This design comes from an exercise in tuning for small area on the open sky130 flow, not from production work.
At most, simulation tests tie the RTL to the original design; equivalence was not proved.
Some runs may be left out. An edit can pass the tests and still lose a function that they never use.
The RTL of runs 2 to 4 was laid out without a check of its function.
Power and IR drop assume default switching activity.

==> design/flow/design.v <==
`timescale 1ns/1ns
module AXI_Sram #(
    parameter   DATA_WIDTH  = 64,
                ADDR_WIDTH  = 32,
                ID_WIDTH    = 1,
                USER_WIDTH  = 1,
                STRB_WIDTH  = (DATA_WIDTH/8)
)(
    input                       ACLK,
    input                       ARESETn,
    input      [ADDR_WIDTH-1:0] AWADDR,
    input      [7:0]            AWLEN,
    input      [2:0]            AWSIZE,
    input      [1:0]            AWBURST,
    input                       AWVALID,
    output reg                  AWREADY,
    input      [DATA_WIDTH-1:0] WDATA,
    input      [STRB_WIDTH-1:0] WSTRB,
    input                       WLAST,
    input                       WVALID,
    output reg                  WREADY,
    output     [1:0]            BRESP,
    output reg                  BVALID,
    input                       BREADY,
    input      [ADDR_WIDTH-1:0] ARADDR,
    input      [7:0]            ARLEN,
    input      [2:0]            ARSIZE,
    input      [1:0]            ARBURST,
    input                       ARVALID,
    output reg                  ARREADY,
    output     [DATA_WIDTH-1:0] RDATA,
    output     [1:0]            RRESP,
    output reg                  RLAST,
    output reg                  RVALID,
    input                       RREADY,
    input                       bist_en,
    input                       dft_en,
    output                      bist_done,
    output reg [7:0]            bist_fail
);
    assign BRESP = 2'b00;
    assign RRESP = 2'b00;
    reg         wen;
    reg  [15:0] awaddr_start;
    reg  [7:0]  awlen;
    reg  [2:0]  awsize;
    reg         awcnt_flag;
    reg  [15:0] awcnt;
    reg  [15:0] awaddr;
    reg  [15:0] awstep;
    reg  [15:0] awstop;
    always @(*) begin
        case (awsize)
            3'h1:    begin awstep = 16'h2; awstop = {7'h0, awlen, 1'b0}; end
            3'h2:    begin awstep = 16'h4; awstop = {6'h0, awlen, 2'b0}; end
            default: begin awstep = 16'h1; awstop = {8'h0, awlen};       end
        endcase
    end
    always @(posedge ACLK or negedge ARESETn) begin
        if (!ARESETn) begin
            AWREADY      <= 1'b0;
            WREADY       <= 1'b0;
            BVALID       <= 1'b0;
            wen          <= 1'b0;
            awaddr_start <= 16'h0;
            awlen        <= 8'h0;
            awsize       <= 3'h0;
            awcnt_flag   <= 1'b0;
            awcnt        <= 16'h0;
            awaddr       <= 16'h0;
        end
        else begin
            AWREADY <= AWVALID & ~AWREADY;
            if (AWREADY)
                WREADY <= 1'b1;
            else if (WVALID & WLAST)
                WREADY <= 1'b0;
            BVALID <= ~BVALID & WLAST;
            if (WLAST)
                wen <= 1'b0;
            else if (AWREADY)
                wen <= 1'b1;
            if (AWVALID) begin
                awaddr_start <= AWADDR[15:0];
                awlen        <= AWLEN;
                awsize       <= AWSIZE;
            end
            if (AWVALID)
                awcnt_flag <= 1'b1;
            else if (awlen == 8'h0)
                awcnt_flag <= 1'b0;
            else if (awcnt == awstop)
                awcnt_flag <= 1'b0;
            awcnt  <= awcnt_flag ? awcnt + awstep : 16'h0;
            awaddr <= awaddr_start + awcnt;
        end
    end
    reg  [15:0] araddr_start;
    reg  [7:0]  arlen;
    reg  [2:0]  arsize;
    reg         arcnt_flag;
    reg  [15:0] arcnt;
    reg  [31:0] rdata_r;
    reg  [15:0] arstep;
    reg  [15:0] arstop;
    always @(*) begin
        case (arsize)
            3'h1:    begin arstep = 16'h2; arstop = {7'h0, arlen, 1'b0}; end
            3'h2:    begin arstep = 16'h4; arstop = {6'h0, arlen, 2'b0}; end
            default: begin arstep = 16'h1; arstop = {8'h0, arlen};       end
        endcase
    end
    wire        ar_at_stop = (arcnt == arstop);
    wire [15:0] araddr     = araddr_start + arcnt;
    wire [31:0] rdata_next;
    always @(posedge ACLK or negedge ARESETn) begin
        if (!ARESETn) begin
            ARREADY      <= 1'b0;
            RVALID       <= 1'b0;
            RLAST        <= 1'b0;
            araddr_start <= 16'h0;
            arlen        <= 8'h0;
            arsize       <= 3'h0;
            arcnt_flag   <= 1'b0;
            arcnt        <= 16'h0;
            rdata_r      <= 32'h0;
        end
        else begin
            ARREADY <= ARVALID & ~ARREADY;
            RVALID  <= ARREADY;
            RLAST   <= RREADY & ar_at_stop;
            if (ARVALID) begin
                araddr_start <= ARADDR[15:0];
                arlen        <= ARLEN;
                arsize       <= ARSIZE;
            end
            if (ARVALID)
                arcnt_flag <= 1'b1;
            else if (arlen == 8'h0)
                arcnt_flag <= 1'b0;
            else if (ar_at_stop)
                arcnt_flag <= 1'b0;
            arcnt <= arcnt_flag ? arcnt + arstep : 16'h0;
            if (RREADY)
                rdata_r <= rdata_next;
        end
    end
    assign RDATA = {32'h0, rdata_r};
    wire        s_bank = wen ? awaddr[15]  : araddr[15];
    wire [3:0]  s_word = wen ? awaddr[5:2] : araddr[5:2];
    wire [1:0]  s_byte = wen ? awaddr[1:0] : araddr[1:0];
    wire [2:0]  s_size = wen ? awsize      : arsize;
    reg  [3:0]  s_csn;
    always @(*) begin
        case (s_size)
            3'b000:  s_csn = ~(4'b0001 << s_byte);
            3'b001:  s_csn = s_byte[1] ? 4'b0011 : 4'b1100;
            3'b010:  s_csn = 4'b0000;
            default: s_csn = 4'b1111;
        endcase
    end
    wire [31:0] wdata;
    assign wdata[7:0]   = WDATA[7:0];
    assign wdata[15:8]  = (awsize == 3'h0) ? 8'h0 : WDATA[15:8];
    assign wdata[31:16] = (awsize == 3'h0 || awsize == 3'h1) ? 16'h0 : WDATA[31:16];
    localparam IDEL1       = 5'b00000;
    localparam P1_WRITE0   = 5'b00001;
    localparam IDEL2       = 5'b00010;
    localparam P2_READ0    = 5'b00011;
    localparam P2_COMPARE0 = 5'b00100;
    localparam P2_WRITE1   = 5'b00101;
    localparam IDEL3       = 5'b00110;
    localparam P3_READ1    = 5'b00111;
    localparam P3_COMPARE1 = 5'b01000;
    localparam P3_WRITE0   = 5'b01001;
    localparam P3_READ0    = 5'b01010;
    localparam P3_COMPARE0 = 5'b01011;
    localparam P3_WRITE1   = 5'b01100;
    localparam IDEL4       = 5'b01101;
    localparam P4_READ1    = 5'b01110;
    localparam P4_COMPARE1 = 5'b01111;
    localparam P4_WRITE0   = 5'b10000;
    localparam IDEL5       = 5'b10001;
    localparam P5_READ0    = 5'b10010;
    localparam P5_COMPARE0 = 5'b10011;
    localparam P5_WRITE1   = 5'b10100;
    localparam P5_READ1    = 5'b10101;
    localparam P5_COMPARE1 = 5'b10110;
    localparam P5_WRITE0   = 5'b10111;
    localparam IDEL6       = 5'b11000;
    localparam P6_READ0    = 5'b11001;
    localparam P6_COMPARE0 = 5'b11010;
    reg  [4:0]  cstate, nstate;
    reg  [3:0]  test_addr;
    reg         r_end;
    reg         up1_down0, count_en, r_end_en, pattern_sel, test_addr_rst;
    reg         rf_start, check_en, wen_test;
    wire        t_full = (test_addr == 4'hf);
    wire        t_zero = (test_addr == 4'h0);
    always @(*) begin
        up1_down0     = 1'b1;
        count_en      = 1'b0;
        r_end_en      = 1'b0;
        pattern_sel   = 1'b0;
        test_addr_rst = 1'b0;
        rf_start      = 1'b0;
        check_en      = 1'b0;
        wen_test      = 1'b1;
        nstate        = cstate;
        case (cstate)
            IDEL1: begin
                test_addr_rst = 1'b1;
                if (!r_end) begin
                    nstate   = P1_WRITE0;
                    rf_start = 1'b1;
                end
            end
            P1_WRITE0: begin
                count_en = 1'b1;
                wen_test = 1'b0;
                if (t_full) begin
                    nstate        = IDEL2;
                    test_addr_rst = 1'b1;
                    up1_down0     = 1'b0;
                end
            end
            IDEL2: begin
                up1_down0     = 1'b0;
                test_addr_rst = 1'b1;
                nstate        = P2_READ0;
            end
            P2_READ0:    nstate = P2_COMPARE0;
            P2_COMPARE0: begin
                check_en = 1'b1;
                nstate   = P2_WRITE1;
            end
            P2_WRITE1: begin
                up1_down0   = 1'b0;
                count_en    = 1'b1;
                wen_test    = 1'b0;
                pattern_sel = 1'b1;
                if (t_zero) begin
                    nstate        = IDEL3;
                    test_addr_rst = 1'b1;
                    up1_down0     = 1'b1;
                end
                else
                    nstate = P2_READ0;
            end
            IDEL3: begin
                pattern_sel   = 1'b1;
                test_addr_rst = 1'b1;
                nstate        = P3_READ1;
            end
            P3_READ1:    nstate = P3_COMPARE1;
            P3_COMPARE1: begin
                pattern_sel = 1'b1;
                check_en    = 1'b1;
                nstate      = P3_WRITE0;
            end
            P3_WRITE0: begin
                wen_test = 1'b0;
                nstate   = P3_READ0;
            end
            P3_READ0:    nstate = P3_COMPARE0;
            P3_COMPARE0: begin
                check_en = 1'b1;
                nstate   = P3_WRITE1;
            end
            P3_WRITE1: begin
                wen_test    = 1'b0;
                pattern_sel = 1'b1;
                count_en    = 1'b1;
                if (t_full) begin
                    nstate        = IDEL4;
                    test_addr_rst = 1'b1;
                end
                else
                    nstate = P3_READ1;
            end
            IDEL4: begin
                pattern_sel   = 1'b1;
                test_addr_rst = 1'b1;
                nstate        = P4_READ1;
            end
            P4_READ1:    nstate = P4_COMPARE1;
            P4_COMPARE1: begin
                pattern_sel = 1'b1;
                check_en    = 1'b1;
                nstate      = P4_WRITE0;
            end
            P4_WRITE0: begin
                wen_test = 1'b0;
                count_en = 1'b1;
                if (t_full) begin
                    nstate        = IDEL5;
                    test_addr_rst = 1'b1;
                end
                else
                    nstate = P4_READ1;
            end
            IDEL5: begin
                pattern_sel   = 1'b1;
                test_addr_rst = 1'b1;
                nstate        = P5_READ0;
            end
            P5_READ0:    nstate = P5_COMPARE0;
            P5_COMPARE0: begin
                check_en = 1'b1;
                nstate   = P5_WRITE1;
            end
            P5_WRITE1: begin
                wen_test    = 1'b0;
                pattern_sel = 1'b1;
                nstate      = P5_READ1;
            end
            P5_READ1:    nstate = P5_COMPARE1;
            P5_COMPARE1: begin
                pattern_sel = 1'b1;
                check_en    = 1'b1;
                nstate      = P5_WRITE0;
            end
            P5_WRITE0: begin
                wen_test = 1'b0;
                count_en = 1'b1;
                if (t_full) begin
                    nstate        = IDEL6;
                    test_addr_rst = 1'b1;
                end
                else
                    nstate = P5_READ0;
            end
            IDEL6: begin
                test_addr_rst = 1'b1;
                nstate        = P6_READ0;
            end
            P6_READ0:    nstate = P6_COMPARE0;
            P6_COMPARE0: begin
                check_en = 1'b1;
                count_en = 1'b1;
                if (t_full) begin
                    nstate        = IDEL1;
                    test_addr_rst = 1'b1;
                    r_end_en      = 1'b1;
                end
                else
                    nstate = P6_READ0;
            end
            default: begin
                nstate        = IDEL1;
                test_addr_rst = 1'b1;
            end
        endcase
    end
    assign bist_done = r_end;
    wire [7:0]  lane_mismatch;
    always @(posedge ACLK or negedge ARESETn) begin
        if (!ARESETn) begin
            cstate    <= IDEL1;
            test_addr <= 4'h0;
            r_end     <= 1'b0;
            bist_fail <= 8'hff;
        end
        else if (bist_en) begin
            cstate <= nstate;
            r_end  <= r_end_en;
            if (test_addr_rst)
                test_addr <= up1_down0 ? 4'h0 : 4'hf;
            else if (count_en)
                test_addr <= up1_down0 ? test_addr + 4'h1 : test_addr - 4'h1;
            if (check_en)
                bist_fail <= bist_fail | lane_mismatch;
            else if (rf_start)
                bist_fail <= 8'h00;
        end
    end
    wire        e_wen  = bist_en ? wen_test  : ~wen;      
    wire [3:0]  e_a    = bist_en ? test_addr : s_word;
    wire [7:0]  e_csn  = bist_en ? 8'h00 :
                         (s_bank ? {s_csn, 4'hf} : {4'hf, s_csn});
    wire [31:0] e_d    = bist_en ? {32{pattern_sel}} : wdata;
    reg  [7:0]  mem  [0:127];
    reg  [3:0]  last_a [0:7];
    wire [3:0]  dec = e_a;
    wire [7:0]  m_rd [0:7];      
    genvar L, W;
    generate
        for (L = 0; L < 8; L = L + 1) begin : g_lane
            wire lane_acc = ~e_csn[L];
            wire [3:0] ra = lane_acc ? e_a : last_a[L];
            always @(posedge ACLK)
                if (lane_acc)
                    last_a[L] <= e_a;
            for (W = 0; W < 16; W = W + 1) begin : g_word
                always @(posedge ACLK)
                    if (lane_acc && !e_wen && dec == W)
                        mem[L*16+W] <= e_d[(L%4)*8 +: 8];
            end
            assign m_rd[L] = mem[L*16 + ra];
        end
    endgenerate
    reg  [31:0] dft_x;
    reg  [7:0]  dft_csn;
    reg         dft_wen;
    wire [31:0] x_next;
    genvar J;
    generate
        for (J = 0; J < 4; J = J + 1) begin : g_x
            wire [7:0] d = e_d[J*8 +: 8];
            assign x_next[J*8 +: 8] = {d[7], d[6] ^ e_wen, d[5], d[4], d[3:0] ^ e_a};
        end
    endgenerate
    always @(posedge ACLK or negedge ARESETn) begin
        if (!ARESETn) begin
            dft_x   <= 32'h0;
            dft_csn <= 8'h0;
            dft_wen <= 1'b0;
        end
        else if (dft_en) begin
            dft_x   <= x_next;
            dft_csn <= e_csn;
            dft_wen <= e_wen;
        end
    end
    wire [7:0] pat = {8{pattern_sel}};
    generate
        for (L = 0; L < 8; L = L + 1) begin : g_cmp
            assign lane_mismatch[L] = dft_en ?
                (dft_csn[L] | (dft_x[(L%4)*8 +: 8] != pat)) :
                (m_rd[L] != pat);
        end
    endgenerate
    generate
        for (J = 0; J < 4; J = J + 1) begin : g_rd
            wire       acc   = s_bank ? ~e_csn[J+4] : ~e_csn[J];
            wire       dcsn  = s_bank ? dft_csn[J+4] : dft_csn[J];
            wire [7:0] mrd   = s_bank ? m_rd[J+4] : m_rd[J];
            wire [7:0] q     = (acc & ~e_wen) ? e_d[J*8 +: 8] : mrd;
            wire [7:0] dsig  = dcsn ? {1'b1, dft_wen, 6'b0} : dft_x[J*8 +: 8];
            assign rdata_next[J*8 +: 8] = dft_en ? dsig : q;
        end
    endgenerate
endmodule
==> design/flow/run.sh <==
#!/bin/bash
# synth_recipe.tcl (not shown) runs the flow's synth.tcl, then flattens the netlist and writes it again
# the make line also repeats each setting of config.mk as NAME=value (left out here)
make -C /OpenROAD-flow-scripts/flow DESIGN_CONFIG=/design/flow/config.mk WORK_HOME=/design/flow/orfs CLKGATE_MAP_FILE= SYNTH_SCRIPT=/design/flow/synth_recipe.tcl finish
==> design/flow/config.mk <==
export PLATFORM = sky130hd
export DESIGN_NAME = AXI_Sram
export DESIGN_NICKNAME = AXI_Sram
export VERILOG_FILES = /design/flow/design.v
export SDC_FILE = /design/flow/constraint.sdc
export NUM_CORES = 4
export LEC_CHECK = 0
export CAP_MARGIN = 20
export CORE_MARGIN = 2
export CORE_UTILIZATION = 40
export PLACE_DENSITY = 0.6
export SLEW_MARGIN = 20
==> design/flow/constraint.sdc <==
create_clock -name core_clock -period 14.0 [get_ports {ACLK}]
set_input_delay 2.8000 -clock core_clock [delete_from_list [all_inputs] [get_ports {ACLK}]]
set_output_delay 2.8000 -clock core_clock [all_outputs]
set_load 0.01 [all_outputs]
Fig. 1: run 1, layout detail
Region (263, 74) to (303, 114) µm. Cells in grey, sequential cells in the stronger grey; small squares are vias.
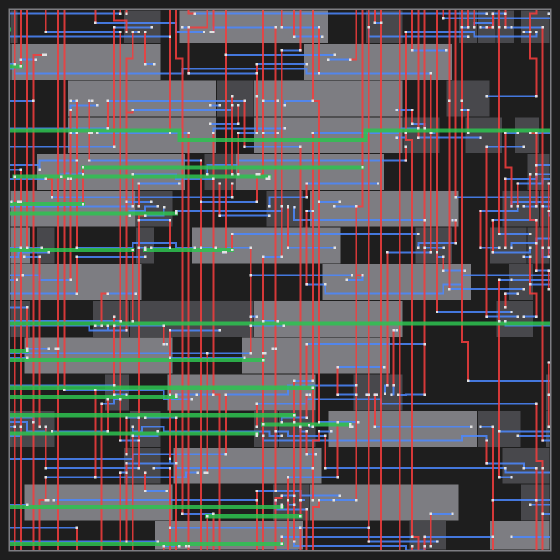
M3: drawn in green. M2: drawn in red. M1: drawn in blue.
Most frequent: edfxtp_1 (23), a22oi_1 (11), nand2_1 (4). Sequential cells in the window: 23. Netlist names of flops here include mem (23). 60 logic cells have their middle in the window.

Fig. 2: run 1, pin placement
(1 px per µm) Pins as bars across the die edge, other pins in grey.
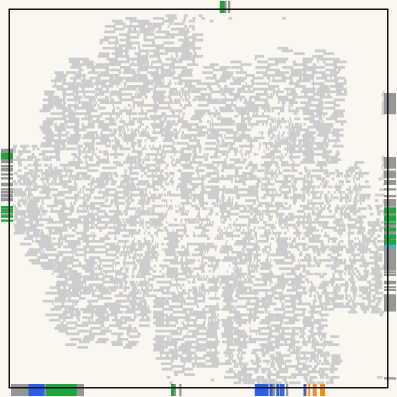
AWLEN: drawn in orange, pins 8, direction input, edge bottom. AWADDR: drawn in blue, pins 32, direction input, edge bottom. ARVALID: drawn in cyan, pins 1, direction input, edge right. WDATA: drawn in green, pins 64, direction input, edge 34 bottom, 17 right, 9 left, 4 top.
x dimension of the die: 377 µm
die extent in y: 377 µm
input/output buffers: 141

Fig. 3: run 1, placement density heat map
(1 px per µm) The die is cut into 38 by 38 equal tiles; dark purple is low, yellow is high, 0 to 100% covered.
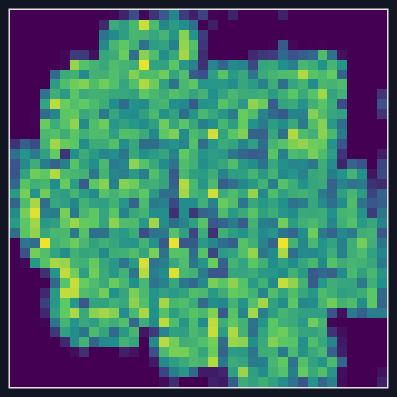
9.2% of the tiles are over 75% full. The mean over all tiles is 43%. The fullest tile reaches 98%. 21% of the tiles are nearly empty.
Core Area: 138,000 µm²
final core utilization: 46.4%
effective utilization at floorplan: 40.4%

-- run 1: area by class of cell --
cell class / count / area [µm²]
repair buffers: 260 / 2370
diodes: 2 / 5.00
multi-input cells: 2806 / 18100
inverters: 91 / 342
fillers: 12200 / 73800
clock inverters: 89 / 956
well taps: 1794 / 2240
clock buffers: 167 / 3630
flip-flops and latches: 1249 / 36200
-- run 1: per-layer routing --
layer,part of all wire [%],vias up
met2,44,2417
met5,0.011,-
met4,3.8,4
met1,41,20200
li1,-,17300
met3,11,416
-- run 1: per-stage QoR --
stage               std cells  utilization, %
global route             6457            46.4
global placement         6192            42.9
finish                   6458            46.4
detailed placement       6196            43.0
floorplan                4395               -
CTS                      6452            46.3
-- run 1: worst max-delay path, cell delays in order --
cell                       delay [ns]
sky130_fd_sc_hd__buf_2           0.16
sky130_fd_sc_hd__buf_4           0.55
sky130_fd_sc_hd__nor2_1          0.32
sky130_fd_sc_hd__and4_1          0.29
sky130_fd_sc_hd__or3_1           0.36
sky130_fd_sc_hd__buf_4           0.27
sky130_fd_sc_hd__a21oi_2         0.64
sky130_fd_sc_hd__nand3_1         0.88
sky130_fd_sc_hd__buf_4           0.51
sky130_fd_sc_hd__mux2i_1         0.77
sky130_fd_sc_hd__a22o_1          0.28
sky130_fd_sc_hd__a221oi_1        0.06
sky130_fd_sc_hd__nand3_1         0.13
sky130_fd_sc_hd__or3_1           0.31
sky130_fd_sc_hd__nand2_1         0.11
sky130_fd_sc_hd__a31oi_1         0.30
sky130_fd_sc_hd__o22ai_1         0.12
sky130_fd_sc_hd__a21oi_1         0.14
-- run 1: flip-flops by register name, summed over array words and instances (netlist names), 3 cells and up --
name	flops
araddr_start	16
arcnt	16
arlen	8
arsize	3
awaddr	7
awaddr_start	16
awcnt	16
awlen	8
awsize	3
bist_fail	8
cstate	5
dft_csn	8
dft_x	32
last_a	32
mem	1024
rdata_r	32
test_addr	4
-- run 1: cell families after synthesis --
group                      after synthesis  share of synthesized area (%)
DFF                                   1249                           65.1
AOI/OAI and AO/OA                     1092                           13.9
other                                    1                        0.00674
muxes                                  242                           4.64
and+or+nand+nor                       1321                           11.4
buffers and inverters                  340                           2.77
xor gates and xnor gates                72                           1.13
adders and majority gates               43                           1.03
==> impl_results.md, run 1 <==
* Result of the run: no timing/DRC/antenna violations
* Largest power group: combinational logic
* Global-route usage over all layers at a little over a quarter
* Cell Area, Synth at between 50,000 and 60,000 µm²
* Ratio of routed vias to standard cells at 6.25
* Sw frac at between 40% and 50%
* Final worst-path cycle share at 59.7%
* Final Setup Violations at 0
* Setup_tns at 0 ns
* Clock latency (worst-skew pair) at roughly 0.79 ns
* Post-synth cell types at 110
* Sum of net half-perimeters after detailed placement at ~130,000 µm
* Critical setup path kind: in -> reg
* Clock tree from TritonCTS: yes
* Power in the clock group at between 3000 and 4000 µW
* Final routed DRC violation total at 0
* Gate count of the mapped netlist at ~4,400
* Power in sequential cells at approximately 5200 µW
* Switching component of the power at 6070 µW
* Placement row count at about 140
* Reg2Reg Setup Slack at 7.66 ns
* Fraction of synthesized cell area taken by the top area cell type at a little under three fifths
* Beginning of the critical path: bist_en
* Worst hold path depth at 0
* Max-slew violation total from the final report at 0
* Class of the tightest hold or removal check: reg -> reg
* Antenna Violating Nets Remaining at 0
* Number of buffers inserted by hold repair at cts at 0
* Post-CTS resize count at 0
* Time the worst path needs with I/O delays and setup at ~8.4 ns
* Seq/Total Area, Yosys at between 60% and 70%
* Register-to-Register Path Depth at 18
* Top cells by instance count after synthesis: 1,024 x sky130_fd_sc_hd__edfxtp_1, 349 x sky130_fd_sc_hd__nand2_1, 339 x sky130_fd_sc_hd__nor2_1
* Mean post-synth cell area at roughly 13 µm²
* Cell type with the largest total area after synthesis: sky130_fd_sc_hd__edfxtp_1
* Aggregate global routing overflow at 0
* Placer congestion estimate at between 0.9 and 1
* Leak pwr at 0.0221 µW
* Average routed wire per standard cell at about 30 µm
* Nature of the critical path endpoint: flip-flop
* Number of buffers on the longest clock path at 3
* Area enclosed by the die boundary at 142,000 µm²
* Highest Clock Rate at approximately 0.12 GHz
* Startpoint of the worst-slack reg-to-reg timing path: arcnt[0]
* Unrepaired setup endpoints after global routing: false
* Final hold slack at 0.409 ns
* Clock transition time at the flip-flop clock pins of the worst setup and hold paths at around 0.060 ns
* Fraction of power consumed by sequential logic at 35.7%
* DR iter-0 viols at between 5,000 and 6,000
* Cell types occupying the most area after synthesis: sky130_fd_sc_hd__edfxtp_1 55%, sky130_fd_sc_hd__dfrtp_1 8.3%, sky130_fd_sc_hd__a22oi_1 3.1%, sky130_fd_sc_hd__mux2i_1 2.6%, sky130_fd_sc_hd__nand2_1 2.4%
* Net count, final at between 4,000 and 5,000
* Number of buffers added by the clock tree synthesis step at 139
* Count of max-cap constraint violations at 0
* Pin count of the biggest net entering global routing at 84
* Global-route wire length before repair at approximately 270,000 µm
* FFs w/ async S/R, synth at between 15 and 20%
* Final worst slack at between 5 and 6 ns
* Int Pwr at 8540 µW
* Hold Violations, Final at 0
* Post-route cell area at 63,900 µm²
* Pwr dens at around 230 nW/µm²
* WHS Endpoint: RVALID
* Num ports at ~260
* Clock share of power at 25.3%
* Met1 layer usage reported by global route at 37.0%
Fig. 4: run 1, critical path on the layout
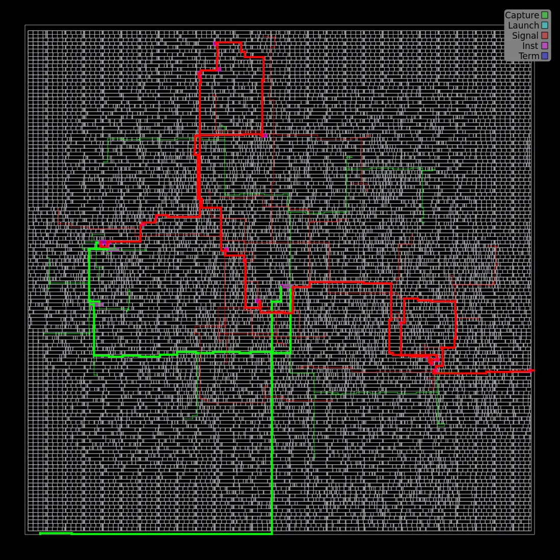

==> run 2, diff against run 1 <==
--- a/design/flow/design.v
+++ b/design/flow/design.v
@@ -58,16 +58,12 @@
     end
     always @(posedge ACLK or negedge ARESETn) begin
         if (!ARESETn) begin
-            AWREADY      <= 1'b0;
-            WREADY       <= 1'b0;
-            BVALID       <= 1'b0;
-            wen          <= 1'b0;
-            awaddr_start <= 16'h0;
-            awlen        <= 8'h0;
-            awsize       <= 3'h0;
-            awcnt_flag   <= 1'b0;
-            awcnt        <= 16'h0;
-            awaddr       <= 16'h0;
+            AWREADY    <= 1'b0;
+            WREADY     <= 1'b0;
+            BVALID     <= 1'b0;
+            wen        <= 1'b0;
+            awsize     <= 3'h0;
+            awcnt_flag <= 1'b0;
         end
         else begin
             AWREADY <= AWVALID & ~AWREADY;
@@ -80,21 +76,24 @@
                 wen <= 1'b0;
             else if (AWREADY)
                 wen <= 1'b1;
-            if (AWVALID) begin
-                awaddr_start <= AWADDR[15:0];
-                awlen        <= AWLEN;
-                awsize       <= AWSIZE;
-            end
+            if (AWVALID)
+                awsize <= AWSIZE;
             if (AWVALID)
                 awcnt_flag <= 1'b1;
             else if (awlen == 8'h0)
                 awcnt_flag <= 1'b0;
             else if (awcnt == awstop)
                 awcnt_flag <= 1'b0;
-            awcnt  <= awcnt_flag ? awcnt + awstep : 16'h0;
-            awaddr <= awaddr_start + awcnt;
         end
     end
+    always @(posedge ACLK) begin
+        if (AWVALID) begin
+            awaddr_start <= AWADDR[15:0];
+            awlen        <= AWLEN;
+        end
+        awcnt  <= awcnt_flag ? awcnt + awstep : 16'h0;
+        awaddr <= awaddr_start + awcnt;
+    end
     reg  [15:0] araddr_start;
     reg  [7:0]  arlen;
     reg  [2:0]  arsize;
@@ -414,14 +413,15 @@
         if (!ARESETn) begin
             dft_x   <= 32'h0;
             dft_csn <= 8'h0;
-            dft_wen <= 1'b0;
         end
         else if (dft_en) begin
             dft_x   <= x_next;
             dft_csn <= e_csn;
-            dft_wen <= e_wen;
         end
     end
+    always @(posedge ACLK)
+        if (dft_en)
+            dft_wen <= e_wen;
     wire [7:0] pat = {8{pattern_sel}};
     generate
         for (L = 0; L < 8; L = L + 1) begin : g_cmp
==> design/flow/flow/run.sh (new file) <==
#!/bin/bash
set -o pipefail
bash standard.sh \
  "BUFFER_PORTS_ARGS=-buffer_cell sky130_fd_sc_hd__buf_1" \
  "CTS_ARGS=-sink_clustering_enable -repair_clock_nets -dont_use_dummy_load -sink_clustering_size 20 -sink_clustering_max_diameter 60 -buf_list sky130_fd_sc_hd__clkbuf_16" \
  finish > flow.log 2>&1
==> design/flow/standard.sh (new file) <==
#!/bin/bash
# synth_recipe.tcl (not shown) runs the flow's synth.tcl, then flattens the netlist and writes it again
# the make line also repeats each setting of config.mk as NAME=value (left out here)
make -C /OpenROAD-flow-scripts/flow DESIGN_CONFIG=/design/flow/config.mk WORK_HOME=/design/flow/orfs CLKGATE_MAP_FILE= SYNTH_SCRIPT=/design/flow/synth_recipe.tcl "${@:-finish}"
--- a/design/flow/config.mk
+++ b/design/flow/config.mk
@@ -7,6 +7,6 @@
 export LEC_CHECK = 0
 export CAP_MARGIN = 20
 export CORE_MARGIN = 2
-export CORE_UTILIZATION = 40
-export PLACE_DENSITY = 0.6
+export CORE_UTILIZATION = 50
+export PLACE_DENSITY = 0.7
 export SLEW_MARGIN = 20
removed: design/flow/run.sh
Fig. 5: run 2, critical path on the layout
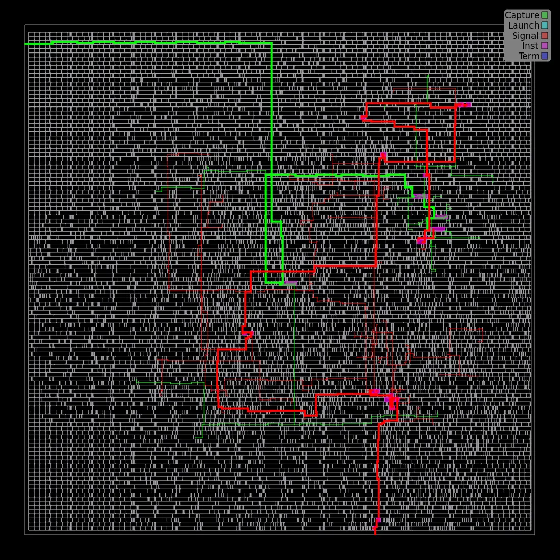
fin cells: 5,636
setup_tns: 0 ns

Fig. 6: run 2, placed cells, one colour a class
(1.5 px per µm)
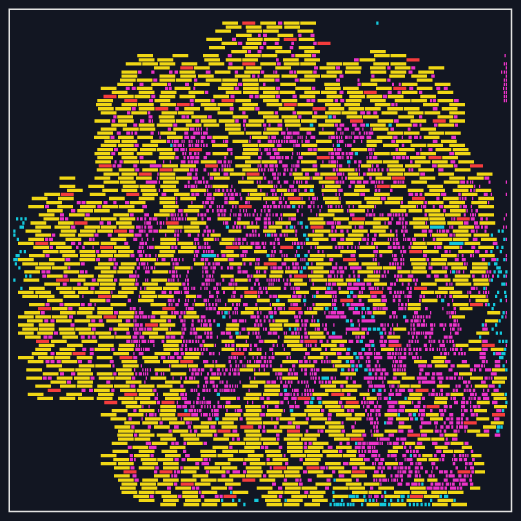
remaining buffers and delay cells: drawn in cyan, cells 226. clock-net drivers: drawn in red, cells 95. sequential cells: drawn in yellow, cells 1,249. remaining logic cells: drawn in magenta, cells 2,659.
fraction of area in registers: 61.5%
placement row count: 120
final core utilization: 54.8%
post-route cell area: 58,900 µm²
Core Area: 108,000 µm²

==> run 2 against run 1 <==
Critical path depth did not move; via count fell by 5.7%; cell count fell by 13%; sequential power barely moved; count of clock-buffer cells in the layout fell by 72; combinational power fell by 15%; synthesized cell count fell by 5.8%; critical path type unchanged; largest cell class unchanged.
==> impl_results.md, run 2 <==
* Int Pwr at 7320 µW (-14%)
* Wire length after detailed routing at 167,000 µm
* Cell types occupying the most area after synthesis: sky130_fd_sc_hd__edfxtp_1 58%, sky130_fd_sc_hd__dfrtp_1 6.3%, sky130_fd_sc_hd__mux2i_1 3.0%, sky130_fd_sc_hd__a22oi_1 2.7%, sky130_fd_sc_hd__nand2_1 2.4%
* Category of the worst setup path launch point: input port
* Total power after layout at 12,400 µW
* Top cells by instance count after synthesis: 1,049 x sky130_fd_sc_hd__edfxtp_1, 343 x sky130_fd_sc_hd__nand2_1, 309 x sky130_fd_sc_hd__nor2_1
* Multi-input gate area in the final layout at 17,000 µm² (-5.9%)
* Fraction of synthesized cell area in xor and xnor cells at 1.11% (-0.022 points)
* Number of buffers on the longest clock path at 3 (unchanged)
* Max-slew violation total from the final report at 0 (unchanged)
* Global-route usage over all layers at 29.3% (+2.8 points)
* FFs w/ async S/R, synth at 11.6% (-3.8 points)
* Number of buffers added by the clock tree synthesis step at 95 (-32%)
* Clock root buffer: sky130_fd_sc_hd__clkbuf_16
* Synth-to-Final Area Change at 8.37%
* Dominant cell type by count on the critical path: sky130_fd_sc_hd__buf_4
* Final worst-path cycle share at 57.5% (-2.2 points)
* Number of optimization iterations in the first detailed-route pass at 8
* Ys Warns at 3
* Compound-gate portion of the synthesized area at 13.2% (-0.68 points)
* Final routed DRC violation total at 0 (unchanged)
* Combinational family with the most area after synthesis: compound AO/OA/AOI/OAI gates
* Number of synthesized flops with an enable pin at approximately 1,000
* Net count, final at 4,446 (-6.6%)
* Register Area at 36,200 µm² (about the same)
* Clock transition time at the flip-flop clock pins of the worst setup and hold paths at 0.08 ns (+0.02 ns)
* Pin count of the biggest net entering global routing at 72 (-14%)
* Leak pwr at 0.0198 µW (-11%)
* Area enclosed by the die boundary at 111,000 µm² (-22%)
* Top FF cell, synth: sky130_fd_sc_hd__edfxtp_1
* Class of the tightest hold or removal check: reg -> reg
* Cell Area, Synth at 54,400 µm² (-2.2%)
* Clock latency (worst-skew pair) at 0.72 ns (-0.07 ns)
* Result of the run: no timing/DRC/antenna violations
* Mean post-synth cell area at 13.2 µm² (+3.8%)
* Final Setup Violations at 0 (unchanged)
* Average routed wire per standard cell at 29.6 µm (about the same)
* Cell type with the largest total area after synthesis: sky130_fd_sc_hd__edfxtp_1
* Cell breakdown of the critical path: buf_1, buf_4, nor2_2, and4b_1, a211oi_4, buf_4, and3_1, buf_4, nand2_1, buf_4, mux2i_1, a22o_1, a221oi_1, o2111ai_1, a211oi_1, nor3_1, a41o_1, o21ai_1
* Critical path data arrival time at just under 9 ns
* Antenna Violating Nets Remaining at 0 (unchanged)
* CP max stage delay at 0.83 ns (-0.05 ns)
* Fill cell total of the finished layout at 8,756 (-28%)
* Post-CTS resize count at 0 (unchanged)
* Adder-Cell Fraction of Synth Area at 1.06% (+0.024 points)
* Global-route wire length before repair at 241,000 µm (-12%)
* Input/output buffers at 141 (unchanged)
* Clock tree from TritonCTS: yes
* Ratio of routed vias to standard cells at 6.76 (+8.1%)
* Worst path slowest cell: sky130_fd_sc_hd__nor2_2
* TritonCTS sink count at about 1,200
* Top library cells by usage in the layout, fill and taps aside: 1,049 x sky130_fd_sc_hd__edfxtp_1, 341 x sky130_fd_sc_hd__nand2_1, 301 x sky130_fd_sc_hd__nor2_1
* Clock skew after layout at about 0.079 ns
* Placer congestion estimate at 0.951 (-0.42%)
* Gate count of the mapped netlist at 4,105 (-5.8%)
* Aggregate global routing overflow at 0 (unchanged)
* Instance count after placement with tap cells included at 5,531 (-11%)
* Count of max-cap constraint violations at 0 (unchanged)
* Most common library cell in the layout ignoring fill and taps: sky130_fd_sc_hd__edfxtp_1
* Share of synthesized area spent on multiplexers at 4.78% (+0.14 points)
* Worst Max-Slew Pin Slew at around 1.3 ns
* Unrepaired setup endpoints after global routing: false
* Time the worst path needs with I/O delays and setup at 8.06 ns (-0.302 ns)
* DR iter-0 viols at 6,175 (+12%)
* Relative slew margins at 11.9%
* Number of setup buffers added after CTS at 0
* Share of post-route cells with drive strength above 1 at 8.11%
* Fraction of synthesized cell area taken by the top area cell type at 57.9% (+2.6 points)
* Num ports at 255 (unchanged)
* Vias at approximately 38,000
* Number of buffers inserted by hold repair at cts at 0 (unchanged)
* Sum of net half-perimeters after detailed placement at 111,000 µm (-14%)
* Highest Clock Rate at 0.124 GHz (+3.7%)
* Flip-flop count of the largest register after layout at 1,024 (unchanged)
* Post-synth cell types at 100 (-9.1%)
* Hold Violations, Final at 0 (unchanged)
* Effective utilization at floorplan at 50.6% (+10 points)
* Fraction of power consumed by sequential logic at 41.8% (+6.1 points)
* Worst-path maximum fanout at 32
* Seq/Total Area, Yosys at 66.7% (+1.5 points)
* Nature of the critical path endpoint: flip-flop
* Critical setup path kind: in -> reg
* Reg with most FFs: mem
* Switching component of the power at 5110 µW (-16%)
* Simple-gate share of the synthesized area at 10.5% (-0.84 points)
* Sw frac at 41.1% (-0.46 points)
* Pwr dens at 211 nW/µm² (-7.8%)
* Clock share of power at 19.3% (-6.0 points)
Fig. 7: run 2, pin placement
(1.5 px per µm) Pins as bars across the die edge, other pins in grey.
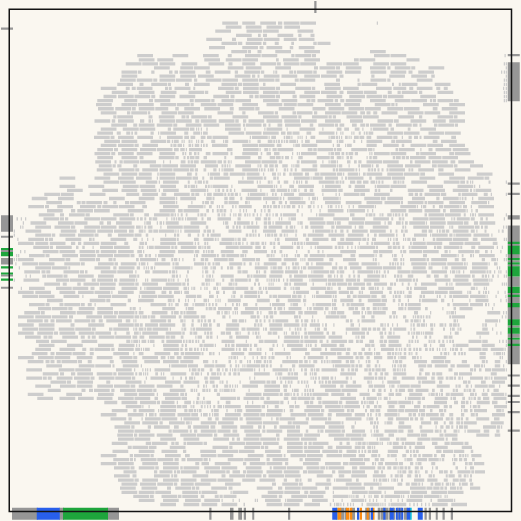
ARVALID: drawn in cyan, pins 1, direction input, edge bottom. AWADDR: drawn in blue, pins 32, direction input, edge bottom. AWLEN: drawn in orange, pins 8, direction input, edge bottom. WDATA: drawn in green, pins 64, direction input, edge 32 bottom, 26 right, 6 left.
x dimension of the die: 334 µm
die extent in y: 334 µm

-- run 2: changes by cell type after synthesis, sizes merged, moves of 25 or more --
cell	previous run	this run
a21oi	197	161
a221oi	51	91
a22o	62	98
a22oi	229	193
dfrtp	185	137
edfxtp	1024	1049
nor2	339	309
nor3	107	70
o21ai	190	162
-- run 2: area by class of cell --
type                    instances  share of cell area, %
diodes                          4                 0.0170
clock buffers                  95                   4.03
inverters                      75                  0.478
multi-input cells            2584                   28.9
flip-flops and latches       1249                   61.5
well taps                    1403                   2.98
repair buffers                226                   2.11
-- run 2: cells by family after synthesis --
kind of cell / Yosys count
buffers and inverters: 307
other: 1
multiplexers: 243
XOR/XNOR: 69
adder cells (fa/ha/maj): 43
AND/OR/NAND/NOR: 1200
flip-flops: 1249
AO/OA/AOI/OAI: 993
-- run 2: power by group through the flow --
stage	Clock (µW)	Sequential (µW)	Combinational, µW
floorplan	0	4970	2970
CTS	2410	5170	4640
finish	2400	5200	4830
global route	2540	5230	5040
global placement	0	5230	4540
detailed placement	0	5240	4620
-- run 2: final timing paths --
check	from	to	slack (ns)	cells after the start
max	bist_en	bist_fail[5]	5.94	18
min	ARREADY	RVALID	0.42	0
max reg2reg	arcnt[0]	bist_fail[3]	7.67	18
min reg2reg	ARREADY	RVALID	0.42	0
max in group asynchronous	ARESETn	rdata_r[28]	9.86	3
min in group asynchronous	ARESETn	arlen[2]	2.06	1
-- run 2: layer usage --
layer  global-route usage, %  part of all wire (%)  up-vias
met5                       0                0.0090        -
met4                    10.8                   4.0        2
met3                    8.23                    14      402
met2                    43.7                    44     2652
met1                    41.2                    39    18900
li1                        -                     -    16200
-- run 2: stage by stage --
stage	hold slack (ns)	cell area, µm²	setup slack [ns]
floorplan	0.435	54500	8.11
global placement	0.405	56400	5.55
detailed placement	0.402	56400	5.46
CTS	0.419	58800	6.15
global route	0.446	58900	5.87
finish	0.416	58900	5.94
-- run 2: critical path: cells and delay by family --
family | cells | cell delay [ns]
simple gates | 5 | 1.96
compound gates | 7 | 2.24
mux | 1 | 0.36
buf+inv | 5 | 1.23
Fig. 8: run 2, placement density heat map
(1 px per µm) The die is cut into 33 by 33 equal tiles; dark purple is low, yellow is high, 0 to 100% covered.
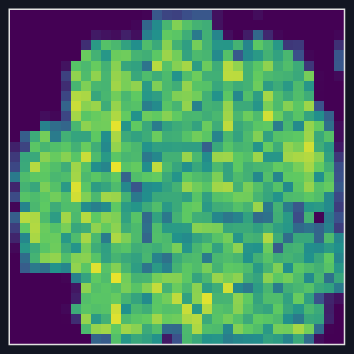

==> run 3, diff against run 2 <==
==> design/flow/flow/run.sh (replaced) <==
#!/bin/bash
set -o pipefail
bash standard.sh \
  "BUFFER_PORTS_ARGS=-buffer_cell sky130_fd_sc_hd__buf_1" \
  "CTS_ARGS=-sink_clustering_enable -repair_clock_nets -dont_use_dummy_load -sink_clustering_size 30 -sink_clustering_max_diameter 80 -buf_list sky130_fd_sc_hd__clkbuf_16" \
  finish > flow.log 2>&1
Fig. 9: run 3, placement density heat map
(1 px per µm) The die is cut into 33 by 33 equal tiles; dark purple is low, yellow is high, 0 to 100% covered.
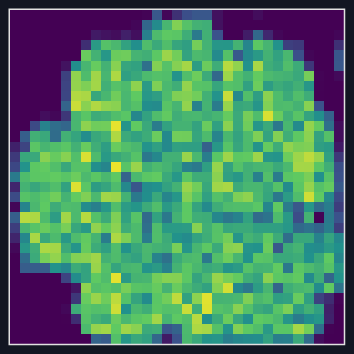
18% of the tiles are over 75% full. 17% of the tiles are nearly empty. The mean over all tiles is 50%. The emptiest ninth of the die: top left.
final core utilization: 53.8%
effective utilization at floorplan: 50.6%

Fig. 10: run 3, critical path on the layout
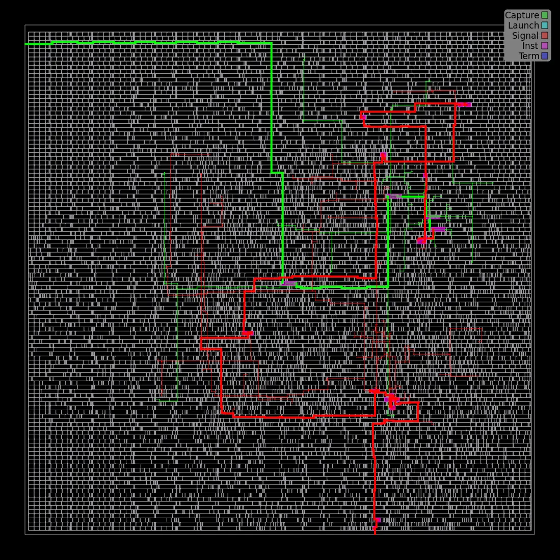
final worst slack: 6.05 ns
time the worst path needs with I/O delays and setup: 7.95 ns

==> run 3 against run 2 <==
Still clean on timing, DRC and antenna; first-iteration DRC count shrank 6.3%; synthesized cell count stayed put; sequential share of layout area rose by 1.1 points; design area down 1.8%; cell count decreased by 0.80%; critical path type unchanged; largest cell class unchanged; largest power group unchanged.
==> impl_results.md, run 3 <==
* Number of buffers inserted by hold repair at cts at 0 (unchanged)
* Met3 track utilization from global routing at 8.29% (+0.052 points)
* Ratio of routed vias to standard cells at 6.75 (about the same)
* Final hold slack at 0.415 ns (-0.00103 ns)
* Nature of the critical path endpoint: flip-flop
* Number of setup buffers added after CTS at 0 (unchanged)
* Most crowded layer after global routing: met2
* Final Setup Violations at 0 (unchanged)
* Mean post-synth cell area at 13.2 µm² (unchanged)
* Placement row count at 120 (unchanged)
* Max-slew violation total from the final report at 0 (unchanged)
* Ys Warns at 3 (unchanged)
* Number of synthesized flops with an enable pin at 1,049 (unchanged)
* Antenna Violating Nets Remaining at 0 (unchanged)
* Fraction of synthesized cell area taken by the top area cell type at 57.9% (unchanged)
* Vias at 37,800 (-0.88%)
* Unrepaired setup endpoints after global routing: false
* Number of buffers on the longest clock path at 3 (unchanged)
* Clock tree from TritonCTS: yes
* Top FF cell, synth: sky130_fd_sc_hd__edfxtp_1
* FFs w/ async S/R, synth at 11.6% (unchanged)
* Power in sequential cells at 5190 µW (about the same)
* Fraction of power consumed by sequential logic at 44.0% (+2.2 points)
* Total power after layout at 11,800 µW (-5.0%)
* Clock root buffer: sky130_fd_sc_hd__clkbuf_16
* Setup_tns at 0 ns (unchanged)
* Gate count of the mapped netlist at 4,105 (unchanged)
* Clock skew after layout at 0.0960 ns (+0.0166 ns)
* Synth-to-Final Area Change at 6.44%
* Cell Area, Synth at 54,400 µm² (unchanged)
* Detailed-routed wire length on met2 at 72,700 µm (-0.68%)
* Power in the clock group at 1800 µW (-25%)
* Cell types occupying the most area after synthesis: sky130_fd_sc_hd__edfxtp_1 58%, sky130_fd_sc_hd__dfrtp_1 6.3%, sky130_fd_sc_hd__mux2i_1 3.0%, sky130_fd_sc_hd__a22oi_1 2.7%, sky130_fd_sc_hd__nand2_1 2.4%
* Leak pwr at 0.0193 µW (-2.6%)
* Flip-flop count of the largest register after layout at 1,024 (unchanged)
* Multi-input gate area in the final layout at 17,000 µm² (unchanged)
* Die extent in y at 334 µm (unchanged)
* Global-route met2 utilization at 43.3% (-0.39 points)
* DR iter-0 viols at 5,787 (-6.3%)
* Sw frac at 42.3% (+1.2 points)
* Register Area at 36,200 µm² (unchanged)
* Aggregate global routing overflow at 0 (unchanged)
* Pin count of the biggest net entering global routing at 72 (unchanged)
* Sum of net half-perimeters after detailed placement at 111,000 µm (unchanged)
* Met1 layer usage reported by global route at 40.7% (-0.57 points)
* Wire length after detailed routing at 166,000 µm (-0.69%)
* Result of the run: no timing/DRC/antenna violations
* Largest power group: registers
* Core Area at 108,000 µm² (unchanged)
* Relative slew margins at 15.2% (+3.3 points)
* DRT met1 WL at 64,300 µm (-0.18%)
* Hold Violations, Final at 0 (unchanged)
* Count of max-cap constraint violations at 0 (unchanged)
Fig. 11: run 3, placed cells, one colour a class
(1.5 px per µm)
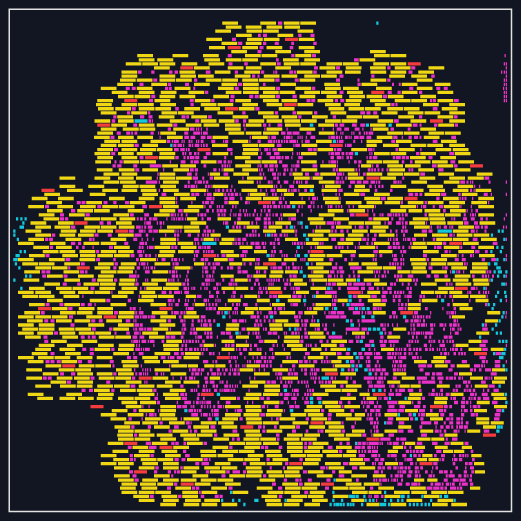
clock-net drivers: drawn in red, cells 54. sequential cells: drawn in yellow, cells 1,249. remaining logic cells: drawn in magenta, cells 2,659. remaining buffers and delay cells: drawn in cyan, cells 224.
post-route cell area: 57,900 µm²
fraction of area in registers: 62.6%

[run 3: cell count changes in the layout (fill, tap and decap cells not counted), sizes merged]
cell    delta
buf        -3
clkinv     -1
diode      -2
clkbuf    -40
inv        +1
[run 3: critical path, cell delays in order]
cell,delay [ns]
sky130_fd_sc_hd__buf_1,0.07
sky130_fd_sc_hd__buf_4,0.24
sky130_fd_sc_hd__nor2_2,0.84
sky130_fd_sc_hd__and4b_1,0.42
sky130_fd_sc_hd__a211oi_4,0.06
sky130_fd_sc_hd__buf_4,0.30
sky130_fd_sc_hd__and3_1,0.22
sky130_fd_sc_hd__buf_4,0.26
sky130_fd_sc_hd__nand2_1,0.39
sky130_fd_sc_hd__buf_4,0.38
sky130_fd_sc_hd__mux2i_1,0.37
sky130_fd_sc_hd__a22o_1,0.29
sky130_fd_sc_hd__a221oi_1,0.49
sky130_fd_sc_hd__o2111ai_1,0.37
sky130_fd_sc_hd__a211oi_1,0.54
sky130_fd_sc_hd__nor3_1,0.10
sky130_fd_sc_hd__a41o_1,0.26
sky130_fd_sc_hd__o21ai_1,0.14
[run 3: area by class of cell]
class | count | area share, %
antenna | 2 | 0.00865
tap | 1403 | 3.03
clock buffer | 54 | 2.33
inverter | 75 | 0.486
multi-input combinational | 2584 | 29.4
sequential | 1249 | 62.6
timing repair buffer | 224 | 2.12
[run 3: stage by stage]
| step | instances | setup WS [ns] |
|---|---|---|
| floorplan | 4140 | 8.11 |
| global placement | 5530 | 5.55 |
| detailed placement | 5531 | 5.46 |
| CTS | 5585 | 6.18 |
| global route | 5589 | 5.89 |
| finish | 5591 | 6.05 |
[run 3: worst paths after layout]
kind | to | cells past startpoint | start | slack [ns]
worst min register to register | RVALID | 0 | ARREADY | 0.41
max in group asynchronous | rdata_r[1] | 3 | ARESETn | 9.94
min in group asynchronous | awsize[2] | 1 | ARESETn | 2.01
worst max register to register | bist_fail[3] | 17 | arcnt[0] | 7.65
worst min-delay path | RVALID | 0 | ARREADY | 0.41
worst max-delay path | bist_fail[5] | 18 | bist_en | 6.05
[run 3: logic make-up (layout without fill, tap and decap cells)]
family,Yosys count,after routing,synth area share [%]
DFF,1249,1249,66.7
and+or+nand+nor,1200,1200,10.5
AOI/OAI and AO/OA,993,993,13.2
buffers and inverters,307,353,2.64
muxes,243,243,4.78
xor gates and xnor gates,69,69,1.11
adders and majority gates,43,43,1.06
other,1,38,0.00690
Fig. 12: run 3, pin placement
(1.5 px per µm) Pins as bars across the die edge, other pins in grey.
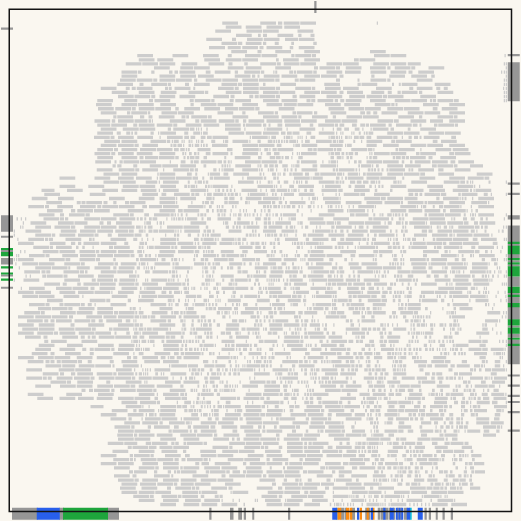

==> run 4, diff against run 3 <==
--- a/design/flow/design.v
+++ b/design/flow/design.v
@@ -140,8 +140,7 @@
             else if (ar_at_stop)
                 arcnt_flag <= 1'b0;
             arcnt <= arcnt_flag ? arcnt + arstep : 16'h0;
-            if (RREADY)
-                rdata_r <= rdata_next;
+            rdata_r <= rdata_next;       
         end
     end
     assign RDATA = {32'h0, rdata_r};
@@ -380,22 +379,34 @@
     wire [31:0] e_d    = bist_en ? {32{pattern_sel}} : wdata;
     reg  [7:0]  mem  [0:127];
     reg  [3:0]  last_a [0:7];
-    wire [3:0]  dec = e_a;
     wire [7:0]  m_rd [0:7];      
-    genvar L, W;
+    wire [15:0] ndw;
+    dec16n u_wdec(.a(e_a), .n(ndw));
+    genvar L, W, B;
     generate
         for (L = 0; L < 8; L = L + 1) begin : g_lane
             wire lane_acc = ~e_csn[L];
-            wire [3:0] ra = lane_acc ? e_a : last_a[L];
             always @(posedge ACLK)
                 if (lane_acc)
                     last_a[L] <= e_a;
+            wire nwl;
+            g_or2 u_nwl(.a(e_csn[L]), .b(e_wen), .y(nwl));
             for (W = 0; W < 16; W = W + 1) begin : g_word
+                wire we;
+                g_nor2 u_we(.a(nwl), .b(ndw[W]), .y(we));
                 always @(posedge ACLK)
-                    if (lane_acc && !e_wen && dec == W)
+                    if (we)
                         mem[L*16+W] <= e_d[(L%4)*8 +: 8];
             end
-            assign m_rd[L] = mem[L*16 + ra];
+            wire [15:0] rs;
+            dec16m u_rdec(.acc(lane_acc), .a(e_a), .b(last_a[L]), .s(rs));
+            for (B = 0; B < 8; B = B + 1) begin : g_bit
+                wire [15:0] col;
+                for (W = 0; W < 16; W = W + 1) begin : g_c
+                    assign col[W] = mem[L*16+W][B];
+                end
+                sel16 u_sel(.d(col), .s(rs), .y(m_rd[L][B]));
+            end
         end
     endgenerate
     reg  [31:0] dft_x;
@@ -409,35 +420,169 @@
             assign x_next[J*8 +: 8] = {d[7], d[6] ^ e_wen, d[5], d[4], d[3:0] ^ e_a};
         end
     endgenerate
+    reg         dft_valid;
     always @(posedge ACLK or negedge ARESETn) begin
-        if (!ARESETn) begin
-            dft_x   <= 32'h0;
-            dft_csn <= 8'h0;
-        end
-        else if (dft_en) begin
-            dft_x   <= x_next;
-            dft_csn <= e_csn;
-        end
+        if (!ARESETn)
+            dft_valid <= 1'b0;
+        else if (dft_en)
+            dft_valid <= 1'b1;
     end
     always @(posedge ACLK)
-        if (dft_en)
+        if (dft_en) begin
+            dft_x   <= x_next;
+            dft_csn <= e_csn;
             dft_wen <= e_wen;
-    wire [7:0] pat = {8{pattern_sel}};
+        end
+    rdpath u_rd(.dft_en(dft_en), .dft_valid(dft_valid), .pattern_sel(pattern_sel), .dft_csn(dft_csn), .dft_x(dft_x), .dft_wen(dft_wen),
+      .RREADY(RREADY), .rdata_q(rdata_r),
+      .m_rd0(m_rd[0]), .m_rd1(m_rd[1]), .m_rd2(m_rd[2]), .m_rd3(m_rd[3]), .m_rd4(m_rd[4]), .m_rd5(m_rd[5]), .m_rd6(m_rd[6]), .m_rd7(m_rd[7]),
+      .s_bank(s_bank), .e_csn(e_csn), .e_wen(e_wen), .e_d(e_d), .lane_mismatch(lane_mismatch), .rdata_next(rdata_next));
+endmodule
+module rdpath(input dft_en, dft_valid, pattern_sel, input [7:0] dft_csn, input [31:0] dft_x, input dft_wen,
+  input RREADY, input [31:0] rdata_q,
+  input [7:0] m_rd0, m_rd1, m_rd2, m_rd3, m_rd4, m_rd5, m_rd6, m_rd7, input s_bank, input [7:0] e_csn, input e_wen, input [31:0] e_d,
+  output [7:0] lane_mismatch, output [31:0] rdata_next);
+    wire [7:0] m_rd [0:7];
+    assign {m_rd[7],m_rd[6],m_rd[5],m_rd[4],m_rd[3],m_rd[2],m_rd[1],m_rd[0]} = {m_rd7,m_rd6,m_rd5,m_rd4,m_rd3,m_rd2,m_rd1,m_rd0};
+    genvar L, J;
+    wire [3:0] x_mis;
     generate
+        for (J = 0; J < 4; J = J + 1) begin : g_xm
+            mis8 u_m(.d(dft_x[J*8 +: 8]), .p(pattern_sel), .y(x_mis[J]));
+        end
         for (L = 0; L < 8; L = L + 1) begin : g_cmp
+            wire m_mis;
+            mis8 u_m(.d(m_rd[L]), .p(pattern_sel), .y(m_mis));
             assign lane_mismatch[L] = dft_en ?
-                (dft_csn[L] | (dft_x[(L%4)*8 +: 8] != pat)) :
-                (m_rd[L] != pat);
+                (dft_valid ? (dft_csn[L] | x_mis[L%4]) : pattern_sel) : m_mis;
         end
     endgenerate
     generate
         for (J = 0; J < 4; J = J + 1) begin : g_rd
-            wire       acc   = s_bank ? ~e_csn[J+4] : ~e_csn[J];
-            wire       dcsn  = s_bank ? dft_csn[J+4] : dft_csn[J];
-            wire [7:0] mrd   = s_bank ? m_rd[J+4] : m_rd[J];
-            wire [7:0] q     = (acc & ~e_wen) ? e_d[J*8 +: 8] : mrd;
-            wire [7:0] dsig  = dcsn ? {1'b1, dft_wen, 6'b0} : dft_x[J*8 +: 8];
-            assign rdata_next[J*8 +: 8] = dft_en ? dsig : q;
+            wire s_h, s_x, s_d, s_hi, s_lo, s_c7, s_c6;
+            rd_sel u_s(.RREADY(RREADY), .dft_en(dft_en), .dft_valid(dft_valid), .s_bank(s_bank),
+                       .csn_lo(e_csn[J]), .csn_hi(e_csn[J+4]), .e_wen(e_wen),
+                       .dcsn_lo(dft_csn[J]), .dcsn_hi(dft_csn[J+4]), .dft_wen(dft_wen),
+                       .s_h(s_h), .s_x(s_x), .s_d(s_d), .s_hi(s_hi), .s_lo(s_lo), .s_c7(s_c7), .s_c6(s_c6));
+            rd_byte u_b(.s_h(s_h), .s_x(s_x), .s_d(s_d), .s_hi(s_hi), .s_lo(s_lo), .s_c7(s_c7), .s_c6(s_c6),
+                        .q(rdata_q[J*8 +: 8]), .x(dft_x[J*8 +: 8]), .d(e_d[J*8 +: 8]),
+                        .m_hi(m_rd[J+4]), .m_lo(m_rd[J]), .y(rdata_next[J*8 +: 8]));
         end
     endgenerate
 endmodule
+module rd_sel(input RREADY, dft_en, dft_valid, s_bank, csn_lo, csn_hi, e_wen, dcsn_lo, dcsn_hi, dft_wen,
+              output s_h, s_x, s_d, s_hi, s_lo, s_c7, s_c6);
+    wire acc  = s_bank ? ~csn_hi : ~csn_lo;
+    wire byp  = acc & ~e_wen;
+    wire dcsn = s_bank ? dcsn_hi : dcsn_lo;
+    wire dsel = RREADY & dft_en & dft_valid;
+    wire msel = RREADY & ~dft_en;
+    assign s_h  = ~RREADY;
+    assign s_x  = dsel & ~dcsn;
+    assign s_c7 = dsel & dcsn;
+    assign s_c6 = dsel & dcsn & dft_wen;
+    assign s_d  = msel & byp;
+    assign s_hi = msel & ~byp & s_bank;
+    assign s_lo = msel & ~byp & ~s_bank;
+endmodule
+module rd_byte(input s_h, s_x, s_d, s_hi, s_lo, s_c7, s_c6, input [7:0] q, x, d, m_hi, m_lo, output [7:0] y);
+    genvar k;
+    for (k = 0; k < 8; k = k + 1) begin : g_k
+        wire a, b;
+        g_aoi222 u_a(.a1(s_h), .b1(q[k]), .a2(s_x), .b2(x[k]), .a3(s_d), .b3(d[k]), .y(a));
+        if (k == 7) begin : g7
+            g_aoi221 u_b(.a1(s_hi), .b1(m_hi[k]), .a2(s_lo), .b2(m_lo[k]), .c(s_c7), .y(b));
+        end
+        else if (k == 6) begin : g6
+            g_aoi221 u_b(.a1(s_hi), .b1(m_hi[k]), .a2(s_lo), .b2(m_lo[k]), .c(s_c6), .y(b));
+        end
+        else begin : gl
+            g_aoi22 u_b(.a1(s_hi), .b1(m_hi[k]), .a2(s_lo), .b2(m_lo[k]), .y(b));
+        end
+        g_nand2 u_o(.a(a), .b(b), .y(y[k]));
+    end
+endmodule
+module mis8(input [7:0] d, input p, output y);
+    assign y = p ? ~&d : |d;
+endmodule
+module g_aoi22(input a1, b1, a2, b2, output y);
+    assign y = ~((a1 & b1) | (a2 & b2));
+endmodule
+module g_aoi221(input a1, b1, a2, b2, c, output y);
+    assign y = ~((a1 & b1) | (a2 & b2) | c);
+endmodule
+module sel16(input [15:0] d, input [15:0] s, output y);
+    wire [4:0] x;
+    genvar i;
+    for (i = 0; i < 5; i = i + 1) begin : g_a
+        g_aoi222 u(.a1(s[3*i]), .b1(d[3*i]), .a2(s[3*i+1]), .b2(d[3*i+1]),
+                   .a3(s[3*i+2]), .b3(d[3*i+2]), .y(x[i]));
+    end
+    wire n0, n1;
+    g_nand3 u_n0(.a(x[0]), .b(x[1]), .c(x[2]), .y(n0));
+    g_nand2 u_n1(.a(x[3]), .b(x[4]), .y(n1));
+    g_ao211 u_o(.a1(s[15]), .a2(d[15]), .b(n0), .c(n1), .y(y));
+endmodule
+module dec16m(input acc, input [3:0] a, input [3:0] b, output [15:0] s);
+    wire [3:0] rn, r;
+    wire [3:0] nlo, nhi;
+    genvar i;
+    for (i = 0; i < 4; i = i + 1) begin : g_m
+        g_muxi u_m(.s(acc), .a1(a[i]), .a0(b[i]), .y(rn[i]));
+        g_inv  u_i(.a(rn[i]), .y(r[i]));
+    end
+    g_nand2 u_l0(.a(rn[1]), .b(rn[0]), .y(nlo[0]));
+    g_nand2 u_l1(.a(rn[1]), .b(r[0]),  .y(nlo[1]));
+    g_nand2 u_l2(.a(r[1]),  .b(rn[0]), .y(nlo[2]));
+    g_nand2 u_l3(.a(r[1]),  .b(r[0]),  .y(nlo[3]));
+    g_nand2 u_h0(.a(rn[3]), .b(rn[2]), .y(nhi[0]));
+    g_nand2 u_h1(.a(rn[3]), .b(r[2]),  .y(nhi[1]));
+    g_nand2 u_h2(.a(r[3]),  .b(rn[2]), .y(nhi[2]));
+    g_nand2 u_h3(.a(r[3]),  .b(r[2]),  .y(nhi[3]));
+    for (i = 0; i < 16; i = i + 1) begin : g_s
+        g_nor2 u_s(.a(nlo[i%4]), .b(nhi[i/4]), .y(s[i]));
+    end
+endmodule
+module dec16n(input [3:0] a, output [15:0] n);
+    wire [3:0] an;
+    wire [3:0] nlo, nhi;
+    genvar i;
+    for (i = 0; i < 4; i = i + 1) begin : g_i
+        g_inv u_i(.a(a[i]), .y(an[i]));
+    end
+    g_nand2 u_l0(.a(an[1]), .b(an[0]), .y(nlo[0]));
+    g_nand2 u_l1(.a(an[1]), .b(a[0]),  .y(nlo[1]));
+    g_nand2 u_l2(.a(a[1]),  .b(an[0]), .y(nlo[2]));
+    g_nand2 u_l3(.a(a[1]),  .b(a[0]),  .y(nlo[3]));
+    g_nand2 u_h0(.a(an[3]), .b(an[2]), .y(nhi[0]));
+    g_nand2 u_h1(.a(an[3]), .b(a[2]),  .y(nhi[1]));
+    g_nand2 u_h2(.a(a[3]),  .b(an[2]), .y(nhi[2]));
+    g_nand2 u_h3(.a(a[3]),  .b(a[2]),  .y(nhi[3]));
+    for (i = 0; i < 16; i = i + 1) begin : g_n
+        g_or2 u_n(.a(nlo[i%4]), .b(nhi[i/4]), .y(n[i]));
+    end
+endmodule
+module g_aoi222(input a1, b1, a2, b2, a3, b3, output y);
+    assign y = ~((a1 & b1) | (a2 & b2) | (a3 & b3));
+endmodule
+module g_ao211(input a1, a2, b, c, output y);
+    assign y = (a1 & a2) | b | c;
+endmodule
+module g_nand2(input a, b, output y);
+    assign y = ~(a & b);
+endmodule
+module g_nand3(input a, b, c, output y);
+    assign y = ~(a & b & c);
+endmodule
+module g_or2(input a, b, output y);
+    assign y = a | b;
+endmodule
+module g_nor2(input a, b, output y);
+    assign y = ~(a | b);
+endmodule
+module g_inv(input a, output y);
+    assign y = ~a;
+endmodule
+module g_muxi(input s, a1, a0, output y);
+    assign y = ~(s ? a1 : a0);
+endmodule
==> design/flow/flow/run.sh (replaced) <==
#!/bin/bash
# The standard ORFS flow (standard.sh, unchanged synthesis) with:
#  - port buffers of the smallest buffer cell,
#  - a clock tree of larger sink clusters and no dummy loads.
# The whole ORFS/OpenROAD output goes to flow.log in this folder; ORFS also
# keeps each step's log under orfs/logs/.
set -o pipefail
bash standard.sh \
  "BUFFER_PORTS_ARGS=-buffer_cell sky130_fd_sc_hd__buf_1" \
  "CTS_ARGS=-sink_clustering_enable -repair_clock_nets -dont_use_dummy_load -sink_clustering_size 25 -sink_clustering_max_diameter 70 -buf_list sky130_fd_sc_hd__clkbuf_16" \
  SKIP_REPAIR_TIE_FANOUT=1 \
  finish > flow.log 2>&1
--- a/design/flow/config.mk
+++ b/design/flow/config.mk
@@ -10,3 +10,4 @@
 export CORE_UTILIZATION = 50
 export PLACE_DENSITY = 0.7
 export SLEW_MARGIN = 20
+export SYNTH_HIERARCHICAL = 1
Fig. 13: run 4, pin placement
(1.5 px per µm) Pins as bars across the die edge, other pins in grey.
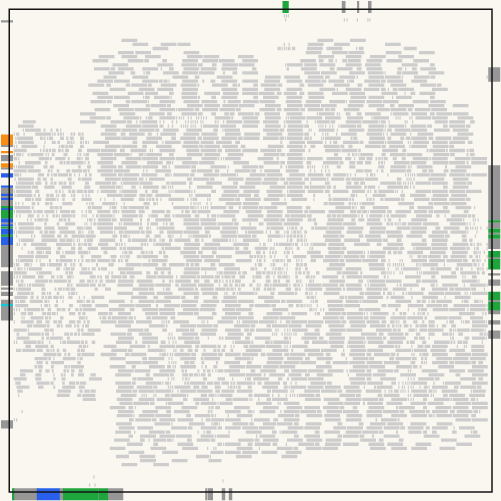
AWADDR: drawn in blue, pins 32, direction input, edge 16 left, 16 bottom. ARVALID: drawn in cyan, pins 1, direction input, edge left. AWLEN: drawn in orange, pins 8, direction input, edge left. WDATA: drawn in green, pins 64, direction input, edge 32 bottom, 21 right, 7 left, 4 top.
All pins by edge: 88 bottom, 80 left, 78 right, 9 top.
x dimension of the die: 321 µm
die extent in y: 321 µm

Fig. 14: run 4, placement density heat map
(1 px per µm) The die is cut into 32 by 32 equal tiles; dark purple is low, yellow is high, 0 to 100% covered.
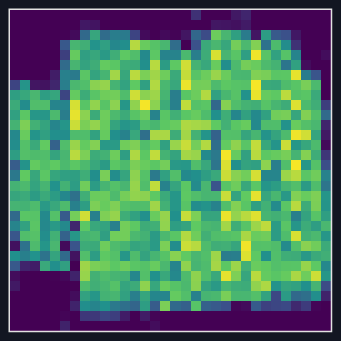
The fullest tile reaches 99%. 21% of the tiles are over 75% full. The mean over all tiles is 51%. 17% of the tiles are nearly empty.
Core Area: 99,900 µm²
effective utilization at floorplan: 50.2%

==> run 4 against run 3 <==
Still clean on timing, DRC and antenna; global-route usage is 5.2 points lower; power is 10% lower; register-to-register slack better by 0.38 ns; cell count is 15% lower; sequential share of layout area is 5.7 points higher; sequential cell count is 1 higher; critical path depth is 2 higher; largest cell class unchanged; largest power group unchanged; highest routed layer unchanged.
==> impl_results.md, run 4 <==
* Result of the run: no timing/DRC/antenna violations
* Ys Warns at 11 (+8)
* Fraction of synthesized cell area taken by the top area cell type at 67.1% (+9.2 points)
* Dominant cell type by count on the critical path: sky130_fd_sc_hd__buf_4
* Vias at 31,100 (-18%)
* Cell Area, Synth at 50,200 µm² (-7.7%)
* Top FF cell, synth: sky130_fd_sc_hd__edfxtp_1
* Detailed-routed wire length on met2 at 58,200 µm (-20%)
* Number of buffers inserted by hold repair at cts at 0 (unchanged)
* Setup_tns at 0 ns (unchanged)
* Hold Violations, Final at 0 (unchanged)
* Clock skew after layout at 0.0712 ns (-0.0248 ns)
* Global-route met2 utilization at 37.4% (-5.9 points)
* WP buf/inv at 7 (+2)
* Worst path slowest cell: sky130_fd_sc_hd__buf_4
* Wire length after detailed routing at 126,000 µm (-24%)
* Nature of the critical path endpoint: flip-flop
* Sw frac at 37.0% (-5.2 points)
* Number of synthesized flops with an enable pin at 1,121 (+6.9%)
* Met3 track utilization from global routing at 5.43% (-2.9 points)
* Placement row count at 116 (-3.3%)
* Final Setup Violations at 0 (unchanged)
* Max-slew violation total from the final report at 0 (unchanged)
* Clock tree from TritonCTS: yes
* Cell breakdown of the critical path: clkbuf_2, buf_4, clkinv_1, buf_4, o21a_1, buf_4, mux2i_1, inv_1, nand2_1, nor2_1, a222oi_1, nand3_1, a211o_1, nand2_1, nor3_1, a31oi_1, inv_1, o22ai_1, a21oi_1, nor2_1
* DR iter-0 viols at 5,179 (-11%)
* Pin count of the biggest net entering global routing at 65 (-9.7%)
* FFs w/ async S/R, synth at 8.48% (-3.1 points)
* Mean post-synth cell area at 15.4 µm² (+16%)
* Most crowded layer after global routing: met2
* Ratio of routed vias to standard cells at 6.57 (-2.6%)
* Gate count of the mapped netlist at 3,258 (-21%)
* Aggregate global routing overflow at 0 (unchanged)
* Leak pwr at 0.0182 µW (-5.4%)
* CP top delay family: compound AO/OA/AOI/OAI gates
* Count of max-cap constraint violations at 0 (unchanged)
* Number of buffers on the longest clock path at 3 (unchanged)
* Post-route cell area at 53,800 µm² (-7.0%)
* Flip-flop count of the largest register after layout at 1,024 (unchanged)
* Number of setup buffers added after CTS at 0 (unchanged)
* DRT met1 WL at 49,700 µm (-23%)
Fig. 15: run 4, critical path on the layout
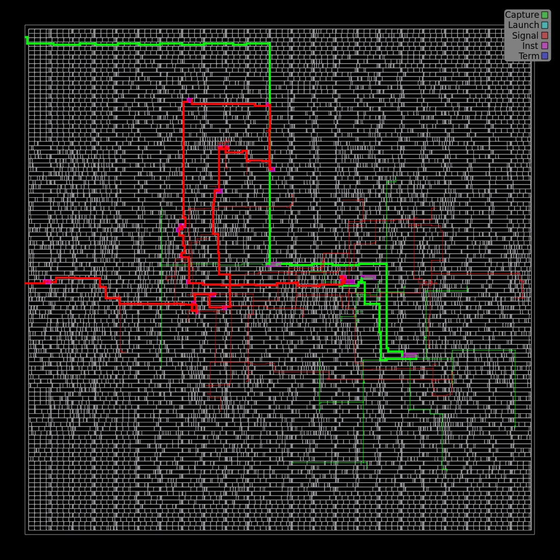
fin cells: 4,728
time the worst path needs with I/O delays and setup: 6.98 ns
final core utilization: 53.9%
final worst slack: 7.02 ns

[run 4: cell types whose count changed after synthesis, sizes merged, moves of 95 or more]
cell,before,now
a22o,98,3
clkbuf,124,29
mux2i,170,39
o21ai,162,63
a22oi,193,24
a222oi,29,352
a21oi,161,56
[run 4: metrics by stage]
stage / cells / total power, µW / hold slack, ns / setup WS, ns
6_report: 4728 / 10600 / 0.415 / 7.02
5_1_grt: 4727 / 11000 / 0.433 / 6.86
4_1_cts: 4727 / 10600 / 0.422 / 7.17
3_5_place_dp: 4666 / 8750 / 0.391 / 6.45
3_3_place_gp: 4665 / 8680 / 0.393 / 6.49
2_1_floorplan: 3258 / 7350 / 0.435 / 7.71
[run 4: final cells by class]
class,instances,area [µm²]
diodes,1,2.50
well taps,1298,1620
repair buffers,197,977
fillers,7979,46000
clock buffers,61,1530
multi-input cells,1846,12600
inverters,75,282
flip-flops and latches,1250,36800
[run 4: power by group through the flow]
| stage | sequential (µW) | clock [µW] | combinational (µW) |
|---|---|---|---|
| after floorplan | 5020 | 0 | 2320 |
| after global placement | 5120 | 0 | 3550 |
| after detailed placement | 5130 | 0 | 3620 |
| after CTS | 5050 | 1880 | 3640 |
| after global routing | 5090 | 2000 | 3950 |
| final | 5050 | 1850 | 3700 |
[run 4: path summary, 6_finish.rpt]
check	endpoint	start	slack, ns	cells past startpoint
setup / recovery	bist_fail[6]	bist_en	7.02	20
hold / removal	RVALID	ARREADY	0.41	0
setup reg to reg	bist_fail[6]	arcnt[9]	8.03	22
hold reg to reg	RVALID	ARREADY	0.41	0
max in group asynchronous	rdata_r[11]	ARESETn	10.44	2
min in group asynchronous	awsize[0]	ARESETn	2.26	1
[run 4: modules after synthesis (local to each module, per instance), a selection]
module    cells inside  cell area (µm²)  copies in the design
AXI_Sram          2056            42100                     1
g_aoi22              1             12.5                    24
g_aoi221             1             15.0                     8
g_muxi               1             10.0                    32
g_nand2              1             3.75                   168
g_nand3              1             5.00                    64
g_or2                1             6.26                    24
mis8                 8             47.5                    12
rd_sel              13             83.8                     4
[run 4: logic make-up (layout without fill, tap and decap cells)]
kind of cell	Yosys count	after routing	share of synthesized area (%)
AOI/OAI and AO/OA	697	697	12.2
adders and majority gates	42	42	1.12
xor gates and xnor gates	71	71	1.24
other	1	2	0.00747
and+or+nand+nor	963	963	8.97
muxes	72	72	1.52
DFF	1250	1250	73.3
buffers and inverters	162	333	1.64
Fig. 16: run 4, placed cells, one colour a class
(2 px per µm)
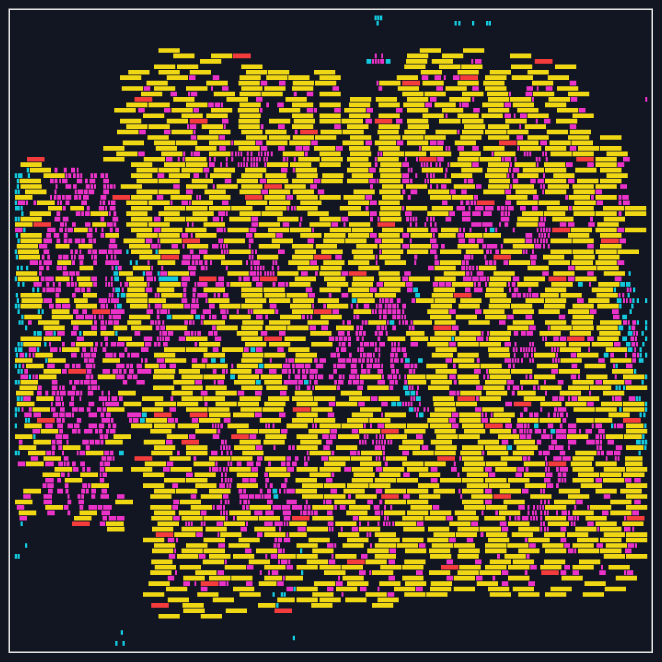

==> run 5, diff against run 4 <==
--- a/design/flow/design.v
+++ b/design/flow/design.v
@@ -512,16 +512,17 @@
     assign y = ~((a1 & b1) | (a2 & b2) | c);
 endmodule
 module sel16(input [15:0] d, input [15:0] s, output y);
-    wire [4:0] x;
+    wire [5:0] x;
     genvar i;
     for (i = 0; i < 5; i = i + 1) begin : g_a
         g_aoi222 u(.a1(s[3*i]), .b1(d[3*i]), .a2(s[3*i+1]), .b2(d[3*i+1]),
                    .a3(s[3*i+2]), .b3(d[3*i+2]), .y(x[i]));
     end
+    g_nand2 u_l(.a(s[15]), .b(d[15]), .y(x[5]));
     wire n0, n1;
     g_nand3 u_n0(.a(x[0]), .b(x[1]), .c(x[2]), .y(n0));
-    g_nand2 u_n1(.a(x[3]), .b(x[4]), .y(n1));
-    g_ao211 u_o(.a1(s[15]), .a2(d[15]), .b(n0), .c(n1), .y(y));
+    g_nand3 u_n1(.a(x[3]), .b(x[4]), .c(x[5]), .y(n1));
+    g_or2   u_o(.a(n0), .b(n1), .y(y));
 endmodule
 module dec16m(input acc, input [3:0] a, input [3:0] b, output [15:0] s);
     wire [3:0] rn, r;
@@ -565,9 +566,6 @@
 module g_aoi222(input a1, b1, a2, b2, a3, b3, output y);
     assign y = ~((a1 & b1) | (a2 & b2) | (a3 & b3));
 endmodule
-module g_ao211(input a1, a2, b, c, output y);
-    assign y = (a1 & a2) | b | c;
-endmodule
 module g_nand2(input a, b, output y);
     assign y = ~(a & b);
 endmodule
--- a/design/flow/flow/run.sh
+++ b/design/flow/flow/run.sh
@@ -8,5 +8,4 @@
 bash standard.sh \
   "BUFFER_PORTS_ARGS=-buffer_cell sky130_fd_sc_hd__buf_1" \
   "CTS_ARGS=-sink_clustering_enable -repair_clock_nets -dont_use_dummy_load -sink_clustering_size 25 -sink_clustering_max_diameter 70 -buf_list sky130_fd_sc_hd__clkbuf_16" \
-  SKIP_REPAIR_TIE_FANOUT=1 \
   finish > flow.log 2>&1
Fig. 17: run 5, placed cells, one colour a class
(2 px per µm)
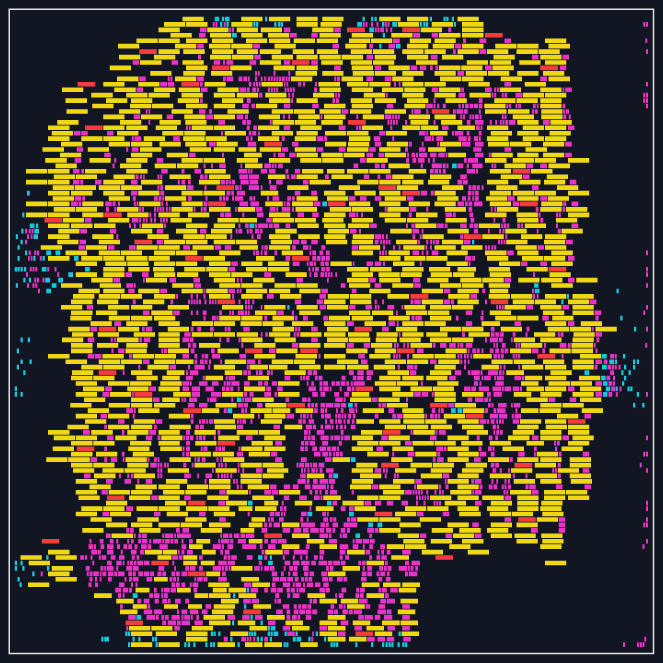
clock-net drivers: drawn in red, cells 61. remaining buffers and delay cells: drawn in cyan, cells 195. remaining logic cells: drawn in magenta, cells 2,020. sequential cells: drawn in yellow, cells 1,250.
Core Area: 100,000 µm²
fraction of area in registers: 67.9%
post-route cell area: 54,100 µm²
final core utilization: 54.1%

Fig. 18: run 5, layout detail
Region (221, 60) to (261, 100) µm. Cells in grey, sequential cells in the stronger grey; small squares are vias.
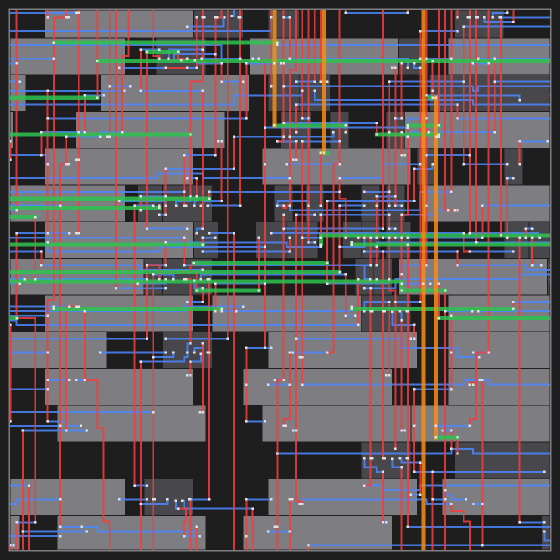
M4: drawn in orange. M3: drawn in green. M2: drawn in red. M1: drawn in blue.
Sequential cells in the window: 31. Netlist names of flops here include mem (31). 66 logic cells have their middle in the window. Most frequent: edfxtp_1 (31), nor2_1 (10), a222oi_1 (9).

==> run 5 against run 4 <==
Power shrank 2.7%; combinational power is 7.0% lower; critical path type unchanged; sequential cell count unchanged; still clean; die area increased by 0.37%.
==> impl_results.md, run 5 <==
* Result of the run: no timing/DRC/antenna violations
* Beginning of the critical path: bist_en
* Clock root buffer: sky130_fd_sc_hd__clkbuf_16
* Most common library cell in the layout ignoring fill and taps: sky130_fd_sc_hd__edfxtp_1
* X dimension of the die at 321 µm (+0.18%)
* Number of buffers inserted by hold repair at cts at 0 (unchanged)
* FFs w/ async S/R, synth at 8.48% (unchanged)
* Number of optimization iterations in the first detailed-route pass at 9
* Unrepaired setup endpoints after global routing: false
* Max-slew violation total from the final report at 0 (unchanged)
* Vias at 31,400 (+1.2%)
* Terminus of the critical flop-to-flop path: bist_fail[5]
* Fraction of synthesized cell area in xor and xnor cells at 1.11% (-0.13 points)
* Simple-gate share of the synthesized area at 10.4% (+1.4 points)
* Power drawn by the combinational cells at 3440 µW (-7.0%)
* Number of setup buffers added after CTS at 0 (unchanged)
* Share of synthesized area spent on multiplexers at 1.59% (+0.076 points)
* Power in the clock group at 1850 µW (about the same)
* Critical path data arrival time at around 7.7 ns
* Instance count after placement with tap cells included at 4,763 (+2.1%)
* Top cells by instance count after synthesis: 1,121 x sky130_fd_sc_hd__edfxtp_1, 354 x sky130_fd_sc_hd__nor2_1, 352 x sky130_fd_sc_hd__a222oi_1
* Cell Area, Synth at 50,400 µm² (+0.37%)
* Sw frac at 36.5% (-0.56 points)
* Post-placement cell area at between 50,000 and 60,000 µm²
* Class of the tightest hold or removal check: reg -> reg
* TritonCTS sink count at about 1,300
* Switching component of the power at 3760 µW
* Wire length after detailed routing at 126,000 µm (about the same)
* Compound-gate portion of the synthesized area at 11.2% (-1.0 points)
* Number of synthesized flops with an enable pin at 1,121 (unchanged)
* Post-CTS resize count at 0
* Int Pwr at between 6000 and 7000 µW
* Mean post-synth cell area at 15.2 µm² (-1.6%)
* Top library cells by usage in the layout, fill and taps aside: 1,121 x sky130_fd_sc_hd__edfxtp_1, 352 x sky130_fd_sc_hd__a222oi_1, 346 x sky130_fd_sc_hd__nor2_1
* Flip-flop count of the largest register after layout at 1,024 (unchanged)
* Gate count of the mapped netlist at 3,324 (+2.0%)
* Number of buffers on the longest clock path at 3 (unchanged)
* Fraction of synthesized cell area taken by the top area cell type at 66.8% (-0.25 points)
* Startpoint of the worst-slack reg-to-reg timing path: arcnt[8]
* Time the worst path needs with I/O delays and setup at 7.04 ns (+0.0629 ns)
* Relative slew margins at a little over a fifth
* Total power after layout at 10,300 µW (-2.7%)
* Clock transition time at the flip-flop clock pins of the worst setup and hold paths at ~0.10 ns
* Cell with the most instances after synthesis: sky130_fd_sc_hd__edfxtp_1
* DR iter-0 viols at 5,375 (+3.8%)
* Ratio of routed vias to standard cells at 6.52 (-0.85%)
* Seq cells post-synth at 1,250
* Leak pwr at 0.0181 µW (-0.81%)
* Fraction of power consumed by sequential logic at approximately half
* Combinational family with the most area after synthesis: compound AO/OA/AOI/OAI gates
* Placement row count at 116 (unchanged)
* Ys Warns at 11 (unchanged)
* Final hold slack at 0.427 ns (+0.0126 ns)
* Power in sequential cells at 5030 µW (about the same)
* Antenna diode count at 0 (-1)
* Register-to-Register Path Depth at 22 (unchanged)
* Clock tree from TritonCTS: yes
* Top FF cell, synth: sky130_fd_sc_hd__edfxtp_1
* Aggregate global routing overflow at 0 (unchanged)
* Largest power group: registers
* Effective utilization at floorplan at 50.4% (+0.11 points)
* Share of post-route cells with drive strength above 1 at around 6.9%
* Placer congestion estimate at between 0.8 and 0.9
* Setup_tns at 0 ns (unchanged)
* Termination of the worst setup path: bist_fail[5]
* Pin count of the biggest net entering global routing at 61 (-6.2%)
* Reg2Reg Setup Slack at 8.27 ns (+0.24 ns)
* Synth-to-Final Area Change at 7.50%
* Nature of the critical path endpoint: flip-flop
* Hold Violations, Final at 0 (unchanged)
* Final Setup Violations at 0 (unchanged)
* Highest Clock Rate at approximately 0.14 GHz
* Count of max-cap constraint violations at 0 (unchanged)
* Post-synth cell types at between 80 and 90
* Comb power frac at 33.3%
* Adder-Cell Fraction of Synth Area at 1.12% (-0.0041 points)
* Clock skew after layout at 0.0835 ns (+0.0122 ns)
* Die extent in y at 321 µm (+0.18%)
* Worst-case setup slack after placement at 6.32 ns (-0.136 ns)
Fig. 19: run 5, critical path on the layout
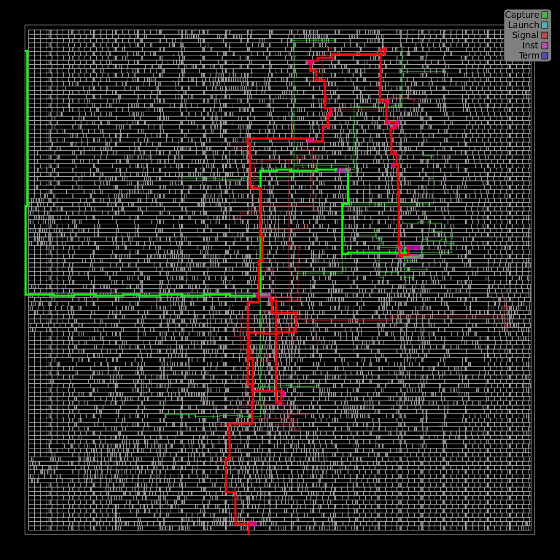
fin cells: 4,824
final worst slack: 6.96 ns

==> run 5: changes by cell type in the layout (fill, tap and decap cells not counted), sizes merged, moves of 7 or more <==
cell | previous run | this run
a211o | 67 | 2
nand3 | 94 | 159
or2 | 31 | 94
conb | 1 | 36
a31oi | 16 | 30
o21ai | 63 | 50
o21a | 16 | 7
xnor2 | 39 | 32
==> run 5: final cells by class <==
cell class                      count  area [µm²]
Fill cell                        7928       45900
Timing Repair Buffer              195         941
Tap cell                         1298        1620
Multi-Input combinational cell   1943       13000
Sequential cell                  1250       36800
Inverter                           77         289
Clock buffer                       61        1530
==> run 5: worst min path at each step <==
stage                     endpoint  depth (start not counted)  slack (ns)  startpoint
after floorplan             RVALID                          0        0.44     ARREADY
after global placement      RVALID                          0        0.39     ARREADY
after detailed placement    RVALID                          0        0.41     ARREADY
after CTS                   BVALID                          1        0.43      BVALID
after global routing        BVALID                          1        0.45      BVALID
final                       BVALID                          1        0.43      BVALID
==> run 5: per-layer routing <==
metal,wire length [µm],up-vias,GRT usage [%]
met4,3910,0,7.12
met3,13100,202,3.62
met1,50700,15700,34.8
met2,58300,1712,37.9
met5,0,-,0
li1,-,13800,-
==> run 5: worst max-delay path: stages <==
cell and delay, ns:
sky130_fd_sc_hd__clkbuf_2 0.07, sky130_fd_sc_hd__buf_4 0.51, sky130_fd_sc_hd__inv_1 0.44, sky130_fd_sc_hd__o21ai_1 0.23, sky130_fd_sc_hd__buf_4 0.24, sky130_fd_sc_hd__inv_1 0.40
sky130_fd_sc_hd__mux2i_1 0.43, sky130_fd_sc_hd__inv_1 0.10, sky130_fd_sc_hd__nand2_1 0.22, sky130_fd_sc_hd__nor2_1 0.20, sky130_fd_sc_hd__a222oi_1 0.54, sky130_fd_sc_hd__nand3_1 0.21
sky130_fd_sc_hd__or2_1 0.30, sky130_fd_sc_hd__nand3_1 0.10, sky130_fd_sc_hd__nor3_1 0.04, sky130_fd_sc_hd__a31oi_1 0.19, sky130_fd_sc_hd__inv_1 0.07, sky130_fd_sc_hd__o22ai_1 0.26
sky130_fd_sc_hd__a21oi_1 0.11, sky130_fd_sc_hd__nor2_1 0.12
==> run 5: logic make-up after synthesis <==
kind of cell / count (synthesis)
flops: 1250
simple gates: 1086
compound gates: 639
buf+inv: 166
mux: 76
xor+xnor: 64
fa+ha+maj: 42
other cells: 1
Fig. 20: run 5, placement density heat map
(1 px per µm) The die is cut into 32 by 32 equal tiles; dark purple is low, yellow is high, 0 to 100% covered.
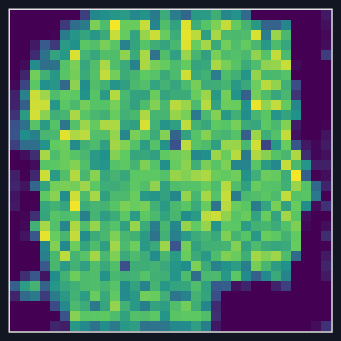

==> run 6, diff against run 5 <==
--- a/design/flow/design.v
+++ b/design/flow/design.v
@@ -162,32 +162,32 @@
     assign wdata[15:8]  = (awsize == 3'h0) ? 8'h0 : WDATA[15:8];
     assign wdata[31:16] = (awsize == 3'h0 || awsize == 3'h1) ? 16'h0 : WDATA[31:16];
     localparam IDEL1       = 5'b00000;
-    localparam P1_WRITE0   = 5'b00001;
+    localparam P1_WRITE0   = 5'b11000;
     localparam IDEL2       = 5'b00010;
-    localparam P2_READ0    = 5'b00011;
-    localparam P2_COMPARE0 = 5'b00100;
-    localparam P2_WRITE1   = 5'b00101;
-    localparam IDEL3       = 5'b00110;
-    localparam P3_READ1    = 5'b00111;
-    localparam P3_COMPARE1 = 5'b01000;
-    localparam P3_WRITE0   = 5'b01001;
+    localparam P2_READ0    = 5'b01000;
+    localparam P2_COMPARE0 = 5'b10000;
+    localparam P2_WRITE1   = 5'b11001;
+    localparam IDEL3       = 5'b00001;
+    localparam P3_READ1    = 5'b01001;
+    localparam P3_COMPARE1 = 5'b10001;
+    localparam P3_WRITE0   = 5'b11010;
     localparam P3_READ0    = 5'b01010;
-    localparam P3_COMPARE0 = 5'b01011;
-    localparam P3_WRITE1   = 5'b01100;
-    localparam IDEL4       = 5'b01101;
-    localparam P4_READ1    = 5'b01110;
-    localparam P4_COMPARE1 = 5'b01111;
-    localparam P4_WRITE0   = 5'b10000;
-    localparam IDEL5       = 5'b10001;
-    localparam P5_READ0    = 5'b10010;
-    localparam P5_COMPARE0 = 5'b10011;
-    localparam P5_WRITE1   = 5'b10100;
-    localparam P5_READ1    = 5'b10101;
-    localparam P5_COMPARE1 = 5'b10110;
-    localparam P5_WRITE0   = 5'b10111;
-    localparam IDEL6       = 5'b11000;
-    localparam P6_READ0    = 5'b11001;
-    localparam P6_COMPARE0 = 5'b11010;
+    localparam P3_COMPARE0 = 5'b10010;
+    localparam P3_WRITE1   = 5'b11011;
+    localparam IDEL4       = 5'b00011;
+    localparam P4_READ1    = 5'b01011;
+    localparam P4_COMPARE1 = 5'b10011;
+    localparam P4_WRITE0   = 5'b11100;
+    localparam IDEL5       = 5'b00101;
+    localparam P5_READ0    = 5'b01100;
+    localparam P5_COMPARE0 = 5'b10100;
+    localparam P5_WRITE1   = 5'b11101;
+    localparam P5_READ1    = 5'b01101;
+    localparam P5_COMPARE1 = 5'b10101;
+    localparam P5_WRITE0   = 5'b11110;
+    localparam IDEL6       = 5'b00100;
+    localparam P6_READ0    = 5'b01110;
+    localparam P6_COMPARE0 = 5'b10110;
     reg  [4:0]  cstate, nstate;
     reg  [3:0]  test_addr;
     reg         r_end;
@@ -512,17 +512,16 @@
     assign y = ~((a1 & b1) | (a2 & b2) | c);
 endmodule
 module sel16(input [15:0] d, input [15:0] s, output y);
-    wire [5:0] x;
+    wire [4:0] x;
     genvar i;
     for (i = 0; i < 5; i = i + 1) begin : g_a
         g_aoi222 u(.a1(s[3*i]), .b1(d[3*i]), .a2(s[3*i+1]), .b2(d[3*i+1]),
                    .a3(s[3*i+2]), .b3(d[3*i+2]), .y(x[i]));
     end
-    g_nand2 u_l(.a(s[15]), .b(d[15]), .y(x[5]));
     wire n0, n1;
     g_nand3 u_n0(.a(x[0]), .b(x[1]), .c(x[2]), .y(n0));
-    g_nand3 u_n1(.a(x[3]), .b(x[4]), .c(x[5]), .y(n1));
-    g_or2   u_o(.a(n0), .b(n1), .y(y));
+    g_nand2 u_n1(.a(x[3]), .b(x[4]), .y(n1));
+    g_ao211 u_o(.a1(s[15]), .a2(d[15]), .b(n0), .c(n1), .y(y));
 endmodule
 module dec16m(input acc, input [3:0] a, input [3:0] b, output [15:0] s);
     wire [3:0] rn, r;
@@ -566,6 +565,9 @@
 module g_aoi222(input a1, b1, a2, b2, a3, b3, output y);
     assign y = ~((a1 & b1) | (a2 & b2) | (a3 & b3));
 endmodule
+module g_ao211(input a1, a2, b, c, output y);
+    assign y = (a1 & a2) | b | c;
+endmodule
 module g_nand2(input a, b, output y);
     assign y = ~(a & b);
 endmodule
--- a/design/flow/flow/run.sh
+++ b/design/flow/flow/run.sh
@@ -8,4 +8,5 @@
 bash standard.sh \
   "BUFFER_PORTS_ARGS=-buffer_cell sky130_fd_sc_hd__buf_1" \
   "CTS_ARGS=-sink_clustering_enable -repair_clock_nets -dont_use_dummy_load -sink_clustering_size 25 -sink_clustering_max_diameter 70 -buf_list sky130_fd_sc_hd__clkbuf_16" \
+  SKIP_REPAIR_TIE_FANOUT=1 \
   finish > flow.log 2>&1
--- a/design/flow/config.mk
+++ b/design/flow/config.mk
@@ -7,7 +7,7 @@
 export LEC_CHECK = 0
 export CAP_MARGIN = 20
 export CORE_MARGIN = 2
-export CORE_UTILIZATION = 50
-export PLACE_DENSITY = 0.7
+export CORE_UTILIZATION = 60
+export PLACE_DENSITY = 0.8
 export SLEW_MARGIN = 20
 export SYNTH_HIERARCHICAL = 1
Fig. 21: run 6, placement density heat map
(1 px per µm) The die is cut into 29 by 29 equal tiles; dark purple is low, yellow is high, 0 to 100% covered.
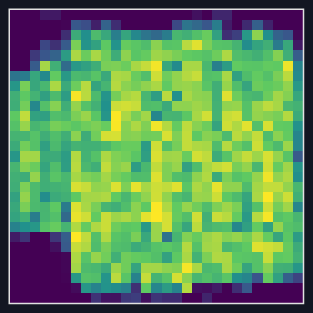
The fullest tile reaches 100%. The mean over all tiles is 61%. 41% of the tiles are over 75% full. 13% of the tiles are nearly empty.
Core Area: 82,200 µm²
effective utilization at floorplan: 60.8%
final core utilization: 64.9%

Fig. 22: run 6, critical path on the layout
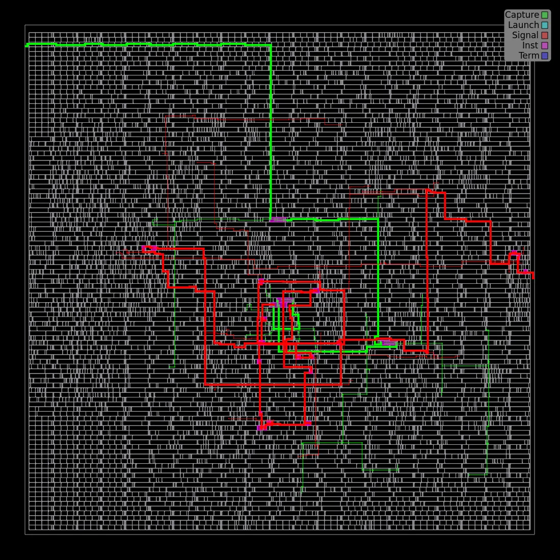
fin cells: 4,464
time the worst path needs with I/O delays and setup: 7.07 ns
final worst slack: 6.93 ns

==> run 6 against run 5 <==
Still clean; core utilization up 11 points; non-clock buffer count is 4 higher; clock skew down 0.0047 ns; routed wire length shrank 2.0%; synthesized area down 0.71%; critical endpoint is now bist_fail[6].
==> impl_results.md, run 6 <==
* Final Setup Violations at 0 (unchanged)
* Top FF cell, synth: sky130_fd_sc_hd__edfxtp_1
* Compound-gate portion of the synthesized area at 12.3% (+1.1 points)
* Cell with the most instances after synthesis: sky130_fd_sc_hd__edfxtp_1
* Worst-path maximum fanout at 22
* Number of buffers on the longest clock path at 3 (unchanged)
* Seq cells post-synth at 1,250 (unchanged)
* WP buf/inv at 8 (+1)
* Final routed DRC violation total at 0
* CP top delay family: buffers and inverters
* Result of the run: no timing/DRC/antenna violations
* Share of synthesized area spent on multiplexers at 1.54% (-0.051 points)
* Startpoint of the worst-slack reg-to-reg timing path: arcnt[1]
* Top library cells by usage in the layout, fill and taps aside: 1,121 x sky130_fd_sc_hd__edfxtp_1, 352 x sky130_fd_sc_hd__a222oi_1, 340 x sky130_fd_sc_hd__nor2_1
* Number of synthesized flops with an enable pin at 1,121 (unchanged)
* Register-to-Register Path Depth at 24 (+9.1%)
* Clock transition time at the flip-flop clock pins of the worst setup and hold paths at 0.09 ns (about the same)
* Antenna Violating Nets Remaining at 0
* Cell breakdown of the critical path: clkbuf_2, clkinv_1, buf_4, o21ai_1, buf_4, inv_1, buf_4, mux2i_1, inv_1, nand2_1, nor2_1, a222oi_1, nand3_1, a211o_1, nand4_1, nor3_1, a31oi_1, inv_1, o22ai_1, a21oi_1, nor2_1
* Aggregate global routing overflow at 0 (unchanged)
* DR iter-0 viols at 5,533 (+2.9%)
* Setup_tns at 0 ns (unchanged)
* Post-route cell area at 53,300 µm² (-1.5%)
* Worst path slowest cell: sky130_fd_sc_hd__a222oi_1
* Post-placement cell area at 51,900 µm² (-1.4%)
* Antenna diode count at 0 (unchanged)
* Wire length after detailed routing at 124,000 µm (-2.0%)
* Count of max-cap constraint violations at 0 (unchanged)
* Fraction of synthesized cell area taken by the top area cell type at 67.3% (+0.47 points)
* Switching component of the power at 3710 µW (-1.5%)
* Max-slew violation total from the final report at 0 (unchanged)
* Num ports at roughly 260
* Placer congestion estimate at 0.929 (+5.8%)
* Critical path data arrival time at 7.69 ns (+0.02 ns)
* Final hold slack at 0.420 ns (-0.00761 ns)
* Clock skew after layout at 0.0788 ns (-0.00470 ns)
* Total power after layout at 10,200 µW (-1.1%)
* Fill cell total of the finished layout at 5,675 (-28%)
* Data required time of the worst path at about 15 ns
* Number of buffers inserted by hold repair at cts at 0 (unchanged)
* Die extent in y at 293 µm (-8.9%)
* Gate count of the mapped netlist at 3,224 (-3.0%)
* Seq/Total Area, Yosys at around three quarters
* X dimension of the die at 293 µm (-8.9%)
* Clock tree from TritonCTS: yes
* Number of optimization iterations in the first detailed-route pass at 9 (unchanged)
* FFs w/ async S/R, synth at 8.48% (unchanged)
* Unrepaired setup endpoints after global routing: false
* Cell Area, Synth at 50,000 µm² (-0.71%)
* Flip-flop count of the largest register after layout at 1,024 (unchanged)
* Termination of the worst setup path: bist_fail[6]
* Reg2Reg Setup Slack at 7.53 ns (-0.74 ns)
* CP max stage delay at 0.67 ns (+0.13 ns)
* Placement row count at 105 (-9.5%)
* Fraction of power consumed by sequential logic at 48.4% (-0.3 points)
* Area enclosed by the die boundary at ~86,000 µm²
* Hold Violations, Final at 0 (unchanged)
* Class of the tightest hold or removal check: reg -> reg
* Synth-to-Final Area Change at 6.66%
* Fraction of synthesized cell area in xor and xnor cells at 1.19% (+0.078 points)
* Post-CTS resize count at 0 (unchanged)
* Beginning of the critical path: bist_en
* Most common library cell in the layout ignoring fill and taps: sky130_fd_sc_hd__edfxtp_1
* Cell type with the largest total area after synthesis: sky130_fd_sc_hd__edfxtp_1
* Top cells by instance count after synthesis: 1,121 x sky130_fd_sc_hd__edfxtp_1, 352 x sky130_fd_sc_hd__a222oi_1, 340 x sky130_fd_sc_hd__nor2_1
* Clock root buffer: sky130_fd_sc_hd__clkbuf_16
* Sw frac at 36.3% (-0.13 points)
* Ys Warns at 11 (unchanged)
* Simple-gate share of the synthesized area at 8.77% (-1.6 points)
* Terminus of the critical flop-to-flop path: bist_fail[2]
* Worst-case setup slack after placement at 6.63 ns (+0.315 ns)
* Post-synth cell types at 86 (-2.3%)
* Highest Clock Rate at 0.141 GHz (-0.42%)
* Register Area at 36,800 µm² (unchanged)
* TritonCTS sink count at 1,250 (unchanged)
* Comb power frac at 33.9% (+0.6 points)
* Share of post-route cells with drive strength above 1 at 6.75% (-0.14 points)
* Multi-input gate area in the final layout at 12,500 µm² (-3.7%)
* Critical setup path kind: in -> reg
* Relative slew margins at 21.1% (-0.31 points)
* Pin count of the biggest net entering global routing at 55 (-9.8%)
* Int Pwr at 6490 µW (-0.92%)
* Adder-Cell Fraction of Synth Area at 1.13% (+0.0079 points)
* Ratio of routed vias to standard cells at 6.98 (+7.1%)
* Leak pwr at 0.0181 µW (about the same)
* Nature of the critical path endpoint: flip-flop
* Vias at 31,200 (-0.91%)
* Combinational family with the most area after synthesis: compound AO/OA/AOI/OAI gates
* Number of gates on the worst path with buffers counted at 21 (+5.0%)
* Number of setup buffers added after CTS at 0 (unchanged)
* Final worst-path cycle share at between 50% and 60%
* Mean post-synth cell area at 15.5 µm² (+2.4%)
Fig. 23: run 6, layout detail
Region (200, 53) to (240, 93) µm. Cells in grey, sequential cells in the stronger grey; small squares are vias.
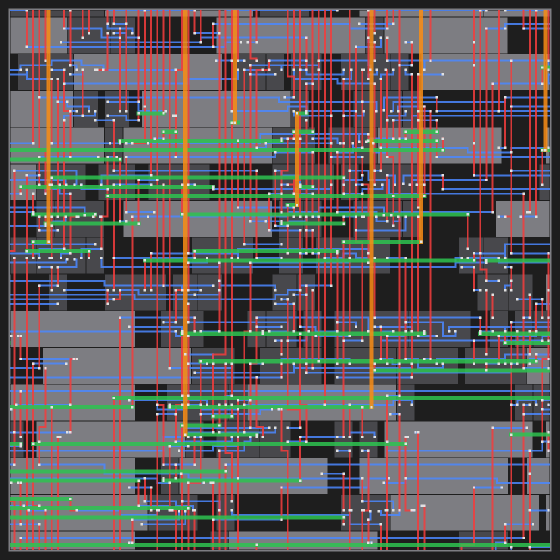
M3: drawn in green. M1: drawn in blue. M2: drawn in red. M4: drawn in orange.
Sequential cells in the window: 22. 100 logic cells have their middle in the window. Most frequent: edfxtp_1 (19), nor2_1 (15), nand2_1 (12). Netlist names of flops here include mem (13), dft_x (4), rdata_r (3).

[run 6: per-layer routing]
| layer | GRT usage (%) | routed length [µm] | vias up |
|---|---|---|---|
| met5 | 0 | 37 | - |
| met4 | 9.68 | 4580 | 6 |
| met3 | 5.62 | 16200 | 273 |
| met2 | 44.4 | 56800 | 2167 |
| met1 | 40.2 | 45900 | 15300 |
| li1 | - | - | 13500 |
[run 6: cells by family after synthesis]
logic type,count (synthesis)
flip-flops,1250
AND/OR/NAND/NOR,939
AO/OA/AOI/OAI,693
buffers and inverters,159
multiplexers,72
XOR/XNOR,68
adder cells (fa/ha/maj),42
other,1
[run 6: worst min-delay path by stage]
stage / end / slack [ns] / from / depth (start not counted)
after global placement: RVALID / 0.39 / ARREADY / 0
after CTS: RVALID / 0.42 / ARREADY / 0
after detailed placement: RVALID / 0.39 / ARREADY / 0
final: RVALID / 0.42 / ARREADY / 0
after floorplan: RVALID / 0.44 / ARREADY / 0
after global routing: RVALID / 0.43 / ARREADY / 0
[run 6: cell type report]
cell class              count  share of cell area, %
flip-flops and latches   1250                   69.0
well taps                1070                   2.51
repair buffers            199                   1.82
clock buffers              59                   2.77
inverters                  71                  0.500
multi-input cells        1815                   23.4
[run 6: Yosys stat by module (local to each module, per instance), a selection]
module   flops+latches  cells
g_inv                0      1
g_muxi               0      1
g_nand2              0      1
g_nand3              0      1
mis8                 0      8
rd_sel               0     13
rdpath               0     26
[run 6: power by group through the flow]
stage	registers, µW	logic [µW]	clock network [µW]
finish	4940	3460	1810
global route	4970	3670	1940
floorplan	4910	2170	0
global placement	5000	3270	0
detailed placement	5010	3360	0
CTS	4930	3370	1820
[run 6: through the flow]
| stage | util (%) | instances |
|---|---|---|
| 5_1_grt | 64.9 | 4464 |
| 3_5_place_dp | 63.1 | 4405 |
| 2_1_floorplan | - | 3224 |
| 6_report | 64.9 | 4464 |
| 4_1_cts | 64.9 | 4464 |
| 3_3_place_gp | 63.1 | 4405 |
Fig. 24: run 6, placed cells, one colour a class
(2 px per µm)
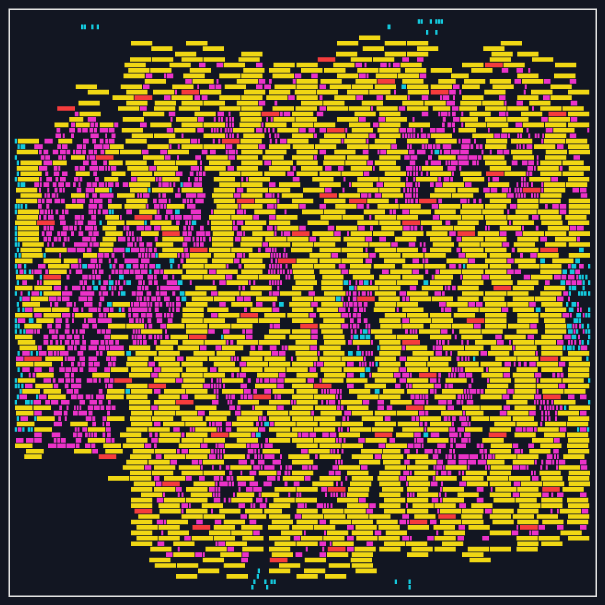

==> run 7, diff against run 6 <==
==> design/flow/flow/run.sh (replaced) <==
#!/bin/bash
# The standard ORFS flow (standard.sh, unchanged synthesis) with:
#  - port buffers of the smallest buffer cell,
#  - a clock tree of larger sink clusters and no dummy loads,
#  - one tie cell per constant instead of one per constant output.
# The whole ORFS/OpenROAD output goes to flow.log in this folder; ORFS also
# keeps each step's log under orfs/logs/.
set -o pipefail
bash standard.sh \
  "BUFFER_PORTS_ARGS=-buffer_cell sky130_fd_sc_hd__buf_1" \
  "CTS_ARGS=-sink_clustering_enable -repair_clock_nets -dont_use_dummy_load -sink_clustering_size 25 -sink_clustering_max_diameter 70 -buf_list sky130_fd_sc_hd__clkbuf_16" \
  SKIP_REPAIR_TIE_FANOUT=1 REMOVE_ABC_BUFFERS=1 \
  finish > flow.log 2>&1
--- a/design/flow/config.mk
+++ b/design/flow/config.mk
@@ -8,6 +8,7 @@
 export CAP_MARGIN = 20
 export CORE_MARGIN = 2
 export CORE_UTILIZATION = 60
+export GPL_TIMING_DRIVEN = 0
 export PLACE_DENSITY = 0.8
 export SLEW_MARGIN = 20
 export SYNTH_HIERARCHICAL = 1
Fig. 25: run 7, placed cells, one colour a class
(2 px per µm)
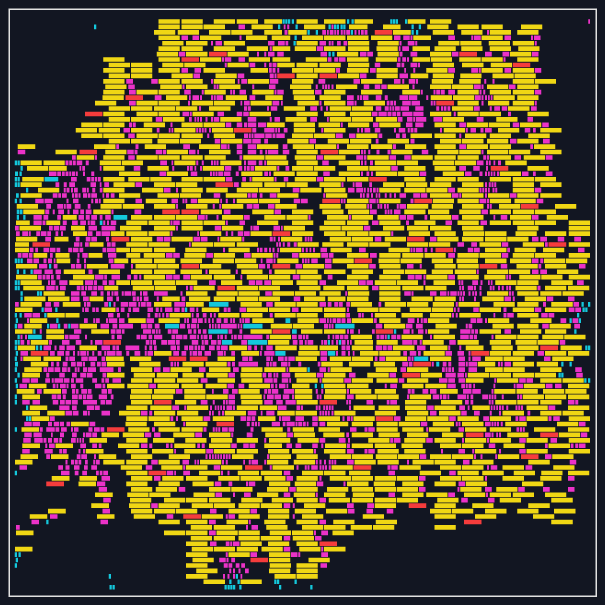
sequential cells: drawn in yellow, cells 1,250. clock-net drivers: drawn in red, cells 59. remaining buffers and delay cells: drawn in cyan, cells 156. remaining logic cells: drawn in magenta, cells 1,886.
final core utilization: 64.8%
fraction of area in registers: 69.0%
post-route cell area: 53,300 µm²
placement row count: 105

Fig. 26: run 7, pin placement
(1.5 px per µm) Pins as bars across the die edge, other pins in grey.
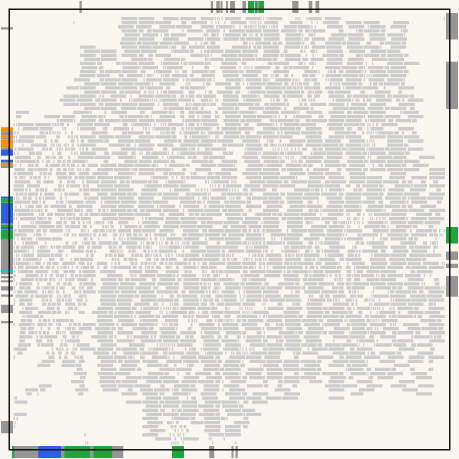
WDATA: drawn in green, pins 64, direction input, edge 40 bottom, 8 right, 8 top, 8 left. ARVALID: drawn in cyan, pins 1, direction input, edge left. AWADDR: drawn in blue, pins 32, direction input, edge 16 left, 16 bottom. AWLEN: drawn in orange, pins 8, direction input, edge left.
All pins by edge: 93 bottom, 73 left, 60 right, 29 top.
x dimension of the die: 293 µm
die extent in y: 293 µm

Fig. 27: run 7, layout detail
Region (200, 53) to (240, 93) µm. Cells in grey, sequential cells in the stronger grey; small squares are vias.
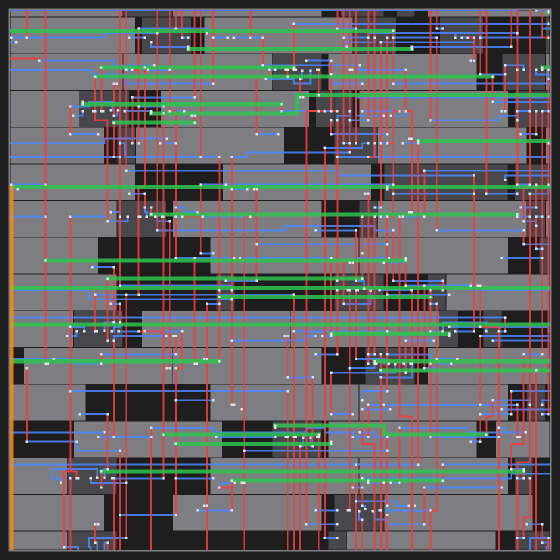
M3: drawn in green. M1: drawn in blue. M4: drawn in orange. M2: drawn in red.
Netlist names of flops here include mem (35), last_a (1). Most frequent: edfxtp_1 (36), a222oi_1 (11), nand2_1 (7). Sequential cells in the window: 36. 67 logic cells have their middle in the window.

==> run 7 against run 6 <==
Highest routed layer unchanged; clock skew is 0.014 ns lower; count of clock-buffer cells in the layout unchanged; combinational power about the same; sequential cell count did not move; cell count down 0.96%; critical endpoint is now bist_fail[0]; synthesized area is the same; design area barely moved.
==> impl_results.md, run 7 <==
* Result of the run: no timing/DRC/antenna violations
* Max-slew violation total from the final report at 0 (unchanged)
* Hold Violations, Final at 0 (unchanged)
* Terminus of the critical flop-to-flop path: bist_fail[0]
* Antenna Violating Nets Remaining at 0 (unchanged)
* Synth-to-Final Area Change at 6.64% (about the same)
* Total power after layout at 10,200 µW (-0.19%)
* Clock transition time at the flip-flop clock pins of the worst setup and hold paths at 0.10 ns (about the same)
* Time the worst path needs with I/O delays and setup at 8.04 ns (+0.970 ns)
* Number of setup buffers added after CTS at 0 (unchanged)
* Final Setup Violations at 0 (unchanged)
* Leak pwr at 0.0179 µW (-0.82%)
* Number of buffers inserted by hold repair at cts at 0 (unchanged)
* Worst-path maximum fanout at 22 (unchanged)
* Gate count of the mapped netlist at 3,224 (unchanged)
* Effective utilization at floorplan at 60.8% (unchanged)
* Switching component of the power at 3680 µW (-0.76%)
* Combinational family with the most area after synthesis: compound AO/OA/AOI/OAI gates
* Highest metal layer used by the detailed router: met5
* Mean post-synth cell area at 15.5 µm² (unchanged)
* Clock tree from TritonCTS: yes
* TritonCTS sink count at 1,250 (unchanged)
* Final worst-path cycle share at 57.5% (+6.9 points)
* DRT met1 WL at 44,100 µm (-4.0%)
* Post-synth cell types at 86 (unchanged)
* CP max stage delay at 0.96 ns (+0.29 ns)
* Register-to-Register Path Depth at 23 (-4.2%)
* Final hold slack at 0.414 ns (-0.00607 ns)
* Class of the tightest hold or removal check: reg -> reg
* Seq/Total Area, Yosys at 73.6% (unchanged)
* Pin count of the biggest net entering global routing at 37 (-33%)
* Adder-Cell Fraction of Synth Area at 1.13% (unchanged)
* Cell breakdown of the critical path: buf_2, buf_12, clkinv_1, o21ai_2, inv_1, mux2i_1, inv_1, nand2_1, nor2_1, a222oi_1, nand3_1, a211o_1, nand2_1, nor3_1, a31oi_1, inv_1, o22ai_1, a21oi_1, nor2_1
* DR iter-0 viols at 5,590 (+1.0%)
* Fraction of synthesized cell area in xor and xnor cells at 1.19% (unchanged)
* Wire length after detailed routing at 120,000 µm (-2.6%)
* Setup_tns at 0 ns (unchanged)
* Number of optimization iterations in the first detailed-route pass at 10 (+1)
* Comb power frac at 33.9% (about the same)
* Num ports at 255 (unchanged)
* Number of buffers on the longest clock path at 3 (unchanged)
* Placer congestion estimate at 0.899 (-3.2%)
* Antenna diode count at 0 (unchanged)
* Data required time of the worst path at 14.58 ns (-0.04 ns)
* Number of synthesized flops with an enable pin at 1,121 (unchanged)
* Detailed-routed wire length on met2 at 57,100 µm (+0.55%)
* Top cells by instance count after synthesis: 1,121 x sky130_fd_sc_hd__edfxtp_1, 352 x sky130_fd_sc_hd__a222oi_1, 340 x sky130_fd_sc_hd__nor2_1
* Unrepaired setup endpoints after global routing: false
* Post-placement cell area at 51,800 µm² (about the same)
* Most common library cell in the layout ignoring fill and taps: sky130_fd_sc_hd__edfxtp_1
* Highest Clock Rate at 0.124 GHz (-12%)
* Aggregate global routing overflow at 0 (unchanged)
* Top library cells by usage in the layout, fill and taps aside: 1,121 x sky130_fd_sc_hd__edfxtp_1, 352 x sky130_fd_sc_hd__a222oi_1, 339 x sky130_fd_sc_hd__nor2_1
* Flip-flop count of the largest register after layout at 1,024 (unchanged)
* Ys Warns at 11 (unchanged)
## run 7: cell counts after synthesis
Identical to the previous run, type by type.
## run 7: power by group through the flow
stage | clock [µW] | sequential (µW) | combinational [µW]
2_1_floorplan | 0 | 4950 | 2100
3_5_place_dp | 0 | 5020 | 3340
3_3_place_gp | 0 | 5020 | 3180
4_1_cts | 1810 | 4930 | 3360
6_report | 1800 | 4940 | 3450
5_1_grt | 1940 | 4970 | 3650
## run 7: metrics by stage
stage,std cells,utilization (%),setup slack (ns)
floorplan,3136,-,7.99
global placement,4347,62.5,2.95
detailed placement,4361,63.0,4.96
CTS,4420,64.8,5.62
global route,4421,64.8,5.93
finish,4421,64.8,5.96
## run 7: worst min-delay path by stage
stage	from	endpoint	slack (ns)	cells after the start
finish	ARREADY	RVALID	0.41	0
global route	ARREADY	RVALID	0.43	0
CTS	ARREADY	RVALID	0.42	0
detailed placement	ARREADY	RVALID	0.41	0
global placement	ARREADY	RVALID	0.40	0
floorplan	ARREADY	RVALID	0.44	0
## run 7: logic make-up after synthesis
family	after synthesis
flops	1250
simple gates	939
compound gates	693
buf+inv	159
mux	72
xor+xnor	68
fa+ha+maj	42
other cells	1
## run 7: per-module statistics from Yosys (local to each module, per instance), a selection
module    cell area, µm²  flip-flops and latches  times used
g_ao211             8.76                       0          64
g_aoi221            15.0                       0           8
AXI_Sram           41900                    1250           1
g_aoi22             12.5                       0          24
g_or2               6.26                       0          24
mis8                47.5                       0          12
g_nand2             3.75                       0         168
g_nor2              3.75                       0         256
g_aoi222            10.0                       0         352
rdpath               156                       0           1
g_inv               3.75                       0          36
rd_sel              83.8                       0           4
## run 7: final cells by class
cell class,instances,area (µm²)
sequential,1250,36800
fill,5612,28900
multi-input combinational,1815,12600
clock buffer,59,1480
tap,1070,1340
timing repair buffer,156,831
inverter,71,267
## run 7: per-layer routing
metal / vias to the layer above / GRT usage [%]
met5: - / 0
met4: 6 / 10.1
met3: 268 / 5.85
met2: 2039 / 44.6
met1: 15200 / 37.3
li1: 13400 / -
## run 7: worst max-delay path, delay by kind of cell
family | cells | cell delay (ns)
compound gates | 6 | 2.43
simple gates | 6 | 0.82
buf+inv | 6 | 1.95
mux | 1 | 0.59
Fig. 28: run 7, placement density heat map
(1 px per µm) The die is cut into 29 by 29 equal tiles; dark purple is low, yellow is high, 0 to 100% covered.
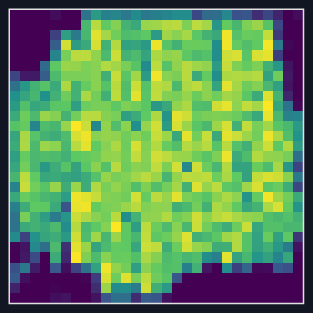

==> run 8, diff against run 7 <==
--- a/design/flow/config.mk
+++ b/design/flow/config.mk
@@ -5,10 +5,10 @@
 export SDC_FILE = /design/flow/constraint.sdc
 export NUM_CORES = 4
 export LEC_CHECK = 0
-export CAP_MARGIN = 20
+export CAP_MARGIN = 5
 export CORE_MARGIN = 2
 export CORE_UTILIZATION = 60
 export GPL_TIMING_DRIVEN = 0
 export PLACE_DENSITY = 0.8
-export SLEW_MARGIN = 20
+export SLEW_MARGIN = 5
 export SYNTH_HIERARCHICAL = 1
Fig. 29: run 8, placement density heat map
(1 px per µm) The die is cut into 29 by 29 equal tiles; dark purple is low, yellow is high, 0 to 100% covered.
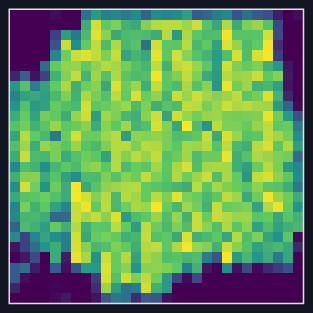
42% of the tiles are over 75% full. The fullest tile reaches 100%. The mean over all tiles is 61%.
final core utilization: 64.8%

Fig. 30: run 8, pin placement
(1.5 px per µm) Pins as bars across the die edge, other pins in grey.
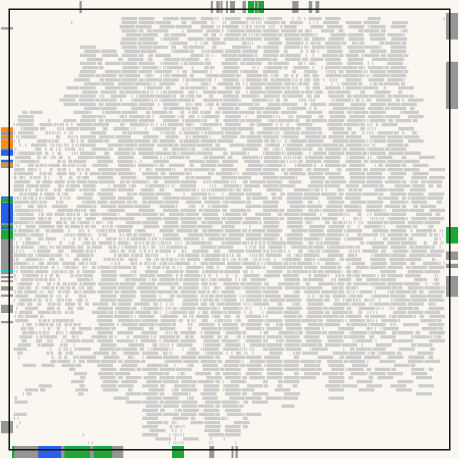
AWADDR: drawn in blue, pins 32, direction input, edge 16 left, 16 bottom. WDATA: drawn in green, pins 64, direction input, edge 40 bottom, 8 right, 8 top, 8 left. ARVALID: drawn in cyan, pins 1, direction input, edge left. AWLEN: drawn in orange, pins 8, direction input, edge left.
All pins by edge: 93 bottom, 73 left, 60 right, 29 top.

Fig. 31: run 8, placed cells, one colour a class
(2 px per µm)
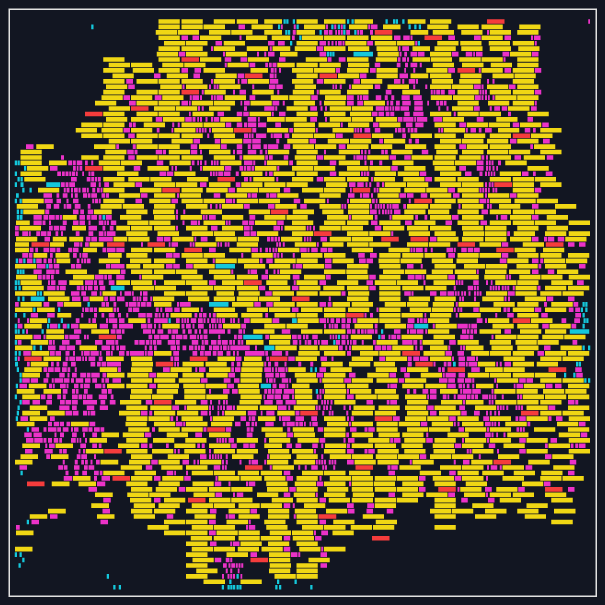
sequential cells: drawn in yellow, cells 1,250. remaining buffers and delay cells: drawn in cyan, cells 153. remaining logic cells: drawn in magenta, cells 1,886. clock-net drivers: drawn in red, cells 60.
fraction of area in registers: 69.0%
post-route cell area: 53,300 µm²

==> run 8 against run 7 <==
Register-to-register slack got worse by 1.0 ns; first-iteration DRC count fell by 2.5%; non-clock buffer count down 3; sequential power barely moved; routed wire length is 0.29% higher; count of clock-buffer cells in the layout is 1 higher; global-route usage rose by 0.16 points; synthesized cell count unchanged; worst hold slack worse by 0.0036 ns; largest cell class unchanged.
==> impl_results.md, run 8 <==
* Terminus of the critical flop-to-flop path: bist_fail[0]
* Placer congestion estimate at 0.899 (unchanged)
* Die extent in y at 293 µm (unchanged)
* Top cells by instance count after synthesis: 1,121 x sky130_fd_sc_hd__edfxtp_1, 352 x sky130_fd_sc_hd__a222oi_1, 340 x sky130_fd_sc_hd__nor2_1
* Highest Clock Rate at 0.109 GHz (-12%)
* CP max stage delay at 1.22 ns (+0.26 ns)
* Effective utilization at floorplan at 60.8% (unchanged)
* Placement row count at 105 (unchanged)
* Flip-flop count of the largest register after layout at 1,024 (unchanged)
* Num ports at 255 (unchanged)
* Worst hold path depth at 0 (unchanged)
* Synth-to-Final Area Change at 6.54% (about the same)
* Number of synthesized flops with an enable pin at 1,121 (unchanged)
* CP top delay family: buffers and inverters
* Most common library cell in the layout ignoring fill and taps: sky130_fd_sc_hd__edfxtp_1
* WHS Endpoint: RVALID
* Wire length after detailed routing at 121,000 µm (+0.29%)
* Final worst-path cycle share at 65.6% (+8.1 points)
* Top library cells by usage in the layout, fill and taps aside: 1,121 x sky130_fd_sc_hd__edfxtp_1, 352 x sky130_fd_sc_hd__a222oi_1, 339 x sky130_fd_sc_hd__nor2_1
* Ys Warns at 11 (unchanged)
* Setup_tns at 0 ns (unchanged)
* Max-slew violation total from the final report at 0 (unchanged)
* Number of buffers inserted by hold repair at cts at 0 (unchanged)
* X dimension of the die at 293 µm (unchanged)
* Pin count of the biggest net entering global routing at 38 (+2.7%)
* Time the worst path needs with I/O delays and setup at 9.18 ns (+1.14 ns)
* Post-synth cell types at 86 (unchanged)
* Clock tree from TritonCTS: yes
* Data required time of the worst path at 14.60 ns (+0.02 ns)
* Number of optimization iterations in the first detailed-route pass at 13 (+3)
* Number of setup buffers added after CTS at 0 (unchanged)
* Post-placement cell area at 51,600 µm² (-0.35%)
* DR iter-0 viols at 5,452 (-2.5%)
* Gate count of the mapped netlist at 3,224 (unchanged)
* Unrepaired setup endpoints after global routing: false
* Final Setup Violations at 0 (unchanged)
* Aggregate global routing overflow at 0 (unchanged)
* Seq/Total Area, Yosys at 73.6% (unchanged)
* TritonCTS sink count at 1,250 (unchanged)
* Number of gates on the worst path with buffers counted at 18 (-1)
* Number of buffers on the longest clock path at 3 (unchanged)
* Register-to-Register Path Depth at 23 (unchanged)
* Worst-path maximum fanout at 29 (+32%)
* Class of the tightest hold or removal check: reg -> reg
* Leak pwr at 0.0179 µW (about the same)
* Result of the run: no timing/DRC/antenna violations
* Antenna Violating Nets Remaining at 0 (unchanged)
* Mean post-synth cell area at 15.5 µm² (unchanged)
-- run 8: cell counts after synthesis --
Identical to the previous run, type by type.
-- run 8: worst max path at each step --
stage | from | endpoint | slack [ns]
after global placement | bist_en | bist_fail[4] | 2.95
final | bist_en | bist_fail[0] | 4.82
after CTS | bist_en | bist_fail[3] | 5.18
after detailed placement | bist_en | bist_fail[3] | 4.43
after global routing | bist_en | bist_fail[0] | 4.72
after floorplan | bist_en | bist_fail[0] | 7.99
-- run 8: layout make-up --
cell class,count,area (µm²)
sequential,1250,36800
fill,5624,29000
multi-input combinational,1815,12600
clock buffer,60,1500
tap,1070,1340
timing repair buffer,153,792
inverter,71,267
antenna,1,2.50
-- run 8: metal layers --
metal | vias up | routed length, µm | track usage (%)
met5 | - | 24 | 0
met4 | 4 | 5340 | 11.1
met3 | 313 | 14200 | 5.70
met2 | 2009 | 56600 | 44.6
met1 | 15200 | 44500 | 37.5
li1 | 13400 | - | -
-- run 8: kinds of logic (layout without fill, tap and decap cells) --
group                    Yosys count  in the layout  synth area share, %
AO/OA/AOI/OAI                    693            693                 12.3
XOR/XNOR                          68             68                 1.19
adder cells (fa/ha/maj)           42             42                 1.13
buffers and inverters            159            284                 1.54
flip-flops                      1250           1250                 73.6
multiplexers                      72             72                 1.54
other                              1              2              0.00750
AND/OR/NAND/NOR                  939            939                 8.77
-- run 8: modules after synthesis (local to each module, per instance), a selection --
module / times used / cell area (µm²) / cells
rdpath: 1 / 156 / 26
rd_sel: 4 / 83.8 / 13
mis8: 12 / 47.5 / 8
g_aoi221: 8 / 15.0 / 1
g_muxi: 32 / 10.0 / 1
g_nand2: 168 / 3.75 / 1
g_inv: 36 / 3.75 / 1
-- run 8: metrics by stage --
stage               cells  hold WS [ns]  worst slack (ns)  power (µW)
floorplan            3136         0.435              7.99        7050
global placement     4347         0.404              2.95        8200
detailed placement   4356         0.404              4.43        8330
CTS                  4416         0.417              5.18       10100
global route         4419         0.424              4.72       10600
finish               4420         0.410              4.82       10200
-- run 8: power breakdown --
group          internal, µW  switching, µW  total (µW)
logic                  1040           2390        3430
clock network           760           1050        1810
registers              4700            241        4940

==> separate check: timing with driven ports <==
The flow's constraints put no driver on any port. The routed layouts listed below were extracted and timed again, unchanged, in two steps.
Step 1, drivers: a clkbuf_16 drives ACLK and a buf_2 each remaining input, both assumed.
Step 2 times the ports against the registers' clock, not the clock port: input delays grow and output delays shrink by t, the midpoint of the rising clock arrivals with the driver on.
Three values: no drivers, after step 1, after step 2; two values: the first two.
run	t (ns)	slack for setup (ns)	pins driven straight from the clock port
run 1	0.858	5.642 / 5.697 / 4.839	1
run 2	0.748	5.943 / 5.996 / 5.248	1
run 3	0.759	6.048 / 6.101 / 5.342	1
run 4	0.720	7.018 / 7.057 / 6.337	1
run 5	0.717	6.955 / 6.995 / 6.278	1
run 6	0.698	6.926 / 6.959 / 6.261	1
run 7	0.703	5.955 / 5.961 / 5.259	1
run 8	0.701	4.816 / 4.823 / 4.122	1
After both steps every run listed still meets setup and hold. The setup slack of run 1, which loses most, moves by +0.055 ns with the drivers and by -0.803 ns with both steps.
